This design comes from an exercise in tuning for small area, a short achievable clock period and few clock cycles per item on the open sky130 flow, not from production work. RTL that was checked went through simulation tests only; none was proved equivalent to the original. Not every run is shown, and edits may drop behaviour that the tests do not exercise. No functional check of the RTL was part of runs 5 to 8, 13 and 14. No activity file was given, so power comes from the tool's default toggle rates.

--- flow/design.v: outline only ---
// module madd_pipeline: 1473 lines
module madd_pipeline #(parameter data_width = 16, parameter n_blocks = 256, parameter full_width = 2 * data_width + 8, parameter n_channels = 16)
	(
		input wire clk,
		input wire reset,
		input wire enable,
		input  wire in_valid,
		output wire in_ready,
		output wire out_valid,
		input  wire out_ready,
		input  wire [$clog2(n_blocks) - 1 : 0] block_in,
		output wire [$clog2(n_blocks) - 1 : 0] block_out,
		input wire [4:0] shift,
		input wire shift_disable,
		input wire signedness,
		input wire saturate_disable,
		input wire signed [data_width - 1 : 0] arg_a_in,
		input wire signed [data_width - 1 : 0] arg_b_in,
		input wire signed [data_width - 1 : 0] arg_c_in,
		output wire signed [full_width - 1 : 0] result_out,
		input  wire [ch_addr_w - 1 : 0] dest_in,
		output wire [ch_addr_w - 1 : 0] dest_out,
		input  wire [4 - 1 : 0] commit_id_in,
		output wire [4 - 1 : 0] commit_id_out,
		input wire commit_flag_in,
		output wire commit_flag_out
	);
  // ...
==> flow/flow/run.sh <==
#!/bin/bash
# Own layout flow: the standard flow (standard.sh, unchanged synthesis),
# with the port buffers that buffer_ports inserts made plain sky130 buffers
# (buffer_ports otherwise picks clkdlybuf4s50_1, a slow 10 um2 delay cell).
# The full output of the flow goes to flow_standard.log in this folder.
set -euo pipefail
cd "$(dirname "$0")/.."
EXTRA=()
if [[ -f flow/extra.mk ]]; then
  while IFS= read -r line; do
    [[ -z "$line" || "$line" == \#* ]] && continue
    EXTRA+=("$line")
  done < flow/extra.mk
fi
bash standard.sh "BUFFER_PORTS_ARGS=-buffer_cell sky130_fd_sc_hd__buf_2" ${EXTRA[@]+"${EXTRA[@]}"} finish > flow_standard.log 2>&1
==> flow/standard.sh <==
#!/bin/bash
# synth_recipe.tcl (not shown) runs the flow's synth.tcl, then flattens the netlist and writes it again
# the make line also repeats each setting of config.mk as NAME=value (left out here)
make -C /OpenROAD-flow-scripts/flow DESIGN_CONFIG=/design/flow/config.mk WORK_HOME=/design/flow/orfs CLKGATE_MAP_FILE= SYNTH_SCRIPT=/design/flow/synth_recipe.tcl "${@:-finish}"
==> flow/config.mk <==
export PLATFORM = sky130hd
export DESIGN_NAME = madd_pipeline
export DESIGN_NICKNAME = madd_pipeline
export VERILOG_FILES = /design/flow/design.v
export SDC_FILE = /design/flow/constraint.sdc
export NUM_CORES = 4
export LEC_CHECK = 0
export ABC_AREA = 1
export CAP_MARGIN = 20
export CORE_MARGIN = 2
export CORE_UTILIZATION = 60
export SETUP_SLACK_MARGIN = 2.0
export SLEW_MARGIN = 20
==> flow/constraint.sdc <==
create_clock -name core_clock -period 7.5 [get_ports {clk}]
set_input_delay 1.5000 -clock core_clock [delete_from_list [all_inputs] [get_ports {clk}]]
set_output_delay 1.5000 -clock core_clock [all_outputs]
set_load 0.01 [all_outputs]
Figure 1. The metal 1 layer (run 1).
Scale: 3 px per um. Supply wires on this layer in gray.
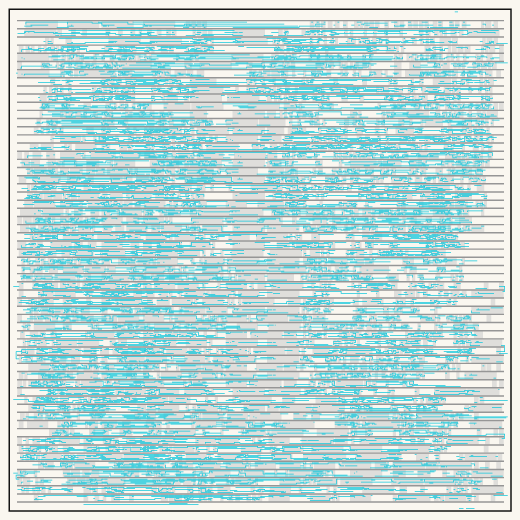
- nets with wire on the layer: 2346
- longest straight run: 68.1 um
- main direction: horizontal

Figure 2. Metal 2 (run 1).
Scale: 3 px per um.
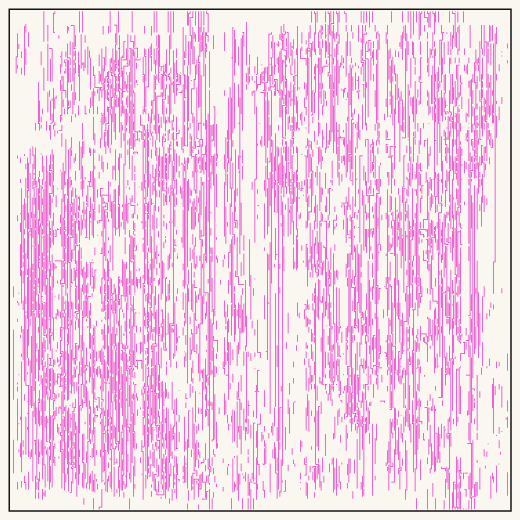
- share of all routed wire: 45%
- main direction: vertical

Figure 3. M3 wires (run 1).
Scale: 4 px per um.
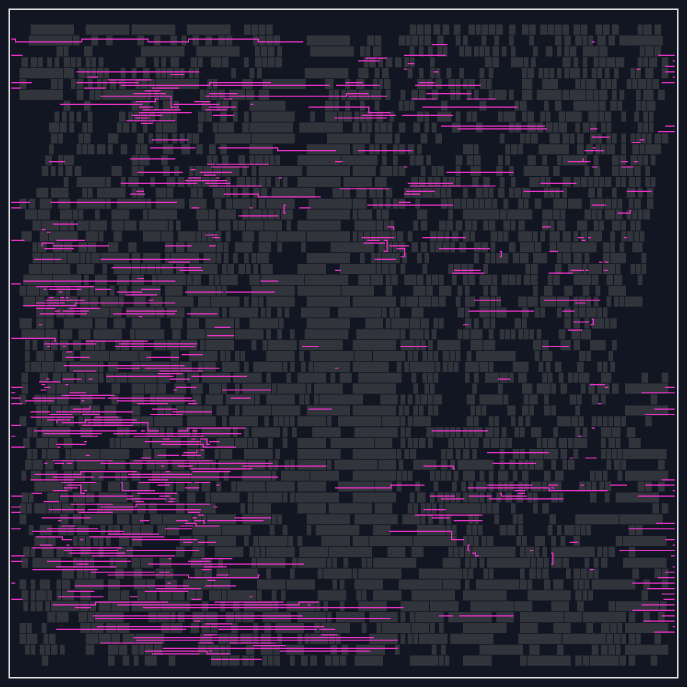
- nets with wire on the layer: 324
- wire length on this layer: 4330 um
- main direction: horizontal

==> results_dict.tcl, run 1 <==
set metrics [dict create \
    status "timing/DRC/antenna clean" \
    globalRouteTotalUtil_pct 34.7 \
    pwr-share-comb_pct 74.9 \
    fin_crit_sh_pct 71.6 \
    drv_cap 0 \
    drt-initial-drc-count 1703 \
    synth_fa_ha_area_share_pct 22.6 \
    initial_core_util_pct 61.0 \
    crit_path_cell_trace "buf_2, nand2_1, inv_1, o21ai_0, fa_1, inv_1, fa_1, inv_1, fa_1, inv_1, fa_1, inv_1, fa_1" \
    switching_power_uw 3240 \
    io_buffers 136 \
    cts_root_buf "clkbuf_16" \
    reg2reg_depth 4 \
    critPathTopFamily "adder cells" \
    nWellTaps 335 \
    viasPerCell 5.90 \
    slew_headroom_pct 34.1 \
    pg_clk_uw 517 \
    dr_total_vias 15400 \
    pre_cts_ws_ns 1.57 \
    seq-cell-share_pct 17.2 \
    synth_common_cells "516 x nand2_1, 339 x inv_1, 170 x o21ai_0" \
    rsz0062_at_grt "yes" \
    firstDrtPassIters 9 \
    dp_hpwl_um 38100 \
    multi_input_area_um2 11200 \
    die_width_um 167 \
    synth_top_family_by_area "adder cells" \
    hold_violations 0 \
    pg_seq_uw 1020 \
    die_h_um 167 \
    grt_pass1_wl_um 76600 \
    postCtsSetupBuffers 9 \
    grt_pass1_vias 14300 \
    grt_max_degree 81 \
    hold_path_depth 2 \
    max_freq_mhz 186 \
    maxSlewViolCount 0 \
    power_density_nw_per_um2 350 \
    multi_input_area_share_pct 64.1 \
    postCtsResizedCells 7 \
    end_kind "flip-flop" \
]
Testbench counts for the RTL of run 1, summed over its fixed seeds: cycles 24,008, items 24,000.
## run 1: placed cells by master (no fill, tap or decap), drive strengths merged, types with 2 or more instances in the layout
cell type  instances
xor2             153
a21oi             63
mux2i              7
and2               3
o21bai             3
nand2            539
fa               141
o21ai            182
inv              347
clkbuf            11
nor2             100
nor4               3
nand3b            11
clkinv            13
o211ai            17
buf              187
o22ai            140
edfxtp           100
a211oi             2
nand3            115
nand4             14
xnor2             14
a31oi              6
clkinvlp           7
ha                62
a21o               3
nor3              24
or2                2
## run 1: through the flow
| step | cells | util [%] | cell area [um^2] | total power [uW] | hold slack (ns) |
|---|---|---|---|---|---|
| after floorplan | 2180 | - | 15900 | 4190 | 0.488 |
| after global placement | 2558 | 63.9 | 16700 | 5200 | 0.453 |
| after detailed placement | 2558 | 63.9 | 16700 | 5350 | 0.462 |
| after CTS | 2585 | 65.6 | 17100 | 5930 | 0.475 |
| after global routing | 2613 | 67.3 | 17500 | 6750 | 0.532 |
| final | 2613 | 67.3 | 17500 | 6140 | 0.477 |
## run 1: per-layer routing
layer | global-route usage (%) | part of all wire [%]
met3 | 5.18 | 8.8
met5 | 0 | 0
met2 | 54.5 | 45
met4 | 14.2 | 4.6
met1 | 48.5 | 42
--- run 2 (diff from run 1) ---
==> flow/flow/extra.mk (new file) <==
SYNTH_ARGS=-noabc
--- a/flow/config.mk
+++ b/flow/config.mk
@@ -10,3 +10,3 @@
 export CORE_MARGIN = 2
-export CORE_UTILIZATION = 60
+export CORE_UTILIZATION = 40
 export SETUP_SLACK_MARGIN = 2.0
Figure 4. Metal 2 (run 2).
Scale: 2 px per um.
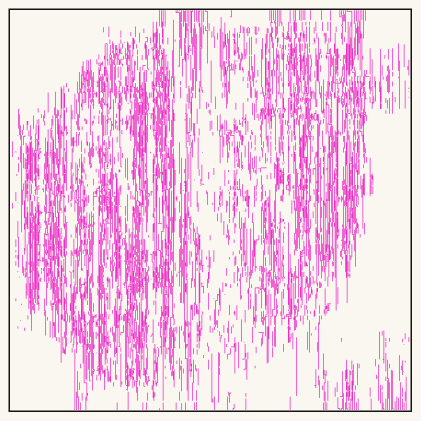
- share of all routed wire: 47%
- wire length on this layer: 23.1 mm

Figure 5. Worst path highlighted (run 2).
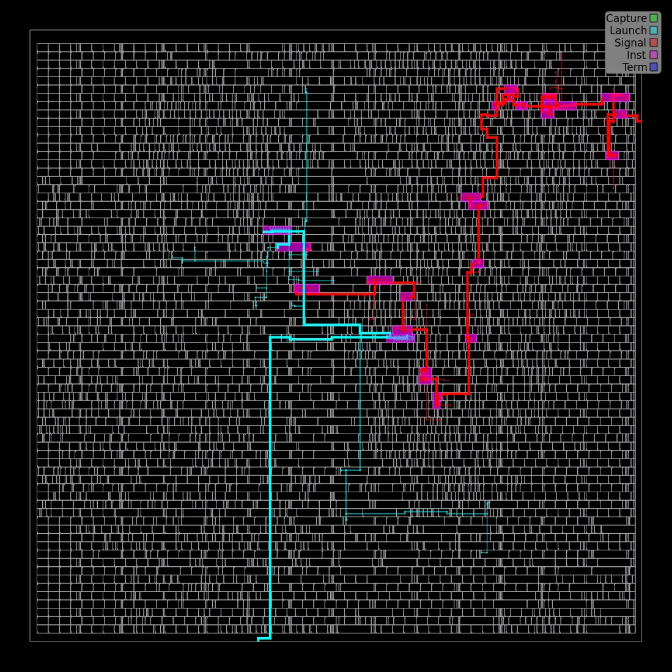
Post-Route Utilization: 46.7%
post-route setup TNS: 0 ns

Figure 6. M3 wires (run 2).
Scale: 4 px per um.
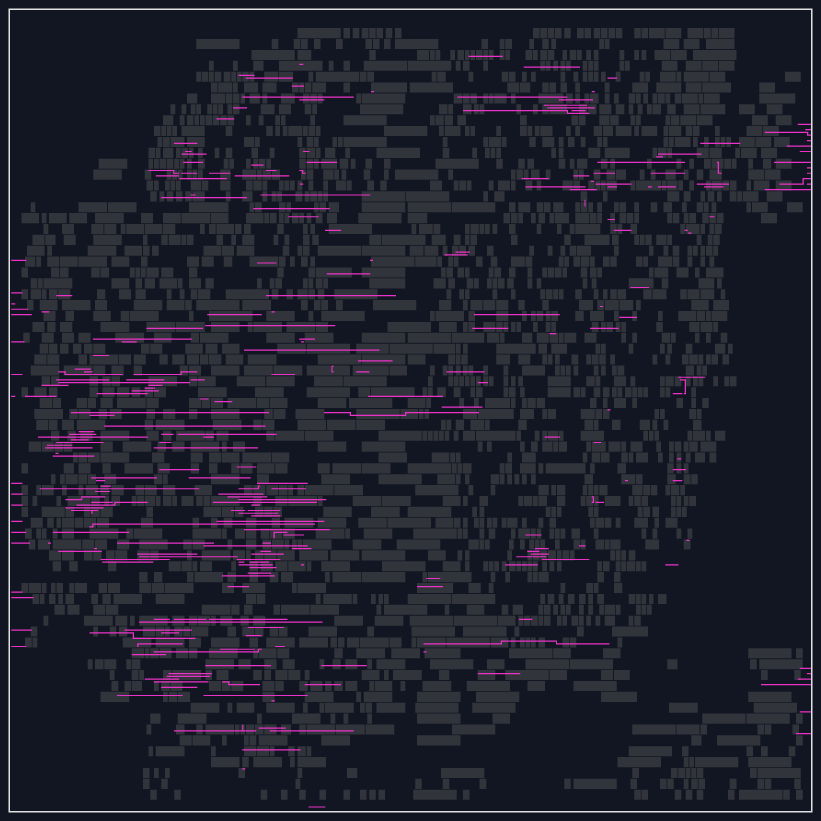
- share of all routed wire: 5.0%
- longest straight run: 55.4 um
- nets with wire on the layer: 210
- wire length on this layer: 2460 um
- main direction: horizontal

==> run 2 against run 1 <==
  * Worst hold slack gained 0.058 ns
  * Cell area grew 0.61%
  * Critical endpoint is now result_out[23]
  * Maximum frequency shrank 1.1%
==> results_dict.tcl, run 2 <==
set metrics [dict create \
    dr_total_vias 14200 \
    pre_cts_ws_ns 1.09 \
    power_density_nw_per_um2 365 \
    dp_hpwl_um 38200 \
    drt-initial-drc-count 1174 \
    io_buffers 136 \
    final_common_cell "nand2_1" \
    globalRouteTotalUtil_pct 23.8 \
    viasPerCell 5.48 \
    postCtsResizedCells 32 \
    hold_violations 0 \
    rsz0062_at_grt "yes" \
    drv_cap 0 \
    pg_seq_uw 1040 \
    holdWs_ns 0.535 \
    grt_pass1_wl_um 76400 \
    reg2reg_depth 3 \
    use_met1_pct 33.4 \
    slew_headroom_pct 36.9 \
    initial_core_util_pct 40.7 \
    postCtsSetupBuffers 7 \
    status "timing/DRC/antenna clean" \
    finalPower_uw 6450 \
    max_freq_mhz 184 \
    met2_usage_pct 39.6 \
    die_h_um 200 \
    met2WireLength_um 23100 \
    switching_power_uw 3340 \
    synth_fa_ha_area_share_pct 23.8 \
    highest_layer "met4" \
    wl_met1_um 22200 \
    cts_root_buf "clkbuf_16" \
    layout_common_cells "444 x nand2_1, 171 x inv_1, 171 x xor2_1" \
    pwr-share-comb_pct 76.3 \
    fin_crit_sh_pct 72.4 \
    met3_length_um 2460 \
    placed_cells 2558 \
    grt_max_degree 71 \
]
[run 2: cell count changes in the layout (fill, tap and decap cells not counted), moves of 19 or more]
cell / delta
nand2_1: -64
nand2_4: +19
buf_6: +22
buf_2: -22
xor2_1: +21
inv_1: -159
[run 2: critical path, cell delays in order (launching register included)]
cell and delay (ns):
edfxtp_1 0.42, fa_2 0.46, fa_2 0.41, nand3_2 0.11
nand3_4 0.11, nand3_2 0.10, nand2_4 0.08, nand2_2 0.07
nand3b_1 0.17, nand3_2 0.14, nand3_2 0.11, nand3_4 0.09
nand3_4 0.13, buf_6 0.15, nand4_1 0.09, nand2_1 0.08
inv_2 0.05, nand2_2 0.05, nand2_4 0.07, nand2_4 0.08
nand2_4 0.07, nand3_4 0.14, clkbuf_16 0.22, nand2_4 0.06
buf_6 0.09
[run 2: cell type report]
class | instances | area, um^2
Sequential cell | 101 | 3020
Clock inverter | 7 | 83.8
Timing Repair Buffer | 180 | 1230
Inverter | 208 | 811
Clock buffer | 9 | 225
Multi-Input combinational cell | 1583 | 11600
Timing Repair inverter | 1 | 5.00
Tap cell | 511 | 639
Fill cell | 3849 | 20200
--- run 3 (diff from run 2) ---
removed: flow/flow/extra.mk
Figure 7. The metal 1 layer (run 3).
Scale: 3 px per um. Supply wires on this layer in gray.
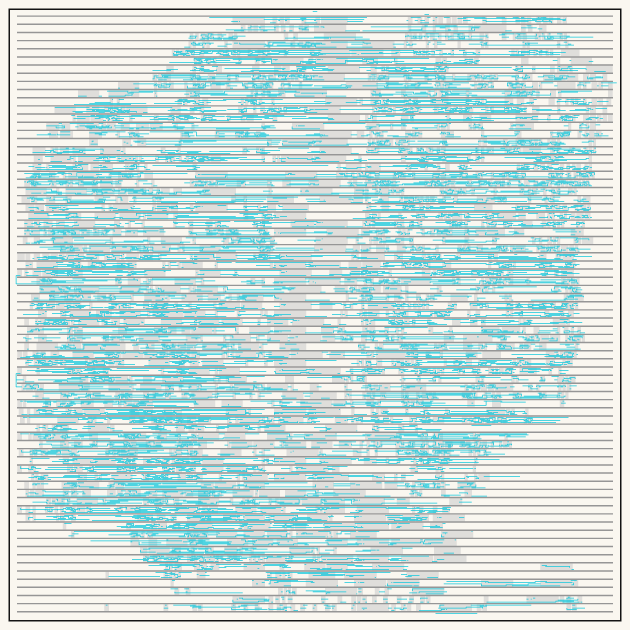
- wire length on this layer: 23.2 mm
- share of all routed wire: 46%

Figure 8. Metal 2 (run 3).
Scale: 2 px per um.
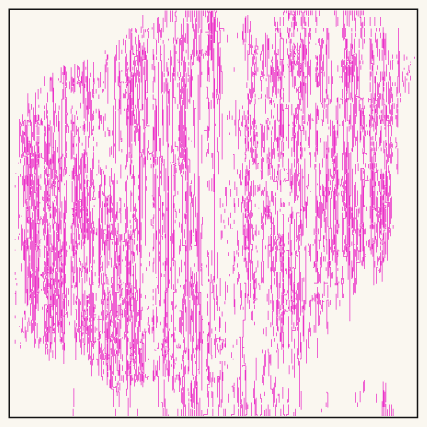
- main direction: vertical
- nets with wire on the layer: 2056
- longest straight run: 102 um
- wire length on this layer: 23.7 mm
- share of all routed wire: 47%

Figure 9. Signal wires on met4 (run 3).
Scale: 2 px per um. Supply wires on this layer in gray.
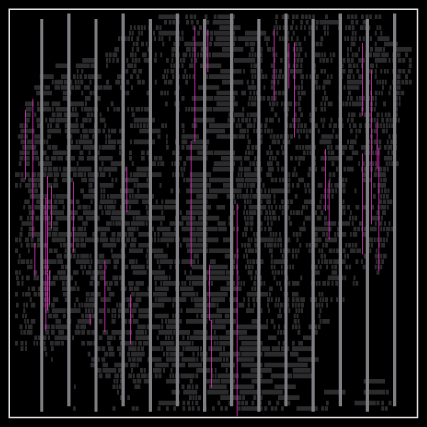
- main direction: vertical
- nets with wire on the layer: 26
- share of all routed wire: 2.2%
- longest straight run: 106 um

==> run 3 against run 2 <==
  * Sequential power hardly changed
  * Largest power group unchanged
  * Combinational power down 3%
  * Sequential cell count unchanged
  * Clock power about the same
  * Still clean
  * Via count is 4.3% higher
  * Highest routed layer unchanged
  * Sequential share of layout area fell by 0.14 points
  * First-iteration DRC count grew 15%
  * Worst hold slack got worse by 0.063 ns
  * Register-to-register slack hardly changed
  * Power is 2.8% lower
  * Cell count grew 7.2%
==> results_dict.tcl, run 3 <==
set metrics [dict create \
    viasPerCell 5.33 \
    final_util_pct 45.1 \
    grt_pass1_vias 14600 \
    grt_max_degree 66 \
    die-area_um2 41300 \
    clockBufferCount 9 \
    fin_crit_sh_pct 70.3 \
    yosysSeqAreaShare_pct 19.0 \
    placed_cells 2751 \
    wl_met1_um 23200 \
    ios 137 \
    placementRows 73 \
    rsz0062_at_grt "no" \
    met2WireLength_um 23700 \
    nWellTaps 525 \
    nMultiInputCombCells 1611 \
    highest_layer "met4" \
    power_density_nw_per_um2 352 \
    fillers 4088 \
    flops_and_latches 101 \
    grt_pass1_wl_um 79700 \
    cts_root_buf "clkbuf_16" \
    finalPower_uw 6270 \
    multi_input_area_share_pct 64.2 \
    dp_hpwl_um 40700 \
    multi_input_area_um2 11400 \
    layout_common_cells "499 x nand2_1, 333 x inv_1, 161 x o21ai_0" \
    end_kind "flip-flop" \
    synth-edff-count 100 \
    n_all_inverters 360 \
    final-nonclk-buf-share_pct 5.69 \
    met3_length_um 2440 \
    crit_fanout 16 \
    slew_headroom_pct 34.2 \
    drv_cap 0 \
    final_common_cell "nand2_1" \
    core_region_area_um2 39500 \
    status "timing/DRC/antenna clean" \
    pwr-share-comb_pct 75.9 \
    postCtsResizedCells 16 \
    arrival_ns 5.37 \
    initial_core_util_pct 40.3 \
    io_buffers 136 \
    postCtsSetupBuffers 8 \
    switching_power_uw 3320 \
    clk_share_pct 1.72 \
    fin_setup_tns_ns 0 \
    max_freq_mhz 190 \
    met2_usage_pct 40.6 \
    globalRouteTotalUtil_pct 24.5 \
    die_h_um 203 \
    use_met1_pct 34.4 \
    dr_total_vias 14900 \
    hold_violations 0 \
    reg2reg_depth 4 \
    seq-cell-share_pct 17.0 \
    largest_class "multi-input combinational cells" \
    drt-initial-drc-count 1347 \
    regArea_um2 3020 \
    n_all_buffers 174 \
]
[run 3: cells by family (layout without fill, tap and decap cells)]
family / Yosys count / in the layout / synth area share (%)
adder cells (fa/ha/maj): 203 / 203 / 22.6
XOR/XNOR: 167 / 167 / 9.25
flip-flops: 101 / 101 / 19.0
AO/OA/AOI/OAI: 423 / 423 / 15.1
AND/OR/NAND/NOR: 810 / 811 / 22.1
buffers and inverters: 469 / 550 / 11.4
multiplexers: 7 / 7 / 0.441
[run 3: critical path: stages]
cell     delay (ns)
buf_2          0.29
nand2_1        0.37
inv_1          0.53
o21ai_0        0.20
fa_1           0.52
inv_1          0.05
fa_1           0.50
inv_1          0.06
fa_1           0.35
inv_1          0.08
fa_1           0.41
inv_1          0.09
fa_1           0.41
[run 3: stage by stage]
step	worst slack [ns]	hold slack, ns
5_1_grt	2.00	0.506
2_1_floorplan	2.06	0.488
6_report	2.23	0.472
4_1_cts	2.02	0.477
3_5_place_dp	1.47	0.466
3_3_place_gp	1.54	0.456
[run 3: power by group through the flow]
stage	clock [uW]	combinational [uW]	sequential (uW)
after floorplan	0	3180	1010
after global placement	0	4340	1030
after detailed placement	0	4440	1040
after CTS	500	4510	1020
after global routing	521	5410	1040
final	490	4760	1020
--- run 4 (diff from run 3) ---
==> flow/flow/run.sh (replaced) <==
#!/bin/bash
# Own layout flow: the standard flow (standard.sh) with a few extra ORFS
# make variables, read one per line from flow/extra.mk. By default the port
# buffers that buffer_ports inserts are plain buf_2 cells (buffer_ports
# otherwise picks clkdlybuf4s50_1, a slow 10 um2 delay cell).
# The full output of the flow goes to flow_standard.log in this folder; each
# ORFS step keeps its own log under orfs/logs/.
set -euo pipefail
cd "$(dirname "$0")/.."
EXTRA=()
PORTBUF="BUFFER_PORTS_ARGS=-buffer_cell sky130_fd_sc_hd__buf_2"
if [[ -f flow/extra.mk ]]; then
  while IFS= read -r line; do
    [[ -z "$line" || "$line" == \#* ]] && continue
    if [[ "$line" == BUFFER_PORTS_ARGS=* ]]; then PORTBUF="$line"; continue; fi
    EXTRA+=("$line")
  done < flow/extra.mk
fi
bash standard.sh "$PORTBUF" ${EXTRA[@]+"${EXTRA[@]}"} finish > flow_standard.log 2>&1
--- a/flow/config.mk
+++ b/flow/config.mk
@@ -11,2 +11,3 @@
 export CORE_UTILIZATION = 40
+export CTS_BUF_LIST = sky130_fd_sc_hd__clkbuf_4 sky130_fd_sc_hd__clkbuf_8
 export SETUP_SLACK_MARGIN = 2.0
Figure 10. The metal 1 layer (run 4).
Scale: 3 px per um. Supply wires on this layer in gray.
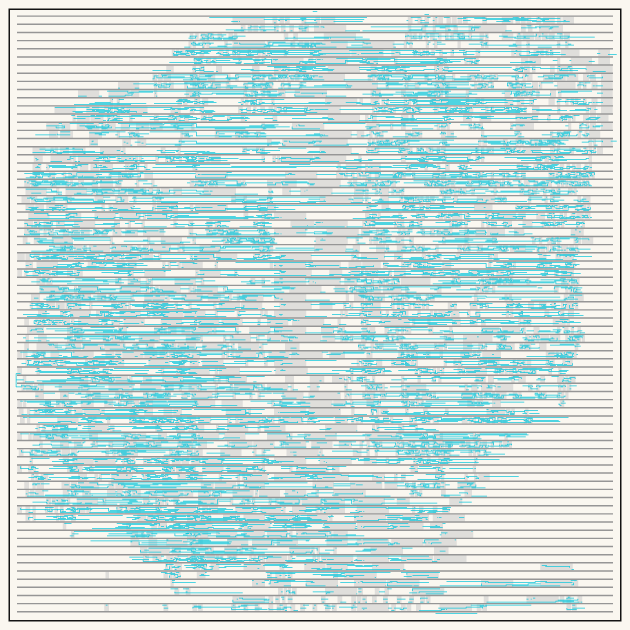
- main direction: horizontal
- nets with wire on the layer: 2389
- share of all routed wire: 46%
- wire length on this layer: 23.0 mm
- longest straight run: 68.5 um

Figure 11. Signal wires on met4 (run 4).
Scale: 2 px per um. Supply wires on this layer in gray.
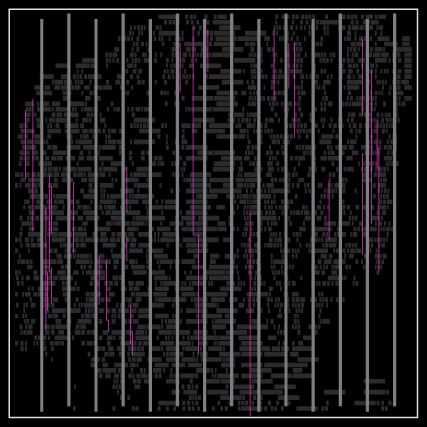
- main direction: vertical
- share of all routed wire: 2.2%
- longest straight run: 104 um

Figure 12. Metal 2 (run 4).
Scale: 2 px per um.
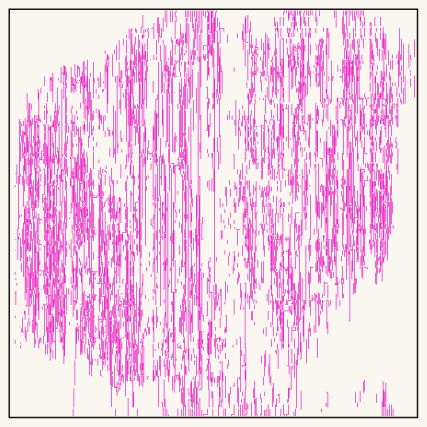
- wire length on this layer: 23.9 mm
- nets with wire on the layer: 2054
- share of all routed wire: 47%

==> run 4 against run 3 <==
  * Still clean
  * Critical path depth rose by 10
  * Global-route usage barely moved
  * Via count fell by 0.40%
  * Clock skew rose by 0.0061 ns
  * Non-clock buffer count rose by 1
==> results_dict.tcl, run 4 <==
set metrics [dict create \
    status "timing/DRC/antenna clean" \
    synth_compound_area_share_pct 15.1 \
    drt-initial-drc-count 1272 \
    placementRows 73 \
    power_density_nw_per_um2 348 \
    die-area_um2 41300 \
    postCtsSetupBuffers 8 \
    grt_pass1_wl_um 79500 \
    pwr-share-comb_pct 77.6 \
    arrival_ns 3.88 \
    ios 137 \
    slew_headroom_pct 35.3 \
    io_buffers 136 \
    grt_pass1_vias 14600 \
    power_leader "combinational cells" \
    postCtsResizedCells 17 \
    finalPower_uw 6210 \
    layout_common_cells "491 x nand2_1, 333 x inv_1, 160 x o21ai_0" \
    grt_max_degree 66 \
    path_buf_inv 5 \
    critPathMaxStageDelay_ns 0.44 \
    end_kind "output pin" \
    core_region_area_um2 39500 \
    die_h_um 203 \
    synth-simple-area-share_pct 22.1 \
    pre_cts_ws_ns 1.47 \
    worstSetupPathDepth 23 \
    fin_crit_sh_pct 71.7 \
    synth_fa_ha_area_share_pct 22.6 \
    cp_slowest_cell "edfxtp_1" \
    reg2reg_depth 4 \
    critPathTopFamily "simple AND/OR/NAND/NOR gates" \
    rsz0062_at_grt "yes" \
    globalRouteTotalUtil_pct 24.5 \
    muxShareOfSynthArea_pct 0.441 \
    crit_fanout 6 \
]
[run 4: logic make-up (layout without fill, tap and decap cells)]
family | Yosys count | count (layout)
xor+xnor | 167 | 167
buf+inv | 469 | 551
fa+ha+maj | 203 | 203
mux | 7 | 7
flops | 101 | 101
compound gates | 423 | 423
simple gates | 810 | 811
[run 4: final cells by class]
class / instances / area (um^2)
clock buffer: 9 / 124
timing repair inverter: 1 / 5.00
tap: 525 / 657
clock inverter: 7 / 81.3
multi-input combinational: 1611 / 11500
fill: 4082 / 21600
sequential: 101 / 3020
timing repair buffer: 175 / 1130
inverter: 359 / 1370
[run 4: metal layers]
metal | up-vias | wire [um] | global-route usage (%)
li1 | 7251 | - | -
met1 | 6999 | 23000 | 34.4
met2 | 482 | 23900 | 40.5
met3 | 64 | 2350 | 1.55
met4 | 0 | 1120 | 7.40
met5 | - | 0 | 0
[run 4: metrics by stage]
stage	instances	cell area (um^2)	util [%]	hold WS (ns)
finish	2788	17900	45.3	0.476
global placement	2751	16900	42.9	0.456
global route	2788	17900	45.3	0.511
CTS	2776	17300	43.8	0.482
detailed placement	2751	16900	42.9	0.466
floorplan	2180	15900	-	0.488
--- run 5: outline of the changes from run 4 ---
flow/design.v: 1475 -> 1455 lines; modules unchanged: 0
  madd_pipeline: edited, 1473 -> 1453 lines
--- a/flow/config.mk
+++ b/flow/config.mk
@@ -10,5 +10,4 @@
 export CORE_MARGIN = 2
 export CORE_UTILIZATION = 40
-export CTS_BUF_LIST = sky130_fd_sc_hd__clkbuf_4 sky130_fd_sc_hd__clkbuf_8
 export SETUP_SLACK_MARGIN = 2.0
 export SLEW_MARGIN = 20
Figure 13. Metal 2 (run 5).
Scale: 2 px per um.
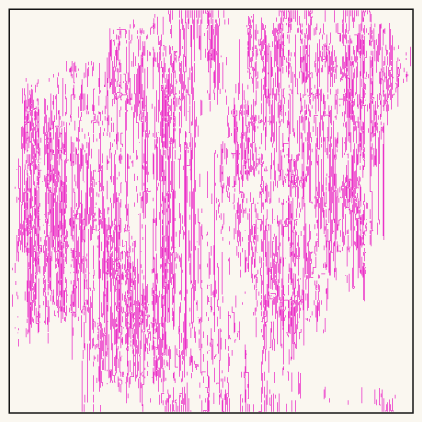
- nets with wire on the layer: 2025
- share of all routed wire: 47%
- longest straight run: 107 um

Figure 14. M3 wires (run 5).
Scale: 4 px per um.
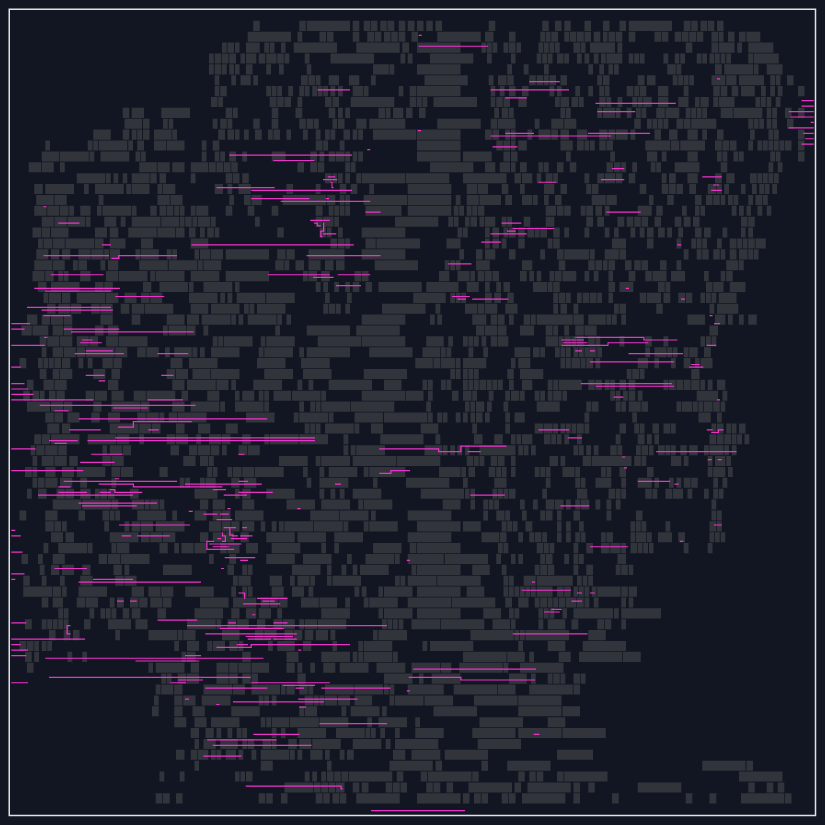
- nets with wire on the layer: 178
- share of all routed wire: 4.7%
- main direction: horizontal
- wire length on this layer: 2330 um
- longest straight run: 56.6 um

Figure 15. Signal wires on met4 (run 5).
Scale: 2 px per um. Supply wires on this layer in gray.
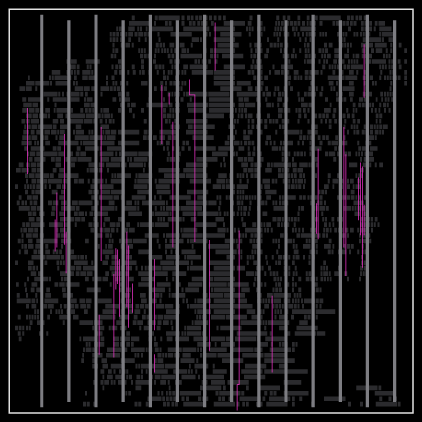
- share of all routed wire: 2.4%
- nets with wire on the layer: 28

==> run 5 against run 4 <==
  * Worst hold slack better by 0.015 ns
  * Clock power up 31%
  * Clock-buffer cell count unchanged
  * Synthesized cell count down 1.7%
  * Still clean
  * Sequential cell count unchanged
  * Largest cell class unchanged
  * Via count down 1.5%
  * Cell area down 1.5%
  * Clock skew down 0.0034 ns
  * Non-clock buffer count up 1
  * Global-route usage down 0.47 points
  * Critical path type is now in -> reg
==> results_dict.tcl, run 5 <==
set metrics [dict create \
    end_kind "flip-flop" \
    globalRouteTotalUtil_pct 24.0 \
    flops_and_latches 101 \
    final_util_pct 45.8 \
    placed_cells 2705 \
    reg2reg_depth 4 \
    n_all_buffers 176 \
    final_cell_area_um2 17600 \
    multi_input_area_um2 11200 \
    arrival_ns 5.48 \
    pre_cts_ws_ns 1.33 \
    synth_compound_area_share_pct 15.2 \
    final-nonclk-buf-share_pct 5.88 \
    status "timing/DRC/antenna clean" \
    fin_crit_sh_pct 71.6 \
    clockBufferCount 9 \
    cp_slowest_cell "o21ai_4" \
    fin_cells 2754 \
    multi_input_area_share_pct 63.6 \
    nMultiInputCombCells 1582 \
    holdWs_ns 0.492 \
    clk_share_pct 1.73 \
    grt_pass1_wl_um 76800 \
    drt-initial-drc-count 1038 \
    fillers 3901 \
    muxShareOfSynthArea_pct 0.451 \
    core_region_area_um2 38500 \
    critPathMaxStageDelay_ns 0.60 \
    die_h_um 201 \
    regArea_um2 3020 \
    die-area_um2 40500 \
    n_all_inverters 361 \
    seq-cell-share_pct 17.2 \
    crit_fanout 16 \
]
[run 5: critical path: cells and delay by family]
kind / cells / cell delay (ns)
xor gates and xnor gates: 1 / 0.19
adders and majority gates: 4 / 1.98
buffers and inverters: 5 / 1.03
AOI/OAI and AO/OA: 2 / 0.75
[run 5: per-layer routing]
metal | vias to the layer above | wire [um] | GRT usage (%)
met2 | 437 | 23300 | 39.8
met3 | 77 | 2330 | 2.45
met4 | 2 | 1200 | 7.22
met1 | 6911 | 22800 | 33.1
met5 | - | 13 | 0
li1 | 7145 | - | -
[run 5: where the power goes]
part	leakage [uW]	internal, uW	total (uW)	switching, uW
combinational	0.00739	1650	4510	2860
clock	0.000149	264	486	222
sequential	0.000945	942	1020	75.7
total	0.00849	2850	6010	3160
[run 5: repair_timing]
| item | 4_1_cts | 5_1_grt |
|---|---|---|
| endpoints found under the setup margin | 60 | 58 |
| endpoints found under the hold margin | 0 | 0 |
| resized for setup | 30 | 86 |
| pin swaps | 5 | 12 |
| cloned | 1 | 6 |
| setup buffers | 7 | 19 |
--- run 6 (diff from run 5) ---
--- a/flow/design.v
+++ b/flow/design.v
@@ -1431,9 +1431,11 @@
 	wire signed [33:0] y = $signed(x) >>> sh_q;
-	wire [32:0] xd = x[33:1] ^ x[32:0];
-	reg  [32:0] ovf_mask;
+	wire [17:0] xd = x[33:16] ^ x[32:15];
+	reg  [17:0] suf;
 	integer k;
-	always @(*)
-		for (k = 0; k < 33; k = k + 1)
-			ovf_mask[k] = (k >= 15 + sh_q);
-	wire ovf_y = |(xd & ovf_mask);
+	always @(*) begin
+		suf[17] = xd[17];
+		for (k = 16; k >= 0; k = k - 1)
+			suf[k] = suf[k + 1] | xd[k];
+	end
+	wire ovf_y = suf[sh_q];
 	wire [17:0] c18   = {{2{sg_q & c_q[15]}}, c_q};
Figure 16. The metal 1 layer (run 6).
Scale: 3 px per um. Supply wires on this layer in gray.
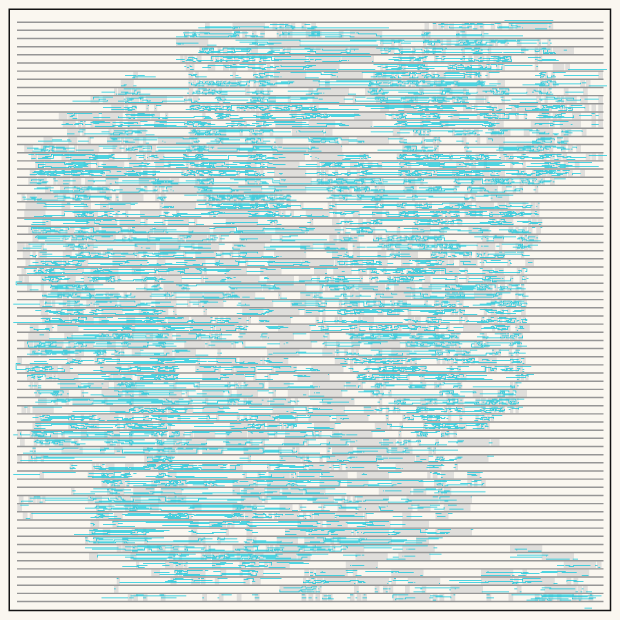
- share of all routed wire: 45%
- longest straight run: 48.8 um
- main direction: horizontal

Figure 17. Worst path highlighted (run 6).
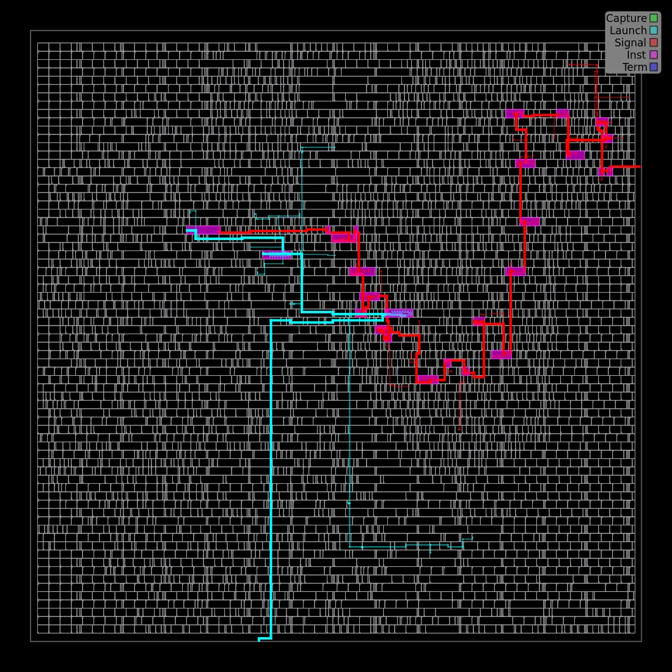
Post-Route Utilization: 45.7%
Setup WS post-layout: 2.18 ns
final instance count without filler cells: 2693

Figure 18. M3 wires (run 6).
Scale: 4 px per um.
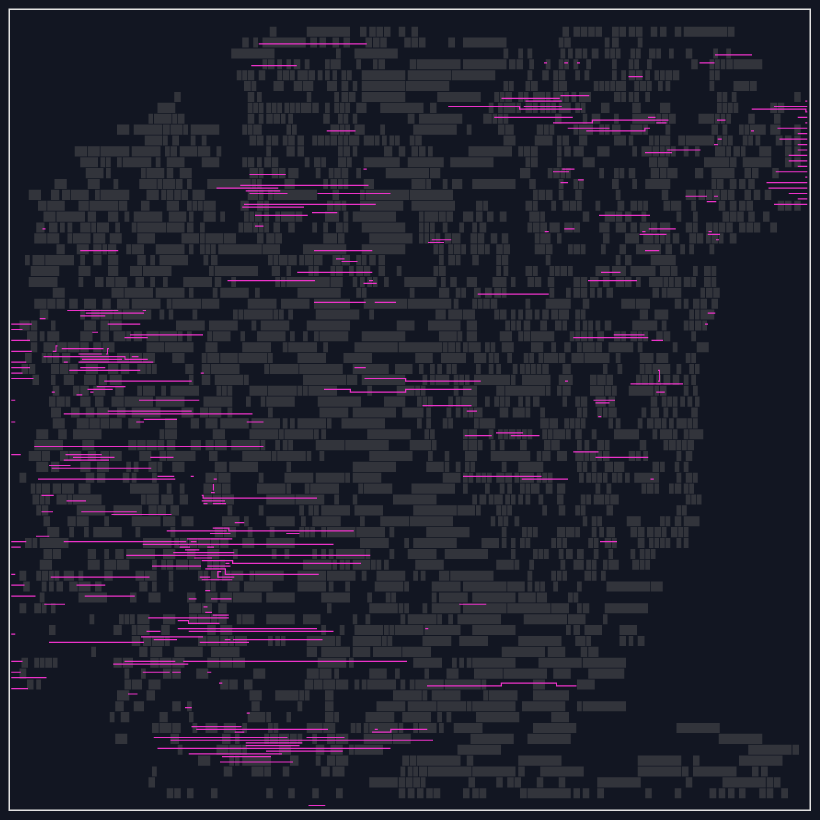
- share of all routed wire: 5.4%
- main direction: horizontal
- wire length on this layer: 2560 um
- nets with wire on the layer: 188
- longest straight run: 65.3 um

==> run 6 against run 5 <==
  * Cell area decreased by 2.0%
  * Combinational power decreased by 2%
  * Setup slack improved by 0.055 ns
  * Maximum frequency grew 1.0%
  * Clock-buffer cell count is the same
  * Power down 2.4%
  * Critical endpoint is now result_out[28]
==> results_dict.tcl, run 6 <==
set metrics [dict create \
    busiest_layer "met2" \
    grt_util_met3_pct 2.67 \
    reg2reg_depth 4 \
    regArea_um2 3020 \
    end_kind "output pin" \
    critPathTopFamily "simple AND/OR/NAND/NOR gates" \
    switching_power_uw 3090 \
    arrival_ns 3.82 \
    die-area_um2 40000 \
    met2_usage_pct 38.9 \
    worstSetupPathDepth 23 \
    pre_cts_ws_ns 1.39 \
    pg_clk_uw 450 \
    seq_power_share_pct 17.1 \
    crit_fanout 6 \
    critPathMaxStageDelay_ns 0.42 \
    pg_seq_uw 1000 \
    postCtsResizedCells 17 \
    intPower_uw 2770 \
    drt-initial-drc-count 1113 \
    final_cell_area_um2 17200 \
    cp_slowest_cell "edfxtp_1" \
    status "timing/DRC/antenna clean" \
    fin_crit_sh_pct 70.9 \
    switching_share_pct 52.7 \
    holdWs_ns 0.472 \
    core_region_area_um2 37800 \
    placed_cells 2647 \
    clkPwrFrac_pct 7.7 \
    die_h_um 200 \
    power_leader "combinational cells" \
    pwr-share-comb_pct 75.3 \
]
run 6: routing by layer:
metal	vias up	part of all wire [%]
met5	-	0
met4	0	3.5
met3	87	5.4
met2	435	46
met1	6598	45
li1	6924	-
run 6: worst register-to-register path, stage by stage (launching register included):
cell	delay [ns]
dfxtp_1	0.32
nand2_1	0.10
nand3_1	0.14
inv_4	0.37
buf_4	0.72
run 6: cell families (layout without fill, tap and decap cells):
family | after synthesis | count (layout) | share of synthesized area (%)
AND/OR/NAND/NOR | 757 | 761 | 20.7
buffers and inverters | 470 | 554 | 11.8
AO/OA/AOI/OAI | 391 | 391 | 14.5
adder cells (fa/ha/maj) | 197 | 197 | 23.0
XOR/XNOR | 165 | 165 | 9.46
flip-flops | 101 | 101 | 19.7
multiplexers | 13 | 13 | 0.848
run 6: layout make-up:
cell class	count	share of cell area (%)
Clock buffer	9	1.31
Clock inverter	7	0.326
Inverter	362	8.07
Multi-Input combinational cell	1527	63.3
Sequential cell	101	17.5
Tap cell	511	3.71
Timing Repair Buffer	174	5.64
Timing Repair inverter	2	0.0725
--- run 7 (diff from run 6) ---
--- a/flow/design.v
+++ b/flow/design.v
@@ -1225,3 +1225,2 @@
 	assign fh_g[23] = h0_q[33] & h1_q[33];
-	wire fh_g0c = fh_g[0] | (fh_p[0] & lo_q[10]);
 	wire fh_G1 = fh_g[23] | (fh_p[23] & fh_g[22]);
@@ -1270,3 +1269,3 @@
 	wire fh_P22 = fh_p[2] & fh_p[1];
-	wire fh_G23 = fh_g[1] | (fh_p[1] & fh_g0c);
+	wire fh_G23 = fh_g[1] | (fh_p[1] & fh_g[0]);
 	wire fh_P23 = fh_p[1] & fh_p[0];
@@ -1314,3 +1313,3 @@
 	wire fh_P44 = fh_P21 & fh_P23;
-	wire fh_G45 = fh_G22 | (fh_P22 & fh_g0c);
+	wire fh_G45 = fh_G22 | (fh_P22 & fh_g[0]);
 	wire fh_P45 = fh_P22 & fh_p[0];
@@ -1354,3 +1353,3 @@
 	wire fh_P64 = fh_P42 & fh_P23;
-	wire fh_G65 = fh_G43 | (fh_P43 & fh_g0c);
+	wire fh_G65 = fh_G43 | (fh_P43 & fh_g[0]);
 	wire fh_P65 = fh_P43 & fh_p[0];
@@ -1386,3 +1385,3 @@
 	wire fh_P80 = fh_P60 & fh_P23;
-	wire fh_G81 = fh_G61 | (fh_P61 & fh_g0c);
+	wire fh_G81 = fh_G61 | (fh_P61 & fh_g[0]);
 	wire fh_P81 = fh_P61 & fh_p[0];
@@ -1402,29 +1401,29 @@
 	wire fh_P88 = fh_P72 & fh_P23;
-	wire fh_G89 = fh_G73 | (fh_P73 & fh_g0c);
+	wire fh_G89 = fh_G73 | (fh_P73 & fh_g[0]);
 	wire fh_P89 = fh_P73 & fh_p[0];
 	assign xh[0] = fh_p[0] ^ lo_q[10];
-	assign xh[1] = fh_p[1] ^ fh_g0c;
-	assign xh[2] = fh_p[2] ^ fh_G23;
-	assign xh[3] = fh_p[3] ^ fh_G45;
-	assign xh[4] = fh_p[4] ^ fh_G44;
-	assign xh[5] = fh_p[5] ^ fh_G65;
-	assign xh[6] = fh_p[6] ^ fh_G64;
-	assign xh[7] = fh_p[7] ^ fh_G63;
-	assign xh[8] = fh_p[8] ^ fh_G62;
-	assign xh[9] = fh_p[9] ^ fh_G81;
-	assign xh[10] = fh_p[10] ^ fh_G80;
-	assign xh[11] = fh_p[11] ^ fh_G79;
-	assign xh[12] = fh_p[12] ^ fh_G78;
-	assign xh[13] = fh_p[13] ^ fh_G77;
-	assign xh[14] = fh_p[14] ^ fh_G76;
-	assign xh[15] = fh_p[15] ^ fh_G75;
-	assign xh[16] = fh_p[16] ^ fh_G74;
-	assign xh[17] = fh_p[17] ^ fh_G89;
-	assign xh[18] = fh_p[18] ^ fh_G88;
-	assign xh[19] = fh_p[19] ^ fh_G87;
-	assign xh[20] = fh_p[20] ^ fh_G86;
-	assign xh[21] = fh_p[21] ^ fh_G85;
-	assign xh[22] = fh_p[22] ^ fh_G84;
-	assign xh[23] = fh_p[23] ^ fh_G83;
-	wire fh_cout = fh_G82;
+	assign xh[1] = fh_p[1] ^ (fh_g[0] | (fh_p[0] & lo_q[10]));
+	assign xh[2] = fh_p[2] ^ (fh_G23 | (fh_P23 & lo_q[10]));
+	assign xh[3] = fh_p[3] ^ (fh_G45 | (fh_P45 & lo_q[10]));
+	assign xh[4] = fh_p[4] ^ (fh_G44 | (fh_P44 & lo_q[10]));
+	assign xh[5] = fh_p[5] ^ (fh_G65 | (fh_P65 & lo_q[10]));
+	assign xh[6] = fh_p[6] ^ (fh_G64 | (fh_P64 & lo_q[10]));
+	assign xh[7] = fh_p[7] ^ (fh_G63 | (fh_P63 & lo_q[10]));
+	assign xh[8] = fh_p[8] ^ (fh_G62 | (fh_P62 & lo_q[10]));
+	assign xh[9] = fh_p[9] ^ (fh_G81 | (fh_P81 & lo_q[10]));
+	assign xh[10] = fh_p[10] ^ (fh_G80 | (fh_P80 & lo_q[10]));
+	assign xh[11] = fh_p[11] ^ (fh_G79 | (fh_P79 & lo_q[10]));
+	assign xh[12] = fh_p[12] ^ (fh_G78 | (fh_P78 & lo_q[10]));
+	assign xh[13] = fh_p[13] ^ (fh_G77 | (fh_P77 & lo_q[10]));
+	assign xh[14] = fh_p[14] ^ (fh_G76 | (fh_P76 & lo_q[10]));
+	assign xh[15] = fh_p[15] ^ (fh_G75 | (fh_P75 & lo_q[10]));
+	assign xh[16] = fh_p[16] ^ (fh_G74 | (fh_P74 & lo_q[10]));
+	assign xh[17] = fh_p[17] ^ (fh_G89 | (fh_P89 & lo_q[10]));
+	assign xh[18] = fh_p[18] ^ (fh_G88 | (fh_P88 & lo_q[10]));
+	assign xh[19] = fh_p[19] ^ (fh_G87 | (fh_P87 & lo_q[10]));
+	assign xh[20] = fh_p[20] ^ (fh_G86 | (fh_P86 & lo_q[10]));
+	assign xh[21] = fh_p[21] ^ (fh_G85 | (fh_P85 & lo_q[10]));
+	assign xh[22] = fh_p[22] ^ (fh_G84 | (fh_P84 & lo_q[10]));
+	assign xh[23] = fh_p[23] ^ (fh_G83 | (fh_P83 & lo_q[10]));
+	wire fh_cout = fh_G82 | (fh_P82 & lo_q[10]);
 	wire [33:0] x = {xh, lo_q[9:0]};
Figure 19. Metal 2 (run 7).
Scale: 2 px per um.
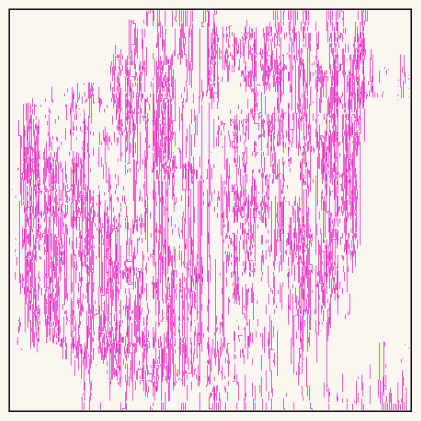
- longest straight run: 102 um
- main direction: vertical

Figure 20. M3 wires (run 7).
Scale: 4 px per um.
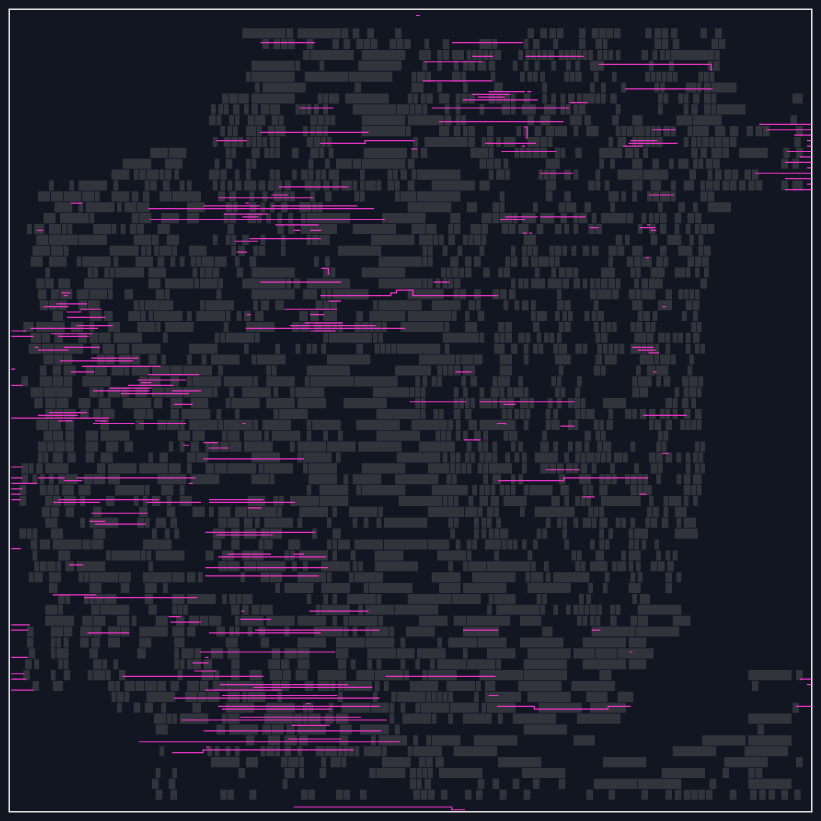
- share of all routed wire: 5.5%
- wire length on this layer: 2560 um
- main direction: horizontal

Figure 21. Signal wires on met4 (run 7).
Scale: 2 px per um. Supply wires on this layer in gray.
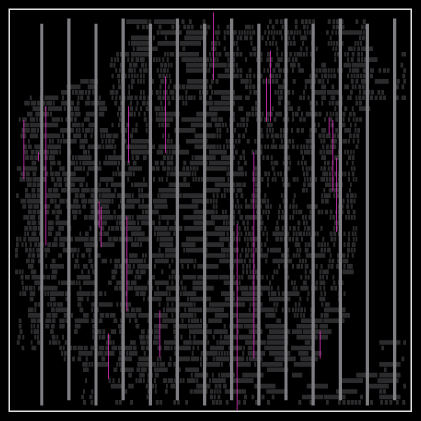
- longest straight run: 103 um
- share of all routed wire: 1.4%
- wire length on this layer: 673 um
- main direction: vertical
- nets with wire on the layer: 17

==> run 7 against run 6 <==
  * Sequential share of layout area down 0.14 points
  * Worst hold slack better by 0.0017 ns
  * Clock power up 4.7%
  * Setup slack worse by 0.014 ns
  * Highest routed layer unchanged
  * Register-to-register slack worse by 0.02 ns
  * Critical path depth down 2
  * Sequential cell count unchanged
  * Combinational power up 3%
  * Largest cell class unchanged
  * Routed wire length down 0.81%
  * Critical path type unchanged
  * Clock skew down 0.013 ns
  * Sequential power about the same
==> results_dict.tcl, run 7 <==
set metrics [dict create \
    status "timing/DRC/antenna clean" \
    switching_power_uw 3160 \
    grt_util_met3_pct 2.65 \
    die_h_um 200 \
    fin_cells 2728 \
    synthXorXnorAreaFrac_pct 9.98 \
    pwr-share-comb_pct 75.2 \
    end_kind "output pin" \
    crit_fanout 7 \
    core_region_area_um2 37800 \
    pre_cts_ws_ns 1.45 \
    synth_compound_area_share_pct 14.4 \
    synth-simple-area-share_pct 20.6 \
    busiest_layer "met2" \
    seq_power_share_pct 17.0 \
    muxShareOfSynthArea_pct 0.650 \
    pg_seq_uw 1030 \
    reg2reg_depth 4 \
    postCtsResizedCells 7 \
    met2_usage_pct 39.4 \
    switching_share_pct 52.1 \
    setup_slack_ns 2.17 \
    pg_clk_uw 471 \
    die-area_um2 40100 \
    cp_slowest_cell "edfxtp_1" \
    clkPwrFrac_pct 7.8 \
    final_util_pct 45.9 \
    arrival_ns 3.83 \
]
-- run 7: cells by family (layout without fill, tap and decap cells) --
| kind of cell | count (synthesis) | after routing |
|---|---|---|
| DFF | 101 | 101 |
| AOI/OAI and AO/OA | 390 | 390 |
| buffers and inverters | 479 | 570 |
| and+or+nand+nor | 773 | 776 |
| adders and majority gates | 197 | 197 |
| muxes | 10 | 10 |
| xor gates and xnor gates | 173 | 173 |
-- run 7: layout make-up --
type | instances | area [um^2]
multi-input cells | 1546 | 11000
clock buffers | 9 | 225
repair buffers | 180 | 1030
inverters | 372 | 1410
fillers | 3971 | 20500
flip-flops and latches | 101 | 3020
well taps | 511 | 639
repair inverters | 2 | 12.5
clock inverters | 7 | 65.1
-- run 7: worst max-delay path: cells and delay by family, from the launching register on --
family,cells,cell delay [ns]
compound gates,2,0.49
fa+ha+maj,1,0.32
buf+inv,2,0.28
flops,1,0.43
simple gates,16,1.94
-- run 7: metal layers --
| layer | part of all wire (%) | wire length, um | vias up |
|---|---|---|---|
| met1 | 45 | 20900 | 6769 |
| met2 | 48 | 22600 | 387 |
| met3 | 5.5 | 2560 | 42 |
| met4 | 1.4 | 673 | 0 |
| met5 | 0 | 0 | - |
| li1 | - | - | 7005 |
--- run 8 (diff from run 7) ---
--- a/flow/flow/run.sh
+++ b/flow/flow/run.sh
@@ -5,4 +5,7 @@
 # otherwise picks clkdlybuf4s50_1, a slow 10 um2 delay cell).
-# The full output of the flow goes to flow_standard.log in this folder; each
-# ORFS step keeps its own log under orfs/logs/.
+# Between synthesis and floorplan, flow/fixinv.py re-chooses the polarity of
+# the full adders to drop the inverters that Yosys leaves between them; it
+# changes no register and no other cell.
+# Logs: flow_synth.log (synthesis), fixinv.log, flow_standard.log (the rest);
+# each ORFS step also keeps its own log under orfs/logs/.
 set -euo pipefail
@@ -18,2 +21,7 @@
 fi
+RES="$PWD/orfs/results/${FLOW_PLATFORM:-sky130hd}/madd_pipeline/base"
+bash standard.sh "$PORTBUF" ${EXTRA[@]+"${EXTRA[@]}"} "$RES/1_2_yosys.v" > flow_synth.log 2>&1
+python3 flow/fixinv.py "$RES/1_2_yosys.v" "$RES/1_2_yosys.fixinv.v" > fixinv.log 2>&1
+cp "$RES/1_2_yosys.v" "$RES/1_2_yosys.orig.v"
+mv "$RES/1_2_yosys.fixinv.v" "$RES/1_2_yosys.v"
 bash standard.sh "$PORTBUF" ${EXTRA[@]+"${EXTRA[@]}"} finish > flow_standard.log 2>&1
==> flow/flow/fixinv.py (new file) <==
#!/usr/bin/env python3
"""Re-choose the polarity of the full adders in a flat sky130 gate netlist.

A full adder is self-dual: FA(~a, ~b, ~c) = (~sum, ~cout). Yosys' extract_fa
often leaves an inverter between two full adders; flipping a full adder (feeding
it the complements of its inputs, so that its outputs carry the complements of
their old values) can remove such inverters. This picks, greedily, the flips
that need the fewest inverters, then rebuilds the inverters: one per signal whose
loads need its complement. Only sky130_fd_sc_hd__inv_1 cells whose nets are not
ports and not named in assign statements are rebuilt; every other cell, and
every register, is left as it is.

usage: fixinv.py IN.v OUT.v
"""
import re
import sys

src = open(sys.argv[1]).read()
cell_re = re.compile(r'^(\s+)(sky130_fd_sc_hd__\w+)\s+(\S+)\s*\((.*?)\);\n', re.S | re.M)
pin_re = re.compile(r'\.(\w+)\(([^()]*)\)')
OUTS = {'X', 'Y', 'Q', 'Q_N', 'SUM', 'COUT', 'HI', 'LO'}
INV = 'sky130_fd_sc_hd__inv_1'
FA = 'sky130_fd_sc_hd__fa_1'

cells = []
for m in cell_re.finditer(src):
    pins = [(p, n.strip()) for p, n in pin_re.findall(m.group(4))]
    cells.append(dict(span=m.span(), ind=m.group(1), typ=m.group(2), name=m.group(3), pins=pins))

protected = set()
hdr = src[:cells[0]['span'][0]] if cells else src
ports = re.search(r'module\s+\w+\s*\((.*?)\);', src, re.S).group(1)
for decl in re.finditer(r'^\s*(input|output|inout)\s*(\[[^\]]*\])?\s*([^;]*);', src, re.M):
    for nm in decl.group(3).split(','):
        nm = nm.strip()
        if decl.group(2):
            hi, lo = [int(x) for x in decl.group(2)[1:-1].split(':')]
            for i in range(min(hi, lo), max(hi, lo) + 1):
                protected.add(f'{nm}[{i}]')
        protected.add(nm)
for a in re.finditer(r'^\s*assign\s+(.*?);', src, re.M | re.S):
    for tok in re.findall(r'\\\S+|[A-Za-z_][\w$]*(?:\s*\[\d+\])?', a.group(1)):
        protected.add(tok.replace(' ', ''))

driver = {}
for c in cells:
    for p, n in c['pins']:
        if p in OUTS:
            driver[n] = (c, p)

def is_free_inv(c):
    if c['typ'] != INV:
        return False
    d = dict(c['pins'])
    return d['A'] not in protected and d['Y'] not in protected

free_inv = [c for c in cells if is_free_inv(c)]
free_ids = set(id(c) for c in free_inv)

root_cache = {}
def root(n):
    """(root net, parity) of net n through free inverters."""
    if n in root_cache:
        return root_cache[n]
    d = driver.get(n)
    if d and id(d[0]) in free_ids:
        r, par = root(dict(d[0]['pins'])['A'])
        res = (r, par ^ 1)
    else:
        res = (n, 0)
    root_cache[n] = res
    return res

# loads: (cell, pin, root, parity) for every input pin of a kept cell
fas = [c for c in cells if c['typ'] == FA]
fa_idx = {id(c): i for i, c in enumerate(fas)}
loads = {}      # root -> list of [cell, pin, parity]
for c in cells:
    if id(c) in free_ids:
        continue
    for p, n in c['pins']:
        if p in OUTS:
            continue
        r, par = root(n)
        loads.setdefault(r, []).append((c, p, par))
# protected nets driven through free inverters are not possible (excluded above)

fa_out_root = {}  # root net -> fa index (its driver)
for i, c in enumerate(fas):
    for p, n in c['pins']:
        if p in ('SUM', 'COUT'):
            fa_out_root[n] = i

flip = [0] * len(fas)
frozen = set(i for i, c in enumerate(fas)
             if any(p in OUTS and n in protected for p, n in c['pins']))

def phase(r):
    i = fa_out_root.get(r)
    return flip[i] if i is not None else 0

def need_inv(r):
    ph = phase(r)
    for c, p, par in loads.get(r, []):
        q = par ^ (flip[fa_idx[id(c)]] if id(c) in fa_idx else 0)
        if q != ph:
            return 1
    return 0

def roots_of_fa(i):
    c = fas[i]
    rs = set()
    for p, n in c['pins']:
        if p in OUTS:
            rs.add(n)
        else:
            rs.add(root(n)[0])
    return rs

before = sum(need_inv(r) for r in loads)
improved = True
rounds = 0
while improved and rounds < 20:
    improved = False
    rounds += 1
    for i in range(len(fas)):
        if i in frozen:
            continue
        rs = roots_of_fa(i)
        old = sum(need_inv(r) for r in rs)
        flip[i] ^= 1
        new = sum(need_inv(r) for r in rs)
        if new < old:
            improved = True
        else:
            flip[i] ^= 1
after = sum(need_inv(r) for r in loads)

# rebuild
def esc(n):
    # escaped identifiers end at white space
    return n + ' ' if n.startswith('\\') else n

inv_net = {}
new_cells = []
new_wires = []
k = [0]
def inv_of(r):
    if r not in inv_net:
        k[0] += 1
        y = f'fixinv_{k[0]}_y'
        inv_net[r] = y
        new_wires.append(y)
        new_cells.append(f'  {INV} fixinv_{k[0]} (\n    .A({esc(r)}),\n    .Y({y})\n  );\n')
    return inv_net[r]

out = []
pos = 0
for c in cells:
    s, e = c['span']
    out.append(src[pos:s])
    pos = e
    if id(c) in free_ids:
        continue
    f = flip[fa_idx[id(c)]] if id(c) in fa_idx else 0
    pins = []
    for p, n in c['pins']:
        if p in OUTS:
            pins.append((p, n))
            continue
        r, par = root(n)
        q = par ^ f
        ph = phase(r)
        pins.append((p, r if q == ph else inv_of(r)))
    body = ',\n'.join(f'{c["ind"]}  .{p}({esc(n)})' for p, n in pins)
    out.append(f'{c["ind"]}{c["typ"]} {c["name"]} (\n{body}\n{c["ind"]});\n')
rest = src[pos:]
i = rest.rfind('endmodule')
out.append(rest[:i] + ''.join(new_cells) + rest[i:])
text = ''.join(out)
# declare the new wires after the module header
j = text.index(');', text.index('module')) + 2
text = text[:j] + '\n' + ''.join(f'  wire {w};\n' for w in new_wires) + text[j:]
open(sys.argv[2], 'w').write(text)
print(f'fixinv: {len(fas)} full adders, {sum(flip)} flipped; inverters rebuilt: '
      f'{len(free_inv)} -> {len(new_cells)} (cost {before} -> {after})', file=sys.stderr)
Figure 22. Worst path highlighted (run 8).
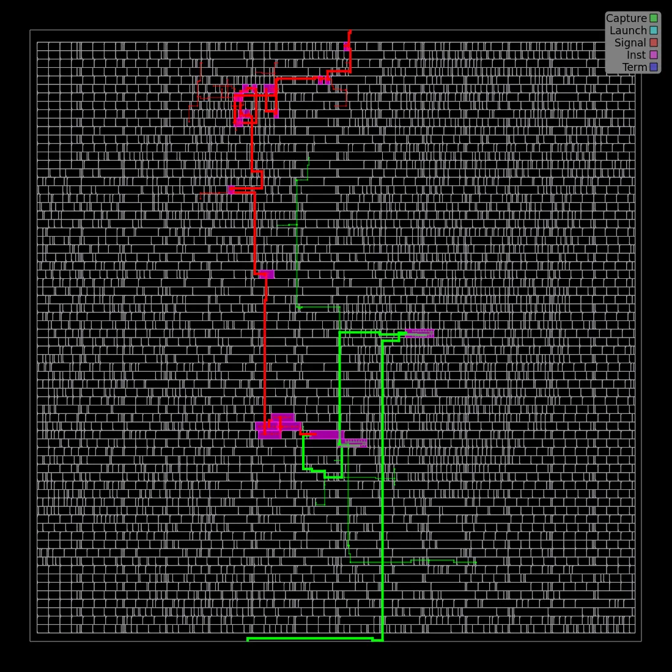
Post-Route Utilization: 45.9%
Setup WS post-layout: 2.16 ns
Tmin final: 5.34 ns
final instance count without filler cells: 2555

Figure 23. M3 wires (run 8).
Scale: 4 px per um.
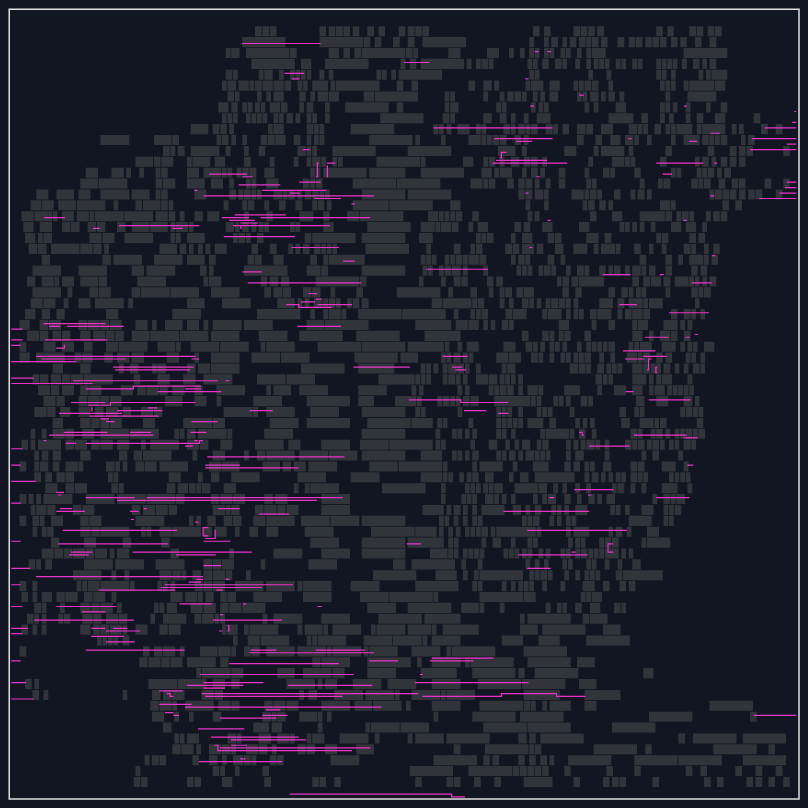
- nets with wire on the layer: 182
- longest straight run: 53.8 um
- share of all routed wire: 5.4%
- main direction: horizontal
- wire length on this layer: 2490 um

Figure 24. Metal 2 (run 8).
Scale: 2 px per um.
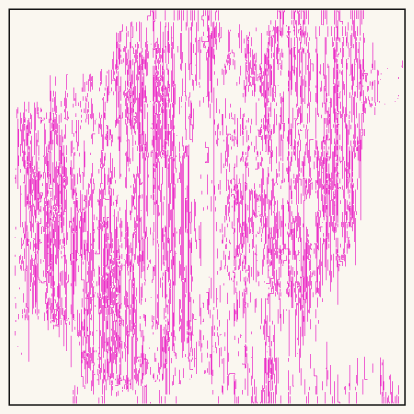
- share of all routed wire: 47%
- main direction: vertical
- longest straight run: 108 um

==> run 8 against run 7 <==
  * Non-clock buffer count increased by 5
  * Combinational power hardly changed
  * Cell count down 6.3%
  * Worst hold slack improved by 0.039 ns
  * Routed wire length decreased by 1.1%
  * Global-route usage is 1.1 points higher
  * Register-to-register slack lost 0.03 ns
  * Maximum frequency down 0.24%
  * Die area shrank 3.2%
  * Core utilization hardly changed
==> results_dict.tcl, run 8 <==
set metrics [dict create \
    die-area_um2 38800 \
    grt_max_degree 75 \
    hold_violations 0 \
    clkPwrFrac_pct 7.6 \
    core_region_area_um2 36700 \
    reg2reg_depth 4 \
    path_buf_inv 5 \
    busiest_layer "met2" \
    pg_seq_uw 1020 \
    highest_layer "met4" \
    status "timing/DRC/antenna clean" \
    cp_slowest_cell "fa_1" \
    yosysWarningCount 1 \
    seq_power_share_pct 16.9 \
    die_h_um 197 \
    synth_cells 1990 \
    ctsHoldBuffers 0 \
    hold_path_depth 2 \
    pg_clk_uw 459 \
    grt_util_met3_pct 2.66 \
    clock_latency_ns 0.37 \
    crit_fanout 10 \
    arrival_ns 5.43 \
    met3_length_um 2490 \
    met2WireLength_um 21800 \
    wl_met1_um 20800 \
    switching_share_pct 50.9 \
    worstSetupPathDepth 17 \
    cts_buffers 9 \
    end_kind "flip-flop" \
    critPathTopFamily "adder cells" \
    finalPower_uw 6020 \
    clock-sinks 101 \
    met2_usage_pct 39.8 \
    cp-start-kind "input pin" \
    cts_tree "built" \
    switching_power_uw 3070 \
    pwr-share-comb_pct 75.4 \
]
==> run 8: final cells by class <==
class,count,area [um^2]
repair inverters,1,7.51
clock inverters,7,67.6
multi-input cells,1545,11000
fillers,3717,19800
flip-flops and latches,101,3020
inverters,239,922
well taps,468,586
clock buffers,9,225
repair buffers,185,1060
==> run 8: tightest hold or removal path, delay by kind of cell, from the launching register on <==
kind | cells | cell delay, ns
simple gates | 1 | 0.08
flops | 1 | 0.33
compound gates | 1 | 0.07
==> run 8: repair_timing <==
item	4_1_cts	5_1_grt
buffers inserted	3	33
pin swaps	1	7
resized for setup	13	80
hold endpoints to repair	0	0
setup endpoints to repair	55	62
gates cloned	1	2
==> run 8: stage by stage <==
stage / hold WS, ns / worst slack, ns / utilization [%] / cells
3_5_place_dp: 0.510 / 1.44 / 43.1 / 2500
2_1_floorplan: 0.488 / 1.99 / - / 1990
4_1_cts: 0.521 / 2.01 / 44.2 / 2520
3_3_place_gp: 0.459 / 1.47 / 43.1 / 2500
6_report: 0.513 / 2.16 / 45.9 / 2555
5_1_grt: 0.542 / 1.98 / 45.9 / 2555
--- run 9: outline of the changes from run 8 ---
flow/design.v: 1456 -> 1449 lines; modules unchanged: 0
  madd_pipeline: edited, 1454 -> 1447 lines
==> flow/flow/run.sh (replaced) <==
#!/bin/bash
# Own layout flow: the standard flow (standard.sh) with a few extra ORFS
# make variables, read one per line from flow/extra.mk. By default the port
# buffers that buffer_ports inserts are plain buf_2 cells (buffer_ports
# otherwise picks clkdlybuf4s50_1, a slow 10 um2 delay cell).
# The full output of the flow goes to flow_standard.log in this folder; each
# ORFS step keeps its own log under orfs/logs/.
set -euo pipefail
cd "$(dirname "$0")/.."
EXTRA=()
PORTBUF="BUFFER_PORTS_ARGS=-buffer_cell sky130_fd_sc_hd__buf_2"
if [[ -f flow/extra.mk ]]; then
  while IFS= read -r line; do
    [[ -z "$line" || "$line" == \#* ]] && continue
    if [[ "$line" == BUFFER_PORTS_ARGS=* ]]; then PORTBUF="$line"; continue; fi
    EXTRA+=("$line")
  done < flow/extra.mk
fi
bash standard.sh "$PORTBUF" ${EXTRA[@]+"${EXTRA[@]}"} finish > flow_standard.log 2>&1
==> flow/flow/extra.mk (new file) <==
SYNTH_ARGS=-noabc
removed: flow/flow/fixinv.py
Figure 25. Metal 2 (run 9).
Scale: 2 px per um.
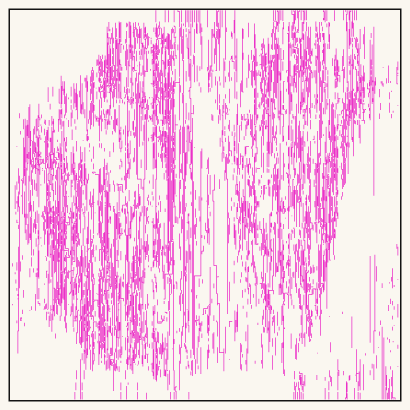
- wire length on this layer: 21.2 mm
- main direction: vertical
- nets with wire on the layer: 1872

Figure 26. M3 wires (run 9).
Scale: 4 px per um.
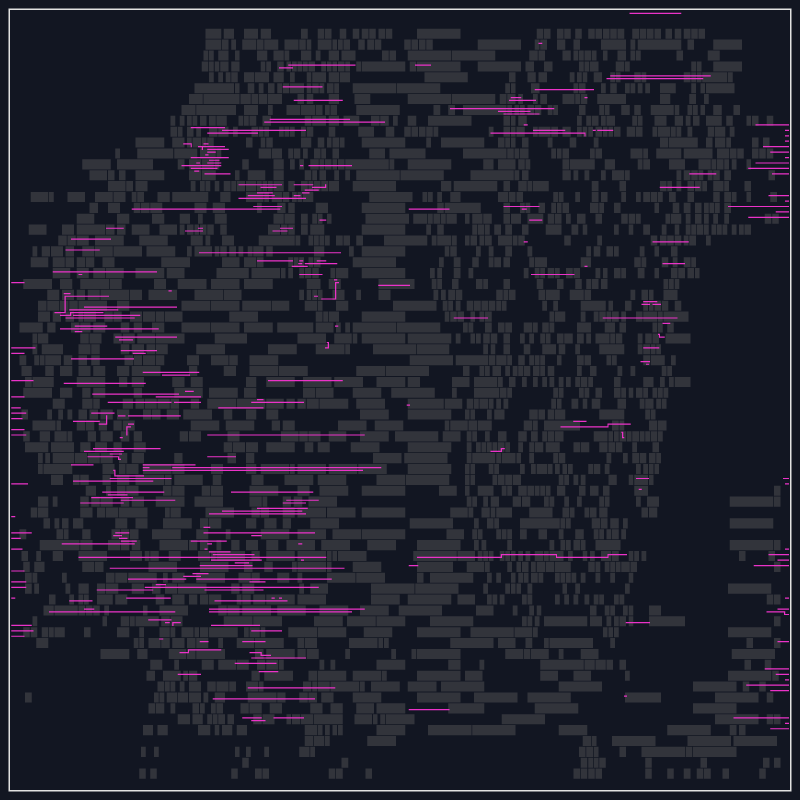
- share of all routed wire: 5.5%
- wire length on this layer: 2450 um
- nets with wire on the layer: 220
- main direction: horizontal

Figure 27. The metal 1 layer (run 9).
Scale: 3 px per um. Supply wires on this layer in gray.
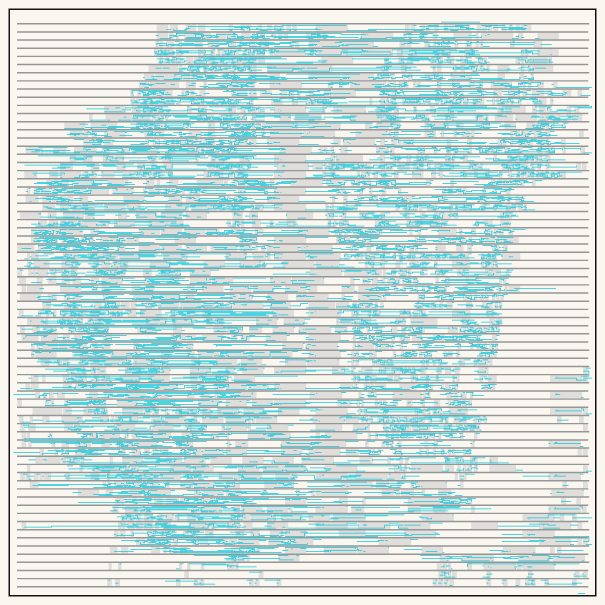
- longest straight run: 46.0 um
- wire length on this layer: 20.1 mm
- nets with wire on the layer: 2114
- share of all routed wire: 45%
- main direction: horizontal

==> run 9 against run 8 <==
  * Sequential power about the same
  * Sequential share of layout area down 0.88 points
  * Critical endpoint is now lo_q[14]$_DFFE_PP_
  * Routed wire length is 3.0% lower
  * Cell area up 1.0%
  * Still clean on timing, DRC and antenna
  * Core utilization grew 1.7 points
  * Combinational power up 4.4%
  * Critical path type unchanged
  * Clock-buffer cell count stayed put
  * Die area fell by 2.1%
==> results_dict.tcl, run 9 <==
set metrics [dict create \
    end_kind "flip-flop" \
    switching_power_uw 3140 \
    die-area_um2 38000 \
    post-synth-top-count-cell "nand2_1" \
    status "timing/DRC/antenna clean" \
    pwr-share-comb_pct 76.9 \
    arrival_ns 5.49 \
    multi_input_area_um2 11100 \
    synthesis.area_um2 14600 \
    wl_met1_um 20100 \
    grt_max_degree 75 \
    core_region_area_um2 35700 \
    grt_util_met3_pct 2.45 \
    postCtsResizedCells 26 \
    clkPwrFrac_pct 6.8 \
    postCtsSetupBuffers 12 \
    final_common_cell "nand2_1" \
    cts_buffers 9 \
    regArea_um2 2900 \
    met2WireLength_um 21200 \
    cp-start-kind "input pin" \
    cts_tree "built" \
    switching_share_pct 50.8 \
    antenna_left 0 \
    holdWs_ns 0.475 \
    final_util_pct 47.6 \
    synth_cells 1886 \
    io_buffers 136 \
    synth-seq-cells 97 \
    firstDrtPassIters 7 \
    highest_layer "met4" \
    pg_seq_uw 1010 \
    seq_power_share_pct 16.3 \
    clock_latency_ns 0.36 \
    crit_fanout 8 \
    grt_pass1_wl_um 70900 \
    hold_violations 0 \
    final_cell_area_um2 17000 \
    met2_usage_pct 38.6 \
    fillers 3579 \
    cp_slowest_cell "fa_1" \
    hold_path_depth 2 \
    maxSlewViolCount 0 \
    period_minus_slack_ns 5.37 \
    gp_congestion 0.940 \
    met3_length_um 2450 \
    clock-sinks 97 \
    initial_core_util_pct 40.8 \
    antenna_found_initial 0 \
    busiest_layer "met2" \
    yosysWarningCount 1 \
    wl_per_cell_um 18.2 \
    reg2reg_depth 4 \
    die_h_um 195 \
    ctsHoldBuffers 0 \
    pg_clk_uw 421 \
    hold_class "reg -> reg" \
]
Testbench counts for the RTL of run 9, summed over its fixed seeds: cycles 24,008, items 24,000.
-- run 9: logic make-up after synthesis --
family                     synth area share (%)
DFF                                        19.9
and+or+nand+nor                            20.8
muxes                                      1.37
buffers and inverters                      8.09
adders and majority gates                  24.6
xor gates and xnor gates                   10.1
AOI/OAI and AO/OA                          15.2
-- run 9: worst max-delay path: cells and delay by family --
| kind | cells | cell delay, ns |
|---|---|---|
| buf+inv | 4 | 0.56 |
| xor+xnor | 1 | 0.15 |
| simple gates | 11 | 1.13 |
| fa+ha+maj | 5 | 1.63 |
| compound gates | 4 | 0.51 |
-- run 9: cell type report --
class                   count  share of cell area [%]
well taps                 461                    3.39
flip-flops and latches     97                    17.0
clock inverters             7                   0.279
multi-input cells        1491                    65.5
clock buffers               9                    1.32
repair buffers            210                    7.90
inverters                 198                    4.59
-- run 9: per-stage QoR --
| stage | power [uW] | setup slack (ns) | instances |
|---|---|---|---|
| after floorplan | 4200 | 1.95 | 1886 |
| after global placement | 5240 | 1.18 | 2408 |
| after detailed placement | 5320 | 1.06 | 2408 |
| after CTS | 5810 | 1.99 | 2438 |
| after global routing | 6870 | 1.90 | 2473 |
| final | 6170 | 2.13 | 2473 |
--- run 10 (diff from run 9) ---
--- a/flow/config.mk
+++ b/flow/config.mk
@@ -10,3 +10,3 @@
 export CORE_MARGIN = 2
-export CORE_UTILIZATION = 40
+export CORE_UTILIZATION = 42
 export SETUP_SLACK_MARGIN = 2.0
removed: flow/flow/extra.mk
Figure 28. Metal 2 (run 10).
Scale: 2 px per um.
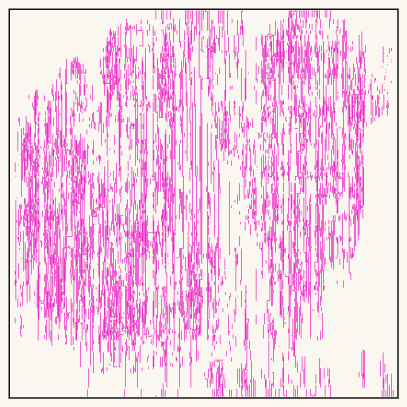
- longest straight run: 89.8 um
- wire length on this layer: 21.1 mm
- main direction: vertical

Figure 29. Signal wires on met4 (run 10).
Scale: 2 px per um. Supply wires on this layer in gray.
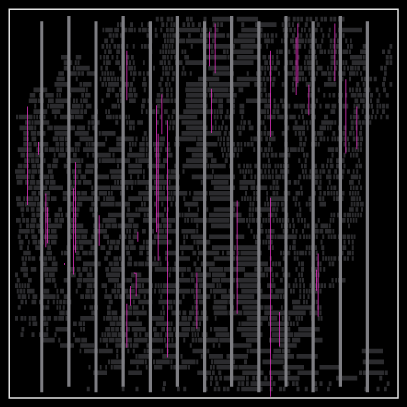
- share of all routed wire: 2.3%
- wire length on this layer: 1050 um
- nets with wire on the layer: 31
- main direction: vertical

Figure 30. Worst path highlighted (run 10).
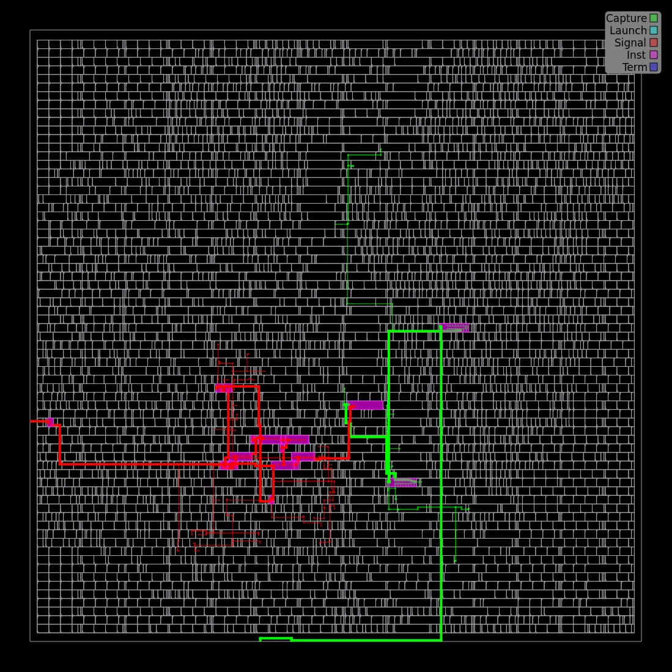
Post-Route Utilization: 47.9%
Tmin final: 5.32 ns
final instance count without filler cells: 2615
Setup WS post-layout: 2.18 ns

==> run 10 against run 9 <==
  * Power up 0.47%
  * Highest routed layer is now met5
  * Cell area down 0.29%
  * Combinational power about the same
  * Routed wire length up 0.33%
  * Clock-buffer cell count unchanged
==> results_dict.tcl, run 10 <==
set metrics [dict create \
    die_h_um 194 \
    busiest_layer "met2" \
    wl_met1_um 20500 \
    crit_fanout 15 \
    clkPwrFrac_pct 7.5 \
    wl_per_cell_um 17.2 \
    holdWs_ns 0.477 \
    met3_length_um 2370 \
    antenna_found_initial 1 \
    synth-seq-cells 97 \
    synth-simple-area-share_pct 20.6 \
    synth_top_family_by_area "adder cells" \
    grt_util_met3_pct 1.73 \
    gp_congestion 0.932 \
    ctsHoldBuffers 0 \
    cts_buffers 9 \
    synth_cells 2048 \
    highest_layer "met5" \
    arrival_ns 5.40 \
    muxShareOfSynthArea_pct 0.530 \
    hold_path_depth 2 \
    final_common_cell "nand2_1" \
    grt_pass1_wl_um 71600 \
    synthesis.area_um2 15100 \
    finalPower_uw 6200 \
    firstDrtPassIters 5 \
    clock-sinks 97 \
    antenna_left 0 \
    synth_fa_ha_area_share_pct 23.3 \
    status "timing/DRC/antenna clean" \
    met2_usage_pct 39.0 \
    core_region_area_um2 35500 \
    placed_cells 2568 \
    post-synth-top-count-cell "nand2_1" \
    hold_violations 0 \
    final_cell_area_um2 17000 \
    end_kind "flip-flop" \
    grt_max_degree 71 \
    met2WireLength_um 21100 \
    io_buffers 136 \
    maxSlewViolCount 0 \
    cts_tree "built" \
    yosysWarningCount 1 \
    synth_compound_area_share_pct 14.6 \
    seq_power_share_pct 16.0 \
]
==> run 10: cell types whose count changed in the layout (fill, tap and decap cells not counted), moves of 9 or more <==
cell,before,now
nand2_2,30,13
nand2_1,402,459
o22ai_1,133,145
nor3_1,21,9
inv_1,165,341
nor2_2,12,3
nor2_1,95,86
buf_4,64,48
mux2i_1,20,8
==> run 10: worst max-delay path, delay by kind of cell <==
family                   cells  cell delay (ns)
buffers and inverters        7             1.17
AO/OA/AOI/OAI                2             0.34
XOR/XNOR                     1             0.18
adder cells (fa/ha/maj)      5             2.20
==> run 10: area by class of cell <==
type,count,area (um^2)
timing repair buffer,187,1110
multi-input combinational,1475,10600
clock inverter,7,77.6
tap,461,577
sequential,97,2900
clock buffer,9,225
fill,3548,18500
inverter,379,1490
==> run 10: through the flow <==
stage	util, %	worst slack [ns]
after detailed placement	45.6	1.27
after CTS	46.7	1.95
after global routing	47.9	1.97
after global placement	45.6	1.35
after floorplan	-	2.00
final	47.9	2.18
==> run 10: what timing repair did <==
action / CTS / global route
pin swaps: 3 / 9
gates cloned: 1 / 1
endpoints found under the setup margin: 40 / 46
buffers inserted: 6 / 23
gates resized for setup: 14 / 60
--- run 11 (diff from run 10) ---
--- a/flow/config.mk
+++ b/flow/config.mk
@@ -10,3 +10,3 @@
 export CORE_MARGIN = 2
-export CORE_UTILIZATION = 42
+export CORE_UTILIZATION = 40
 export SETUP_SLACK_MARGIN = 2.0
Figure 31. Metal 2 (run 11).
Scale: 2 px per um.
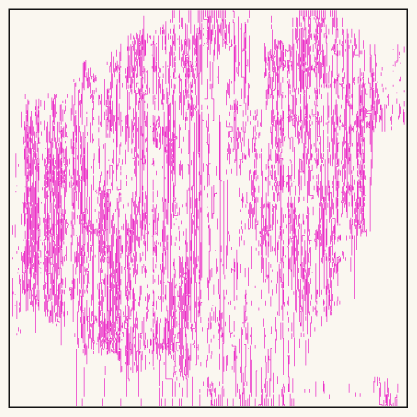
- nets with wire on the layer: 1937
- main direction: vertical
- share of all routed wire: 47%
- longest straight run: 107 um

Figure 32. The metal 1 layer (run 11).
Scale: 3 px per um. Supply wires on this layer in gray.
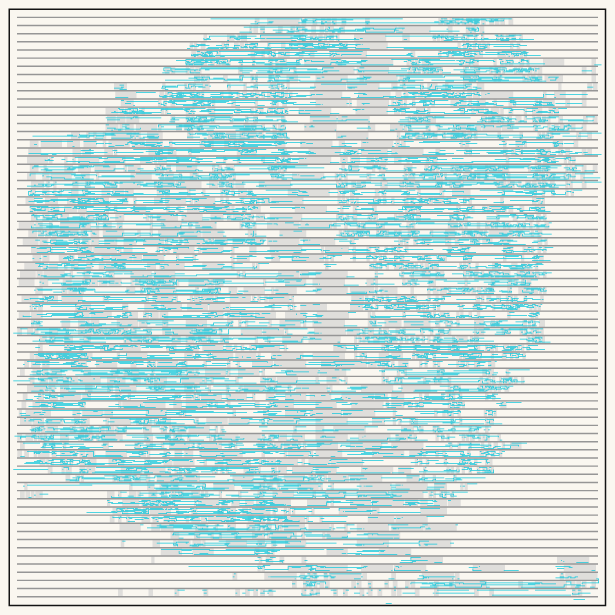
- main direction: horizontal
- nets with wire on the layer: 2263
- wire length on this layer: 20.6 mm

Figure 33. Signal wires on met4 (run 11).
Scale: 2 px per um. Supply wires on this layer in gray.
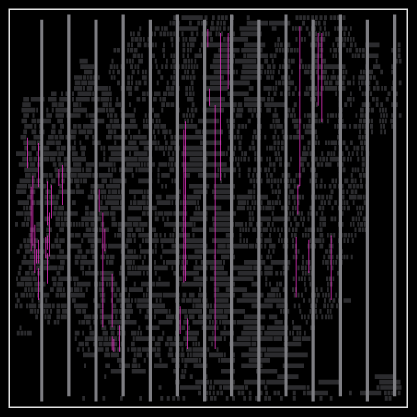
- wire length on this layer: 1090 um
- main direction: vertical
- share of all routed wire: 2.4%
- nets with wire on the layer: 32

==> run 11 against run 10 <==
  * Routed wire length increased by 1.7%
  * First-iteration DRC count decreased by 0.28%
  * Still clean
  * Setup slack got worse by 0.054 ns
  * Synthesized cell count unchanged
  * Critical endpoint is now lo_q[14]$_DFFE_PP_
==> results_dict.tcl, run 11 <==
set metrics [dict create \
    final_cell_area_um2 17000 \
    end_kind "flip-flop" \
    final-nonclk-buf-share_pct 6.23 \
    final_util_pct 45.5 \
    n_all_inverters 379 \
    pre_cts_ws_ns 0.950 \
    largest_class "multi-input combinational cells" \
    crit_fanout 13 \
    hold_path_depth 2 \
    nWellTaps 511 \
    gp_congestion 0.948 \
    wl_per_cell_um 17.2 \
    status "timing/DRC/antenna clean" \
    die_h_um 198 \
    synth-simple-area-share_pct 20.6 \
    finalPower_uw 6100 \
    clk_share_pct 1.90 \
    grt_max_degree 73 \
    antenna_found_initial 0 \
    placed_cells 2616 \
    regArea_um2 2900 \
    arrival_ns 5.48 \
    nMultiInputCombCells 1475 \
    fillers 3835 \
    ctsHoldBuffers 0 \
    synth_top_family_by_area "adder cells" \
    flops_and_latches 97 \
    fin_cells 2656 \
    maxSlewViolCount 0 \
    synth_fa_ha_area_share_pct 23.3 \
]
[run 11: cell counts after synthesis]
No cell type changed its count.
[run 11: power breakdown]
part | internal, uW | total, uW | leakage (uW) | switching [uW]
sequential | 936 | 991 | 0.000908 | 54.5
clock | 295 | 498 | 0.000157 | 203
combinational | 1710 | 4610 | 0.00715 | 2900
total | 2950 | 6100 | 0.00822 | 3150
[run 11: worst max-delay path, cell delays in order]
cell and delay [ns]:
buf_8 0.14, inv_1 0.07, buf_6 0.19, nand2_1 0.13
o21ai_4 0.12, buf_6 0.19, o22ai_1 0.09, xor2_1 0.19
fa_1 0.50, fa_1 0.50, inv_1 0.06, fa_1 0.45
ha_1 0.34, inv_2 0.09, o21ai_1 0.10, a21oi_1 0.17
o21ai_1 0.11, nand2_1 0.07, nand2_1 0.06, a21oi_2 0.16
o21bai_1 0.08, a21o_1 0.15
[run 11: per-layer routing]
metal  track usage, %  vias up  part of all wire, %
li1                 -     6797                    -
met1             32.2     6570                   45
met2             39.3      458                   47
met4             6.43        0                  2.4
met3             2.42       82                  5.7
met5                0        -                    0
--- run 12 (diff from run 11) ---
==> flow/flow/extra.mk (new file) <==
BUFFER_PORTS_ARGS=-buffer_cell sky130_fd_sc_hd__buf_1
Figure 34. M3 wires (run 12).
Scale: 4 px per um.
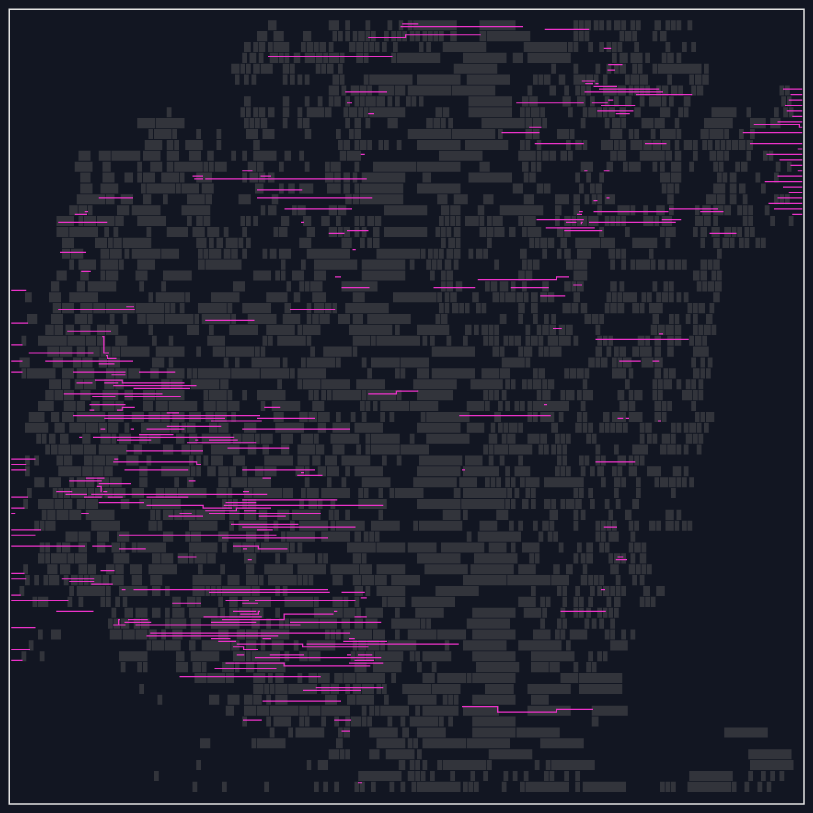
- longest straight run: 49.7 um
- main direction: horizontal
- wire length on this layer: 2610 um
- share of all routed wire: 5.8%
- nets with wire on the layer: 201

Figure 35. Worst path highlighted (run 12).
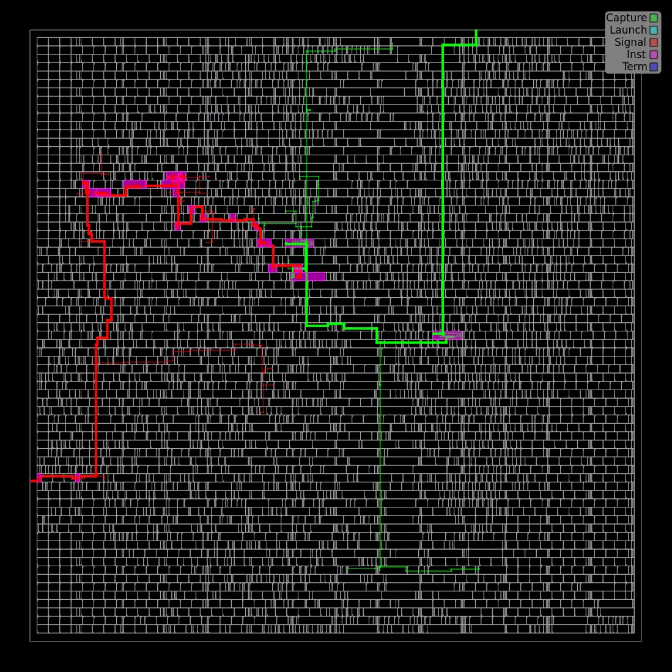
Post-Route Utilization: 45.6%
Tmin final: 5.36 ns
Setup WS post-layout: 2.14 ns
final instance count without filler cells: 2686

Figure 36. The metal 1 layer (run 12).
Scale: 3 px per um. Supply wires on this layer in gray.
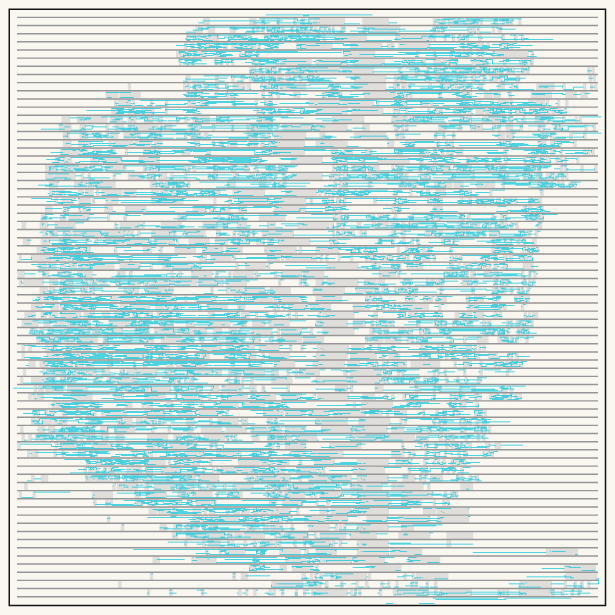
- share of all routed wire: 45%
- nets with wire on the layer: 2293

==> run 12 against run 11 <==
  * Still clean
  * Synthesized cell count unchanged
  * Critical path depth down 3
  * Cell count up 1.1%
  * Routed wire length down 1.3%
  * Setup slack better by 0.022 ns
  * Clock skew up 0.00081 ns
  * Largest cell class unchanged
  * Highest routed layer unchanged
==> results_dict.tcl, run 12 <==
set metrics [dict create \
    status "timing/DRC/antenna clean" \
    arrival_ns 5.47 \
    postPlaceCellArea_um2 16200 \
    critPathMaxStageDelay_ns 0.51 \
    critPathTopFamily "adder cells" \
    end_kind "flip-flop" \
    path_buf_inv 2 \
    met2WireLength_um 21000 \
    placed_cells 2630 \
    clockBufferDepth 2 \
    maxSlewViolCount 0 \
    fillers 3810 \
    die_h_um 198 \
    dp_hpwl_um 36600 \
    met3_length_um 2610 \
    antenna_found_initial 0 \
    firstDrtPassIters 5 \
    wl_met1_um 20300 \
    fin_skew_ns 0.00920 \
    grt_max_degree 72 \
    crit_path_cell_trace "buf_1, inv_1, o22ai_1, xor2_1, ha_1, fa_1, fa_1, ha_1, a21oi_1, o21ai_1, a21oi_1, o21ai_1, a21oi_1, o21ai_1, nand2_1, nand2_1, a21oi_2, o21bai_1, a21o_1" \
    h-tree-depth 3 \
    synth_cells 2048 \
    clock-sinks 97 \
    cp_slowest_cell "fa_1" \
    pre_cts_ws_ns 1.00 \
    hold_violations 0 \
    worstSetupPathDepth 19 \
    ctsHoldBuffers 0 \
    grt_util_met3_pct 2.64 \
    hold_path_depth 2 \
    cp-start-kind "input pin" \
    final_cell_area_um2 17000 \
    rrSetupSlack_ns 5.42 \
    busiest_layer "met2" \
    use_met1_pct 31.4 \
    met2_usage_pct 37.9 \
    crit_fanout 16 \
    wl_per_cell_um 16.8 \
    gp_congestion 0.941 \
    finalPower_uw 6080 \
    synth_common_cells "469 x nand2_1, 350 x inv_1, 151 x xor2_1" \
    highest_layer "met4" \
    p_leak_uw 0.00802 \
    final-setup-viol-count 0 \
    fin_crit_sh_pct 71.4 \
    async_flop_share_pct 0 \
    max-vdd-ir-drop_mv 0.248 \
]
[run 12: cell counts after synthesis]
No cell type changed its count.
[run 12: final cells by class]
class,count,area [um^2],share of cell area (%)
Clock inverter,7,68.8,0.404
Tap cell,511,639,3.75
Multi-Input combinational cell,1475,10600,62.4
Sequential cell,97,2900,17.0
Inverter,379,1460,8.58
Timing Repair Buffer,208,1110,6.52
Clock buffer,9,225,1.32
[run 12: logic make-up after synthesis]
group                      Yosys count  synth area share, %
buffers and inverters              477                 12.2
and+or+nand+nor                    723                 20.6
AOI/OAI and AO/OA                  383                 14.6
muxes                                8                0.530
DFF                                 97                 19.2
xor gates and xnor gates           163                 9.55
adders and majority gates          197                 23.3
[run 12: worst register-to-register path: stages, from the launching register on]
cell	delay (ns)
dfxtp_1	0.33
nand2_1	0.10
nand3_1	0.12
clkinv_2	0.34
buf_4	0.75
[run 12: where the power goes]
group / switching (uW) / internal, uW
Clock: 201 / 258
Sequential: 54.7 / 936
Combinational: 2900 / 1730
[run 12: timing repair]
action / 4_1_cts / 5_1_grt
cloned: 1 / 0
pin swaps: 5 / 10
gates resized for setup: 22 / 71
hold endpoints to repair: 0 / 0
endpoints found under the setup margin: 44 / 43
buffers inserted: 9 / 30
--- run 13 (diff from run 12) ---
--- a/flow/design.v
+++ b/flow/design.v
@@ -33,6 +33,7 @@
 	wire [16:0] b_ext = {signedness & arg_b_in[15], arg_b_in};
-	wire [33:0] c_ext = {{18{signedness & arg_c_in[15]}}, arg_c_in};
+	wire [15:0]   c_g   = arg_c_in & {16{~big}};
+	wire [33:0] c_ext = {{18{signedness & c_g[15]}}, c_g};
 	wire [33:0] c_sh  = c_ext << sa;
 	wire [33:0] rnd   = (sa == 4'd0) ? 34'd0 : (34'd1 << (sa - 4'd1));
-	wire [33:0] crow  = big ? 34'd0 : (c_sh | rnd);
+	wire [33:0] crow  = c_sh | rnd;
 	wire pp1;
removed: flow/flow/extra.mk
Figure 37. Worst path highlighted (run 13).
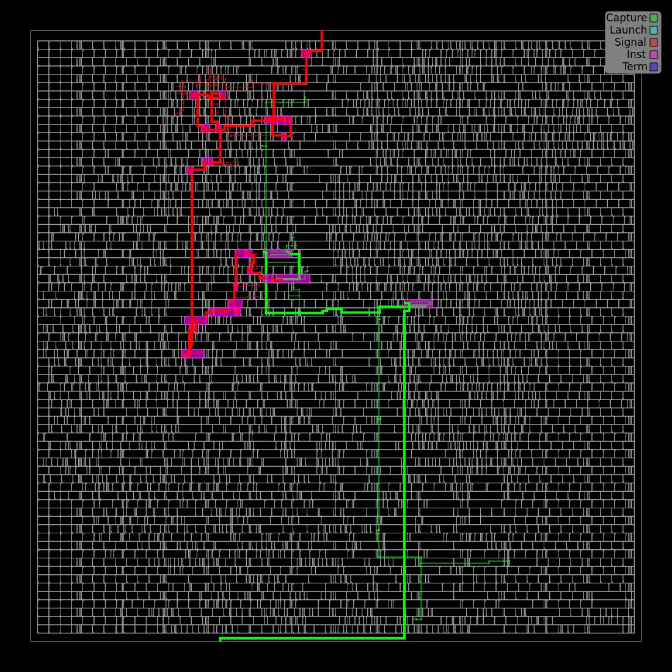
Setup WS post-layout: 2.15 ns
final instance count without filler cells: 2694
Post-Route Utilization: 46.2%
Tmin final: 5.35 ns

Figure 38. Metal 2 (run 13).
Scale: 2 px per um.
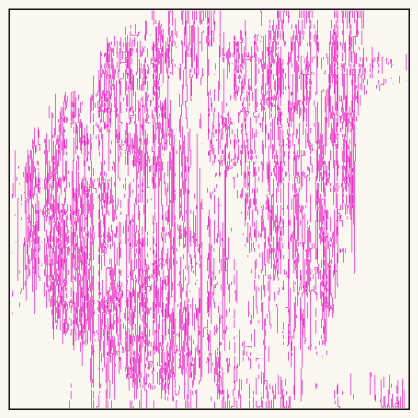
- share of all routed wire: 48%
- wire length on this layer: 22.1 mm
- nets with wire on the layer: 1995
- main direction: vertical

Figure 39. M3 wires (run 13).
Scale: 4 px per um.
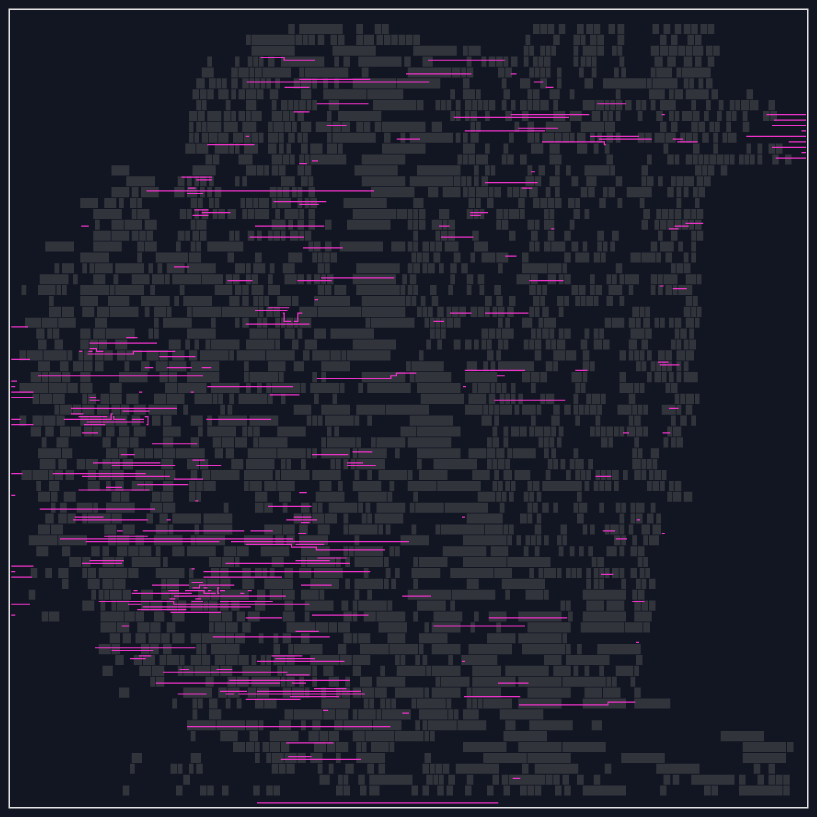
- wire length on this layer: 2430 um
- nets with wire on the layer: 181

==> run 13 against run 12 <==
  * Critical path type unchanged
  * Worst hold slack improved by 0.013 ns
  * Cell count rose by 0.30%
  * Still clean
  * Synthesized cell count rose by 0.88%
  * Core utilization rose by 0.60 points
  * Highest routed layer unchanged
  * Largest cell class unchanged
  * Maximum frequency barely moved
  * Clock skew rose by 0.0071 ns
==> results_dict.tcl, run 13 <==
set metrics [dict create \
    cts_root_buf "clkbuf_16" \
    cp-start-kind "input pin" \
    postCtsSetupBuffers 16 \
    power_leader "combinational cells" \
    firstDrtPassIters 5 \
    max-vdd-ir-drop_mv 0.271 \
    antenna_found_initial 0 \
    wl_per_cell_um 17.2 \
    gp_congestion 0.969 \
    final-setup-viol-count 0 \
    path_buf_inv 9 \
    fin_crit_sh_pct 71.4 \
    switching_power_uw 3220 \
    end_kind "flip-flop" \
    finalPower_uw 6190 \
    h-tree-depth 3 \
    pwr-share-comb_pct 76.7 \
    crit_path_cell_trace "buf_4, nor2_2, inv_2, nor2_2, buf_6, clkinvlp_4, buf_4, a21oi_1, o21ai_0, nand2_1, nand2_1, o21ai_1, fa_1, inv_1, fa_1, inv_1, fa_1, inv_1, ha_1, inv_1, nor3_2, nand3_1, nand2_1, xor2_1" \
    clkPwrFrac_pct 7.3 \
    seq_power_share_pct 16.0 \
    cp_slowest_cell "fa_1" \
    powerComb_uw 4750 \
    intPower_uw 2970 \
    hold_path_depth 2 \
    ctsHoldBuffers 0 \
    ys_types 50 \
    async_flop_share_pct 0 \
    critPathTopFamily "adder cells" \
    postPlaceCellArea_um2 16300 \
    synthesis.area_um2 15200 \
    rrSetupSlack_ns 5.46 \
    grt_max_degree 80 \
    synth.avg_cell_area_um2 7.38 \
    worstSetupPathDepth 24 \
    final_cell_area_um2 17300 \
    clockBufferDepth 2 \
    fin_skew_ns 0.0163 \
    critPathMaxStageDelay_ns 0.53 \
    switching_share_pct 52.0 \
    die_h_um 199 \
    dp_hpwl_um 37400 \
    viasPerCell 5.22 \
    status "timing/DRC/antenna clean" \
    clock-sinks 97 \
    worst_ep_required_time_ns 7.61 \
    fillers 3779 \
    hold_violations 0 \
    p_leak_uw 0.00835 \
    synth_cells 2066 \
    placed_cells 2620 \
    pg_clk_uw 449 \
    arrival_ns 5.46 \
    crit_fanout 15 \
]
-- run 13: routing by layer --
layer	wire length, um	vias up	global-route usage, %
met5	0	-	0
met4	1230	0	7.24
met3	2430	70	2.75
met2	22100	448	39.7
met1	20600	6646	30.9
li1	-	6900	-
-- run 13: layout make-up --
class                   instances  area (um^2)  share of cell area [%]
multi-input cells            1512        10900                    62.7
flip-flops and latches         97         2900                    16.7
inverters                     349         1370                    7.88
repair buffers                206         1240                    7.18
well taps                     511          639                    3.69
clock buffers                   9          225                    1.30
clock inverters                 7         61.3                   0.353
repair inverters                3         22.5                   0.130
-- run 13: worst min-delay path, stage by stage (launching register included) --
cell and delay, ns:
dfxtp_1 0.33, nand2_1 0.07, a21oi_1 0.06
-- run 13: kinds of logic (layout without fill, tap and decap cells) --
family / after synthesis / in the layout / synth area share, %
compound gates: 408 / 408 / 15.0
xor+xnor: 167 / 167 / 9.64
fa+ha+maj: 197 / 197 / 23.1
buf+inv: 460 / 574 / 11.7
flops: 97 / 97 / 19.0
mux: 23 / 23 / 1.51
simple gates: 714 / 717 / 19.9
--- run 14 (diff from run 13) ---
--- a/flow/config.mk
+++ b/flow/config.mk
@@ -11,3 +11,3 @@
 export CORE_UTILIZATION = 40
-export SETUP_SLACK_MARGIN = 2.0
+export SETUP_SLACK_MARGIN = 2.2
 export SLEW_MARGIN = 20
Figure 40. Metal 2 (run 14).
Scale: 2 px per um.
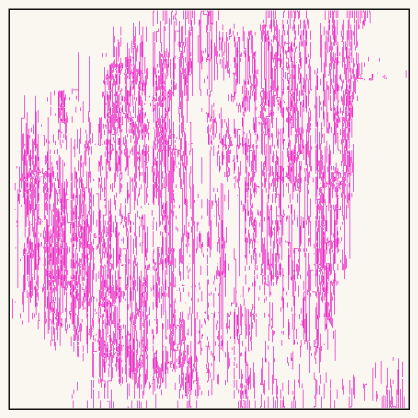
- main direction: vertical
- longest straight run: 83.6 um
- wire length on this layer: 23.1 mm

Figure 41. Worst path highlighted (run 14).
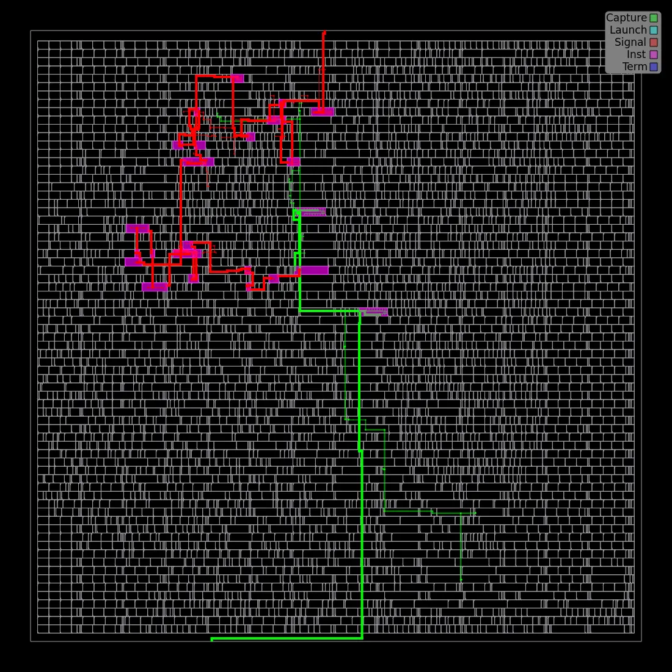
Tmin final: 5.24 ns
Post-Route Utilization: 48.0%
final instance count without filler cells: 2724

Figure 42. Signal wires on met4 (run 14).
Scale: 2 px per um. Supply wires on this layer in gray.
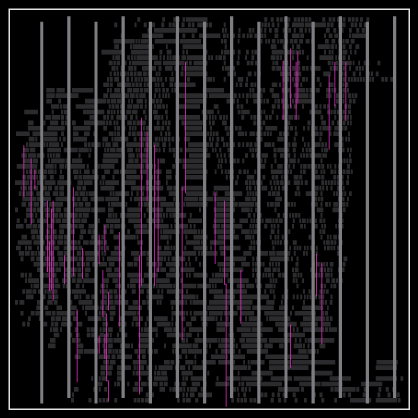
- longest straight run: 83.6 um
- wire length on this layer: 1400 um
- nets with wire on the layer: 36
- share of all routed wire: 2.9%

==> run 14 against run 13 <==
  * Core utilization grew 1.8 points
  * Non-clock buffer count up 27
  * Cell area increased by 3.9%
  * Maximum frequency up 2.2%
  * Routed wire length grew 2.9%
  * Sequential share of layout area is 0.63 points lower
  * Clock-buffer cell count did not move
==> results_dict.tcl, run 14 <==
set metrics [dict create \
    synthXorXnorAreaFrac_pct 9.64 \
    arrival_ns 5.34 \
    ys_types 50 \
    synthesis.area_um2 15200 \
    synth_cells 2066 \
    grt_max_degree 70 \
    fin_skew_ns 0.00877 \
    seq_power_share_pct 14.8 \
    h-tree-depth 3 \
    crit_fanout 7 \
    p_leak_uw 0.00856 \
    viasPerCell 5.32 \
    dp_hpwl_um 37500 \
    critPathTopFamily "adder cells" \
    status "timing/DRC/antenna clean" \
    power_leader "combinational cells" \
    firstDrtPassIters 6 \
    crit_path_cell_trace "buf_12, nor2_4, inv_2, nor2_2, buf_6, clkinvlp_4, buf_6, o21ai_2, o21ai_1, mux2i_1, mux2i_1, o32ai_2, ha_2, inv_2, fa_1, inv_2, fa_2, ha_4, a21oi_2, o21ai_2, a21oi_1, nand2_1, xor2_1" \
    antenna_found_initial 0 \
    clockBufferDepth 2 \
    hold_path_depth 2 \
    clock-sinks 97 \
    muxShareOfSynthArea_pct 1.51 \
    synth_fa_ha_area_share_pct 23.1 \
    path_buf_inv 7 \
    synth.avg_cell_area_um2 7.38 \
    async_flop_share_pct 0 \
    critPathMaxStageDelay_ns 0.56 \
    placed_cells 2621 \
    worst_ep_required_time_ns 7.60 \
    final-setup-viol-count 0 \
    hold_violations 0 \
    intPower_uw 3290 \
    worstSetupPathDepth 23 \
]
-- run 14: cell counts after synthesis --
No cell type changed its count.
-- run 14: layout make-up --
class                      count  area, um^2
fill                        3739       19600
clock inverter                 7        58.8
multi-input combinational   1513       11200
clock buffer                   9         225
sequential                    97        2900
timing repair inverter         5        30.0
inverter                     349        1380
tap                          511         639
timing repair buffer         233        1560
-- run 14: per-stage QoR --
| step | worst slack (ns) | power [uW] | hold WS (ns) | utilization, % | area, um^2 |
|---|---|---|---|---|---|
| 2_1_floorplan | 2.13 | 4370 | 0.488 | - | 15400 |
| 3_3_place_gp | 1.37 | 5450 | 0.455 | 43.5 | 16300 |
| 3_5_place_dp | 1.35 | 5570 | 0.466 | 43.5 | 16300 |
| 4_1_cts | 2.20 | 6180 | 0.476 | 45.5 | 17100 |
| 5_1_grt | 2.08 | 7520 | 0.506 | 48.0 | 18000 |
| 6_report | 2.26 | 6770 | 0.476 | 48.0 | 18000 |
-- run 14: metal layers --
layer  vias to the layer above  part of all wire (%)  global-route usage [%]
li1                       6986                     -                       -
met1                      6963                    43                    32.2
met2                       467                    48                    40.7
met3                        84                   5.2                    2.09
met4                         0                   2.9                    7.74
met5                         -                     0                       0
--- run 15 (diff from run 14) ---
--- a/flow/design.v
+++ b/flow/design.v
@@ -33,7 +33,6 @@
 	wire [16:0] b_ext = {signedness & arg_b_in[15], arg_b_in};
-	wire [15:0]   c_g   = arg_c_in & {16{~big}};
-	wire [33:0] c_ext = {{18{signedness & c_g[15]}}, c_g};
+	wire [33:0] c_ext = {{18{signedness & arg_c_in[15]}}, arg_c_in};
 	wire [33:0] c_sh  = c_ext << sa;
 	wire [33:0] rnd   = (sa == 4'd0) ? 34'd0 : (34'd1 << (sa - 4'd1));
-	wire [33:0] crow  = c_sh | rnd;
+	wire [33:0] crow  = big ? 34'd0 : (c_sh | rnd);
 	wire pp1;
@@ -1262,3 +1261,2 @@
 	assign fh_g[19] = h0_q[33] & h1_q[33];
-	wire fh_g0c = fh_g[0] | (fh_p[0] & lo_q[14]);
 	wire fh_G1 = fh_g[19] | (fh_p[19] & fh_g[18]);
@@ -1299,3 +1297,3 @@
 	wire fh_P18 = fh_p[2] & fh_p[1];
-	wire fh_G19 = fh_g[1] | (fh_p[1] & fh_g0c);
+	wire fh_G19 = fh_g[1] | (fh_p[1] & fh_g[0]);
 	wire fh_P19 = fh_p[1] & fh_p[0];
@@ -1335,3 +1333,3 @@
 	wire fh_P36 = fh_P17 & fh_P19;
-	wire fh_G37 = fh_G18 | (fh_P18 & fh_g0c);
+	wire fh_G37 = fh_G18 | (fh_P18 & fh_g[0]);
 	wire fh_P37 = fh_P18 & fh_p[0];
@@ -1367,3 +1365,3 @@
 	wire fh_P52 = fh_P34 & fh_P19;
-	wire fh_G53 = fh_G35 | (fh_P35 & fh_g0c);
+	wire fh_G53 = fh_G35 | (fh_P35 & fh_g[0]);
 	wire fh_P53 = fh_P35 & fh_p[0];
@@ -1391,3 +1389,3 @@
 	wire fh_P64 = fh_P48 & fh_P19;
-	wire fh_G65 = fh_G49 | (fh_P49 & fh_g0c);
+	wire fh_G65 = fh_G49 | (fh_P49 & fh_g[0]);
 	wire fh_P65 = fh_P49 & fh_p[0];
@@ -1399,25 +1397,25 @@
 	wire fh_P68 = fh_P56 & fh_P19;
-	wire fh_G69 = fh_G57 | (fh_P57 & fh_g0c);
+	wire fh_G69 = fh_G57 | (fh_P57 & fh_g[0]);
 	wire fh_P69 = fh_P57 & fh_p[0];
 	assign xh[0] = fh_p[0] ^ lo_q[14];
-	assign xh[1] = fh_p[1] ^ fh_g0c;
-	assign xh[2] = fh_p[2] ^ fh_G19;
-	assign xh[3] = fh_p[3] ^ fh_G37;
-	assign xh[4] = fh_p[4] ^ fh_G36;
-	assign xh[5] = fh_p[5] ^ fh_G53;
-	assign xh[6] = fh_p[6] ^ fh_G52;
-	assign xh[7] = fh_p[7] ^ fh_G51;
-	assign xh[8] = fh_p[8] ^ fh_G50;
-	assign xh[9] = fh_p[9] ^ fh_G65;
-	assign xh[10] = fh_p[10] ^ fh_G64;
-	assign xh[11] = fh_p[11] ^ fh_G63;
-	assign xh[12] = fh_p[12] ^ fh_G62;
-	assign xh[13] = fh_p[13] ^ fh_G61;
-	assign xh[14] = fh_p[14] ^ fh_G60;
-	assign xh[15] = fh_p[15] ^ fh_G59;
-	assign xh[16] = fh_p[16] ^ fh_G58;
-	assign xh[17] = fh_p[17] ^ fh_G69;
-	assign xh[18] = fh_p[18] ^ fh_G68;
-	assign xh[19] = fh_p[19] ^ fh_G67;
-	wire fh_cout = fh_G66;
+	assign xh[1] = fh_p[1] ^ (fh_g[0] | (fh_p[0] & lo_q[14]));
+	assign xh[2] = fh_p[2] ^ (fh_G19 | (fh_P19 & lo_q[14]));
+	assign xh[3] = fh_p[3] ^ (fh_G37 | (fh_P37 & lo_q[14]));
+	assign xh[4] = fh_p[4] ^ (fh_G36 | (fh_P36 & lo_q[14]));
+	assign xh[5] = fh_p[5] ^ (fh_G53 | (fh_P53 & lo_q[14]));
+	assign xh[6] = fh_p[6] ^ (fh_G52 | (fh_P52 & lo_q[14]));
+	assign xh[7] = fh_p[7] ^ (fh_G51 | (fh_P51 & lo_q[14]));
+	assign xh[8] = fh_p[8] ^ (fh_G50 | (fh_P50 & lo_q[14]));
+	assign xh[9] = fh_p[9] ^ (fh_G65 | (fh_P65 & lo_q[14]));
+	assign xh[10] = fh_p[10] ^ (fh_G64 | (fh_P64 & lo_q[14]));
+	assign xh[11] = fh_p[11] ^ (fh_G63 | (fh_P63 & lo_q[14]));
+	assign xh[12] = fh_p[12] ^ (fh_G62 | (fh_P62 & lo_q[14]));
+	assign xh[13] = fh_p[13] ^ (fh_G61 | (fh_P61 & lo_q[14]));
+	assign xh[14] = fh_p[14] ^ (fh_G60 | (fh_P60 & lo_q[14]));
+	assign xh[15] = fh_p[15] ^ (fh_G59 | (fh_P59 & lo_q[14]));
+	assign xh[16] = fh_p[16] ^ (fh_G58 | (fh_P58 & lo_q[14]));
+	assign xh[17] = fh_p[17] ^ (fh_G69 | (fh_P69 & lo_q[14]));
+	assign xh[18] = fh_p[18] ^ (fh_G68 | (fh_P68 & lo_q[14]));
+	assign xh[19] = fh_p[19] ^ (fh_G67 | (fh_P67 & lo_q[14]));
+	wire fh_cout = fh_G66 | (fh_P66 & lo_q[14]);
 	wire [33:0] x = {xh, lo_q[13:0]};
--- a/flow/config.mk
+++ b/flow/config.mk
@@ -11,3 +11,3 @@
 export CORE_UTILIZATION = 40
-export SETUP_SLACK_MARGIN = 2.2
+export SETUP_SLACK_MARGIN = 2.0
 export SLEW_MARGIN = 20
Figure 43. Metal 2 (run 15).
Scale: 2 px per um.
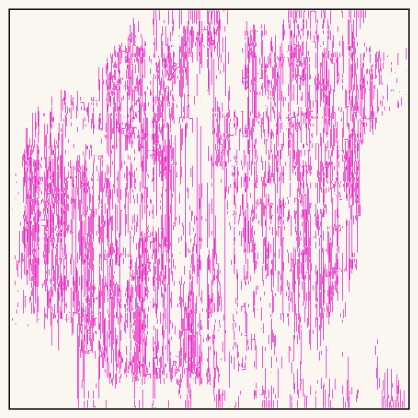
- wire length on this layer: 21.7 mm
- share of all routed wire: 47%
- nets with wire on the layer: 1978

Figure 44. The metal 1 layer (run 15).
Scale: 3 px per um. Supply wires on this layer in gray.
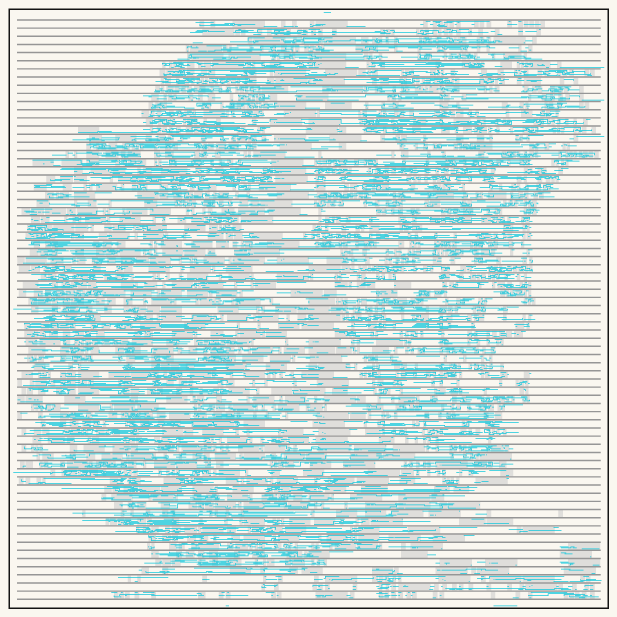
- nets with wire on the layer: 2334
- wire length on this layer: 20.7 mm
- main direction: horizontal

Figure 45. M3 wires (run 15).
Scale: 4 px per um.
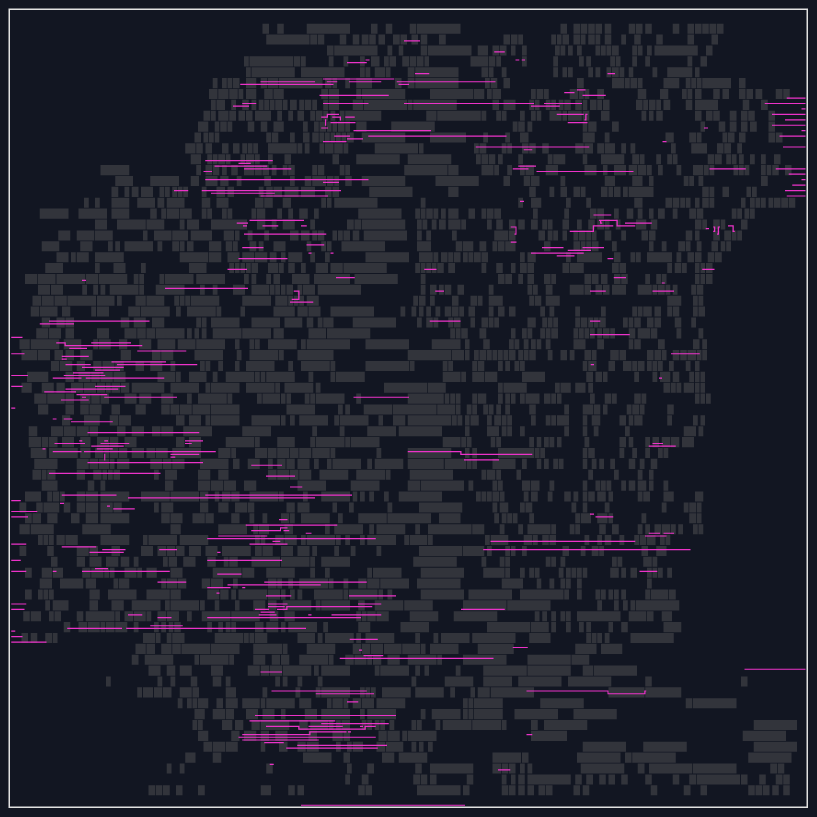
- wire length on this layer: 2460 um
- share of all routed wire: 5.3%
- main direction: horizontal
- nets with wire on the layer: 208
- longest straight run: 51.5 um

==> run 15 against run 14 <==
  * Still clean
  * Setup slack got worse by 0.10 ns
  * Non-clock buffer count decreased by 49
  * Combinational power down 9.8%
  * Core utilization shrank 2.3 points
  * Critical path type unchanged
  * Largest power group unchanged
==> results_dict.tcl, run 15 <==
set metrics [dict create \
    synth_cells 2097 \
    setup_slack_ns 2.16 \
    fin_skew_ns 0.0128 \
    multi_input_area_um2 10800 \
    n_all_buffers 184 \
    period_minus_slack_ns 5.34 \
    flops_and_latches 97 \
    seq_power_share_pct 16.1 \
    arrival_ns 5.53 \
    largest_class "multi-input combinational cells" \
    hold_violations 0 \
    synth.avg_cell_area_um2 7.26 \
    p_leak_uw 0.00830 \
    n_all_inverters 368 \
    fin_cells 2705 \
    nMultiInputCombCells 1529 \
    clockBufferDepth 2 \
    final-nonclk-buf-share_pct 6.31 \
    clock-sinks 97 \
    synthesis.area_um2 15200 \
    final_cell_area_um2 17200 \
    critPathMaxStageDelay_ns 0.53 \
    grt_util_met3_pct 2.57 \
    grt_max_degree 70 \
    status "timing/DRC/antenna clean" \
    postPlaceCellArea_um2 16300 \
]
Testbench counts for the RTL of run 15, summed over its fixed seeds: cycles 24,008, items 24,000.
==> run 15: cell count changes in the layout (fill, tap and decap cells not counted), moves of 9 or more <==
cell     change
nand2_1     +86
nand3_1     +23
nand3_2     -11
o22ai_1     +12
inv_1       +39
buf_4       -38
a21oi_1     -11
inv_2       -16
buf_6        -9
mux2i_1     -13
nand2_2     -29
==> run 15: timing repair <==
item                       4_1_cts  5_1_grt
pin swaps                        2       10
resized for setup               17       65
cloned                           1        1
setup buffers                    4       23
setup endpoints to repair       25       51
hold buffers                     0        0
==> run 15: cells by family after synthesis <==
group	count (synthesis)	share of synthesized area, %
DFF	97	19.1
muxes	9	0.591
xor gates and xnor gates	168	9.81
adders and majority gates	197	23.1
and+or+nand+nor	750	20.5
AOI/OAI and AO/OA	403	15.0
buffers and inverters	473	12.0
==> run 15: worst max-delay path, delay by kind of cell <==
family | cells | cell delay [ns]
AND/OR/NAND/NOR | 1 | 0.08
adder cells (fa/ha/maj) | 5 | 2.19
buffers and inverters | 7 | 0.72
XOR/XNOR | 2 | 0.37
AO/OA/AOI/OAI | 4 | 0.64
--- run 16 (diff from run 15) ---
==> flow/flow/extra.mk (new file) <==
SYNTH_ARGS=-noabc
Figure 46. Worst path highlighted (run 16).
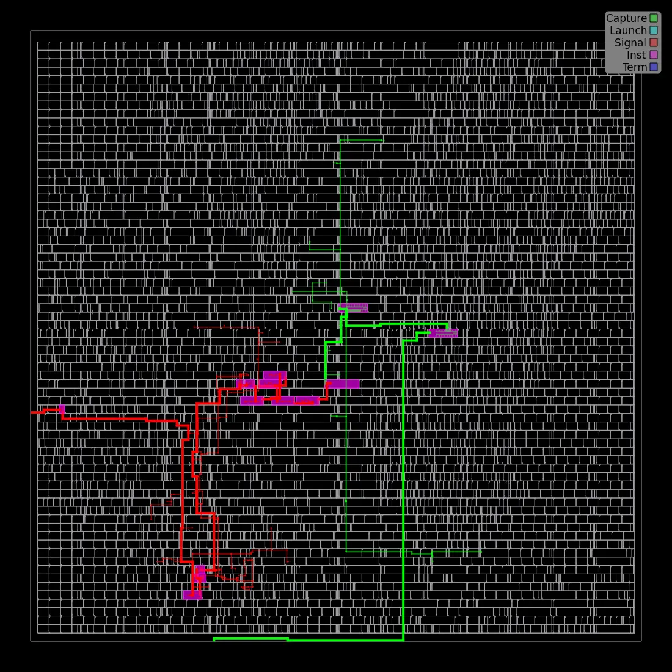
Setup WS post-layout: 2.16 ns
final instance count without filler cells: 2534
Tmin final: 5.34 ns
Post-Route Utilization: 46.7%

Figure 47. The metal 1 layer (run 16).
Scale: 3 px per um. Supply wires on this layer in gray.
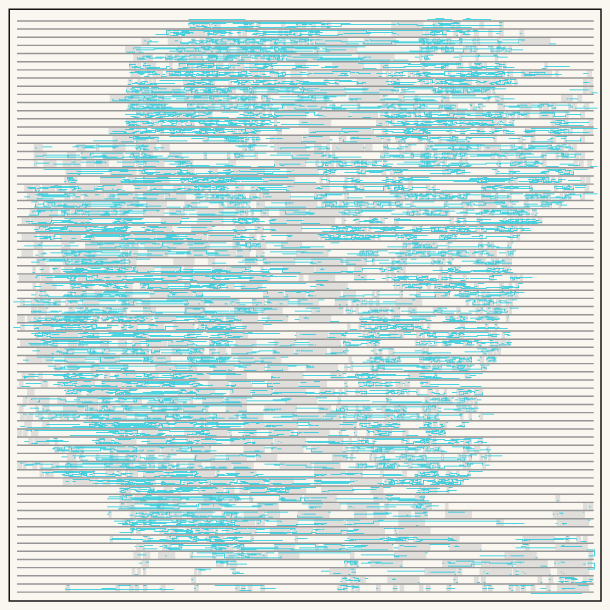
- main direction: horizontal
- wire length on this layer: 20.4 mm
- share of all routed wire: 45%
- longest straight run: 47.8 um
- nets with wire on the layer: 2160

Figure 48. M3 wires (run 16).
Scale: 4 px per um.
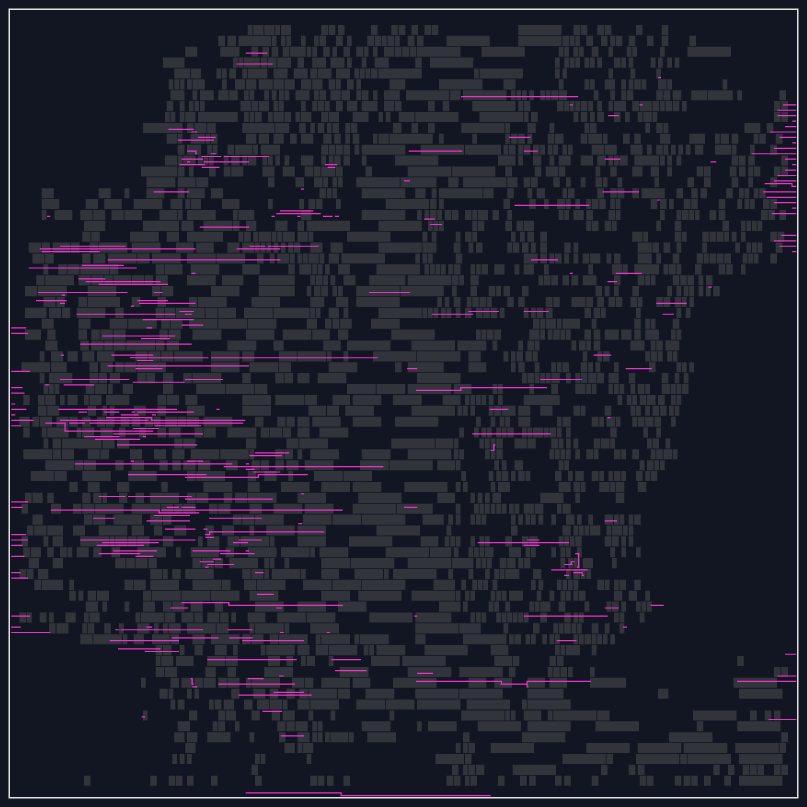
- share of all routed wire: 5.1%
- main direction: horizontal
- longest straight run: 45.1 um
- nets with wire on the layer: 195

==> run 16 against run 15 <==
  * Still clean on timing, DRC and antenna
  * Synthesized area down 2.4%
  * Register-to-register slack barely moved
  * Clock-buffer cell count increased by 1
  * Maximum frequency is essentially flat
  * First-iteration DRC count up 11%
  * Non-clock buffer count rose by 22
  * Global-route usage fell by 0.39 points
  * Sequential share of layout area increased by 0.062 points
  * Core utilization up 1.0 points
  * Sequential power is essentially flat
  * Combinational power barely moved
  * Clock power up 18%
  * Highest routed layer unchanged
==> results_dict.tcl, run 16 <==
set metrics [dict create \
    synth_compound_area_share_pct 15.4 \
    hold_violations 0 \
    synth-edff-count 96 \
    initial_core_util_pct 40.6 \
    synth_fa_ha_area_share_pct 24.1 \
    critPathTopFamily "adder cells" \
    yosysTopAreaCell "edfxtp_1" \
    path_class "in -> reg" \
    clock-sinks 97 \
    postCtsResizedCells 27 \
    synth.avg_cell_area_um2 7.62 \
    final_cell_area_um2 17100 \
    synth_cells 1950 \
    worstSetupPathDepth 12 \
    ctsHoldBuffers 0 \
    synthesis.area_um2 14900 \
    gp_congestion 0.907 \
    fin_skew_ns 0.00917 \
    seq_power_share_pct 16.0 \
    arrival_ns 5.42 \
    path_buf_inv 3 \
    fin_crit_sh_pct 71.2 \
    yosys-top-cells-area "edfxtp_1 19%, fa_1 19%, nand2_1 11%" \
    h-tree-depth 3 \
    postCtsSetupBuffers 14 \
    critPathMaxStageDelay_ns 0.53 \
    muxShareOfSynthArea_pct 1.62 \
    antenna_left 0 \
    synthXorXnorAreaFrac_pct 10.1 \
    placed_cells 2472 \
    clockBufferDepth 2 \
    synth-simple-area-share_pct 20.8 \
    io_buffers 136 \
    status "timing/DRC/antenna clean" \
    cp_slowest_cell "buf_2" \
    p_leak_uw 0.00773 \
    grt_max_degree 74 \
    postPlaceCellArea_um2 16000 \
]
## run 16: power by group through the flow
stage          clock, uW  sequential (uW)  combinational, uW
2_1_floorplan          0              999               3380
3_3_place_gp           0             1020               4440
3_5_place_dp           0             1020               4520
4_1_cts              526             1010               4570
5_1_grt              545             1030               5470
6_report             511             1010               4800
## run 16: worst min-delay path, cell delays in order, from the launching register on
cell and delay (ns):
dfxtp_1 0.32, nand2_1 0.06, a21oi_1 0.05
## run 16: final cells by class
type / count / area (um^2)
clock buffer: 10 / 229
clock inverter: 6 / 106
fill: 3688 / 19500
inverter: 214 / 857
multi-input combinational: 1532 / 11100
sequential: 97 / 2900
tap: 468 / 586
timing repair buffer: 206 / 1300
timing repair inverter: 1 / 5.00
## run 16: logic make-up (layout without fill, tap and decap cells)
group | count (synthesis) | count (layout)
simple gates | 736 | 737
compound gates | 399 | 399
buf+inv | 322 | 437
fa+ha+maj | 202 | 202
xor+xnor | 170 | 170
flops | 97 | 97
mux | 24 | 24
## run 16: per-layer routing
layer	wire [um]	vias to the layer above	global-route usage [%]	share of wire, %
li1	-	6728	-	-
met1	20400	6557	32.1	45
met2	20400	428	36.8	45
met3	2290	73	2.52	5.1
met4	1770	0	9.50	4.0
met5	0	-	0	0

-- port drivers added, routing unchanged --
Ports are ideal in the flow. The routed layouts listed here were re-timed in OpenROAD. Step 1: set_driving_cell puts a clkbuf_16 on clk and a buf_2 on each other input, an assumption about the parent block. Step 2 also shifts input and output timing later by t, the mid clock arrival at the registers, as if the neighbouring blocks saw the same clock. Slacks: ideal / step 1 / step 2; pairs: ideal / step 1.
| run | t (ns) | setup slack, ns | clock arrival spread, ns | worst slew at a driven data input, ns |
|---|---|---|---|---|
| run 1 | 0.400 | 2.132 / 2.162 / 1.762 | 0.022 / 0.021 | 0.04 |
| run 2 | 0.411 | 2.073 / 2.024 / 1.735 | 0.026 / 0.027 | 0.05 |
| run 3 | 0.411 | 2.230 / 2.194 / 1.836 | 0.016 / 0.016 | 0.04 |
| run 4 | 0.439 | 2.121 / 2.080 / 1.705 | 0.027 / 0.028 | 0.04 |
| run 5 | 0.400 | 2.127 / 2.130 / 1.729 | 0.017 / 0.017 | 0.05 |
| run 6 | 0.404 | 2.182 / 2.134 / 1.794 | 0.021 / 0.022 | 0.04 |
| run 7 | 0.409 | 2.168 / 2.123 / 1.769 | 0.009 / 0.008 | 0.05 |
| run 8 | 0.400 | 2.155 / 2.182 / 1.781 | 0.023 / 0.023 | 0.05 |
| run 9 | 0.408 | 2.128 / 2.131 / 1.733 | 0.012 / 0.012 | 0.06 |
| run 10 | 0.390 | 2.175 / 2.185 / 1.796 | 0.011 / 0.011 | 0.06 |
| run 11 | 0.390 | 2.121 / 2.129 / 1.739 | 0.012 / 0.012 | 0.05 |
| run 12 | 0.399 | 2.143 / 2.166 / 1.767 | 0.016 / 0.016 | 0.05 |
| run 13 | 0.407 | 2.147 / 2.167 / 1.759 | 0.021 / 0.021 | 0.04 |
| run 14 | 0.400 | 2.261 / 2.248 / 1.848 | 0.017 / 0.017 | 0.08 |
| run 15 | 0.398 | 2.161 / 2.167 / 1.769 | 0.014 / 0.015 | 0.05 |
| run 16 | 0.394 | 2.161 / 2.179 / 1.786 | 0.013 / 0.013 | 0.07 |
After both steps every run listed still meets setup and hold. For run 4, which loses most, drivers alone change the setup slack by -0.041 ns; drivers and shift together by -0.416 ns.
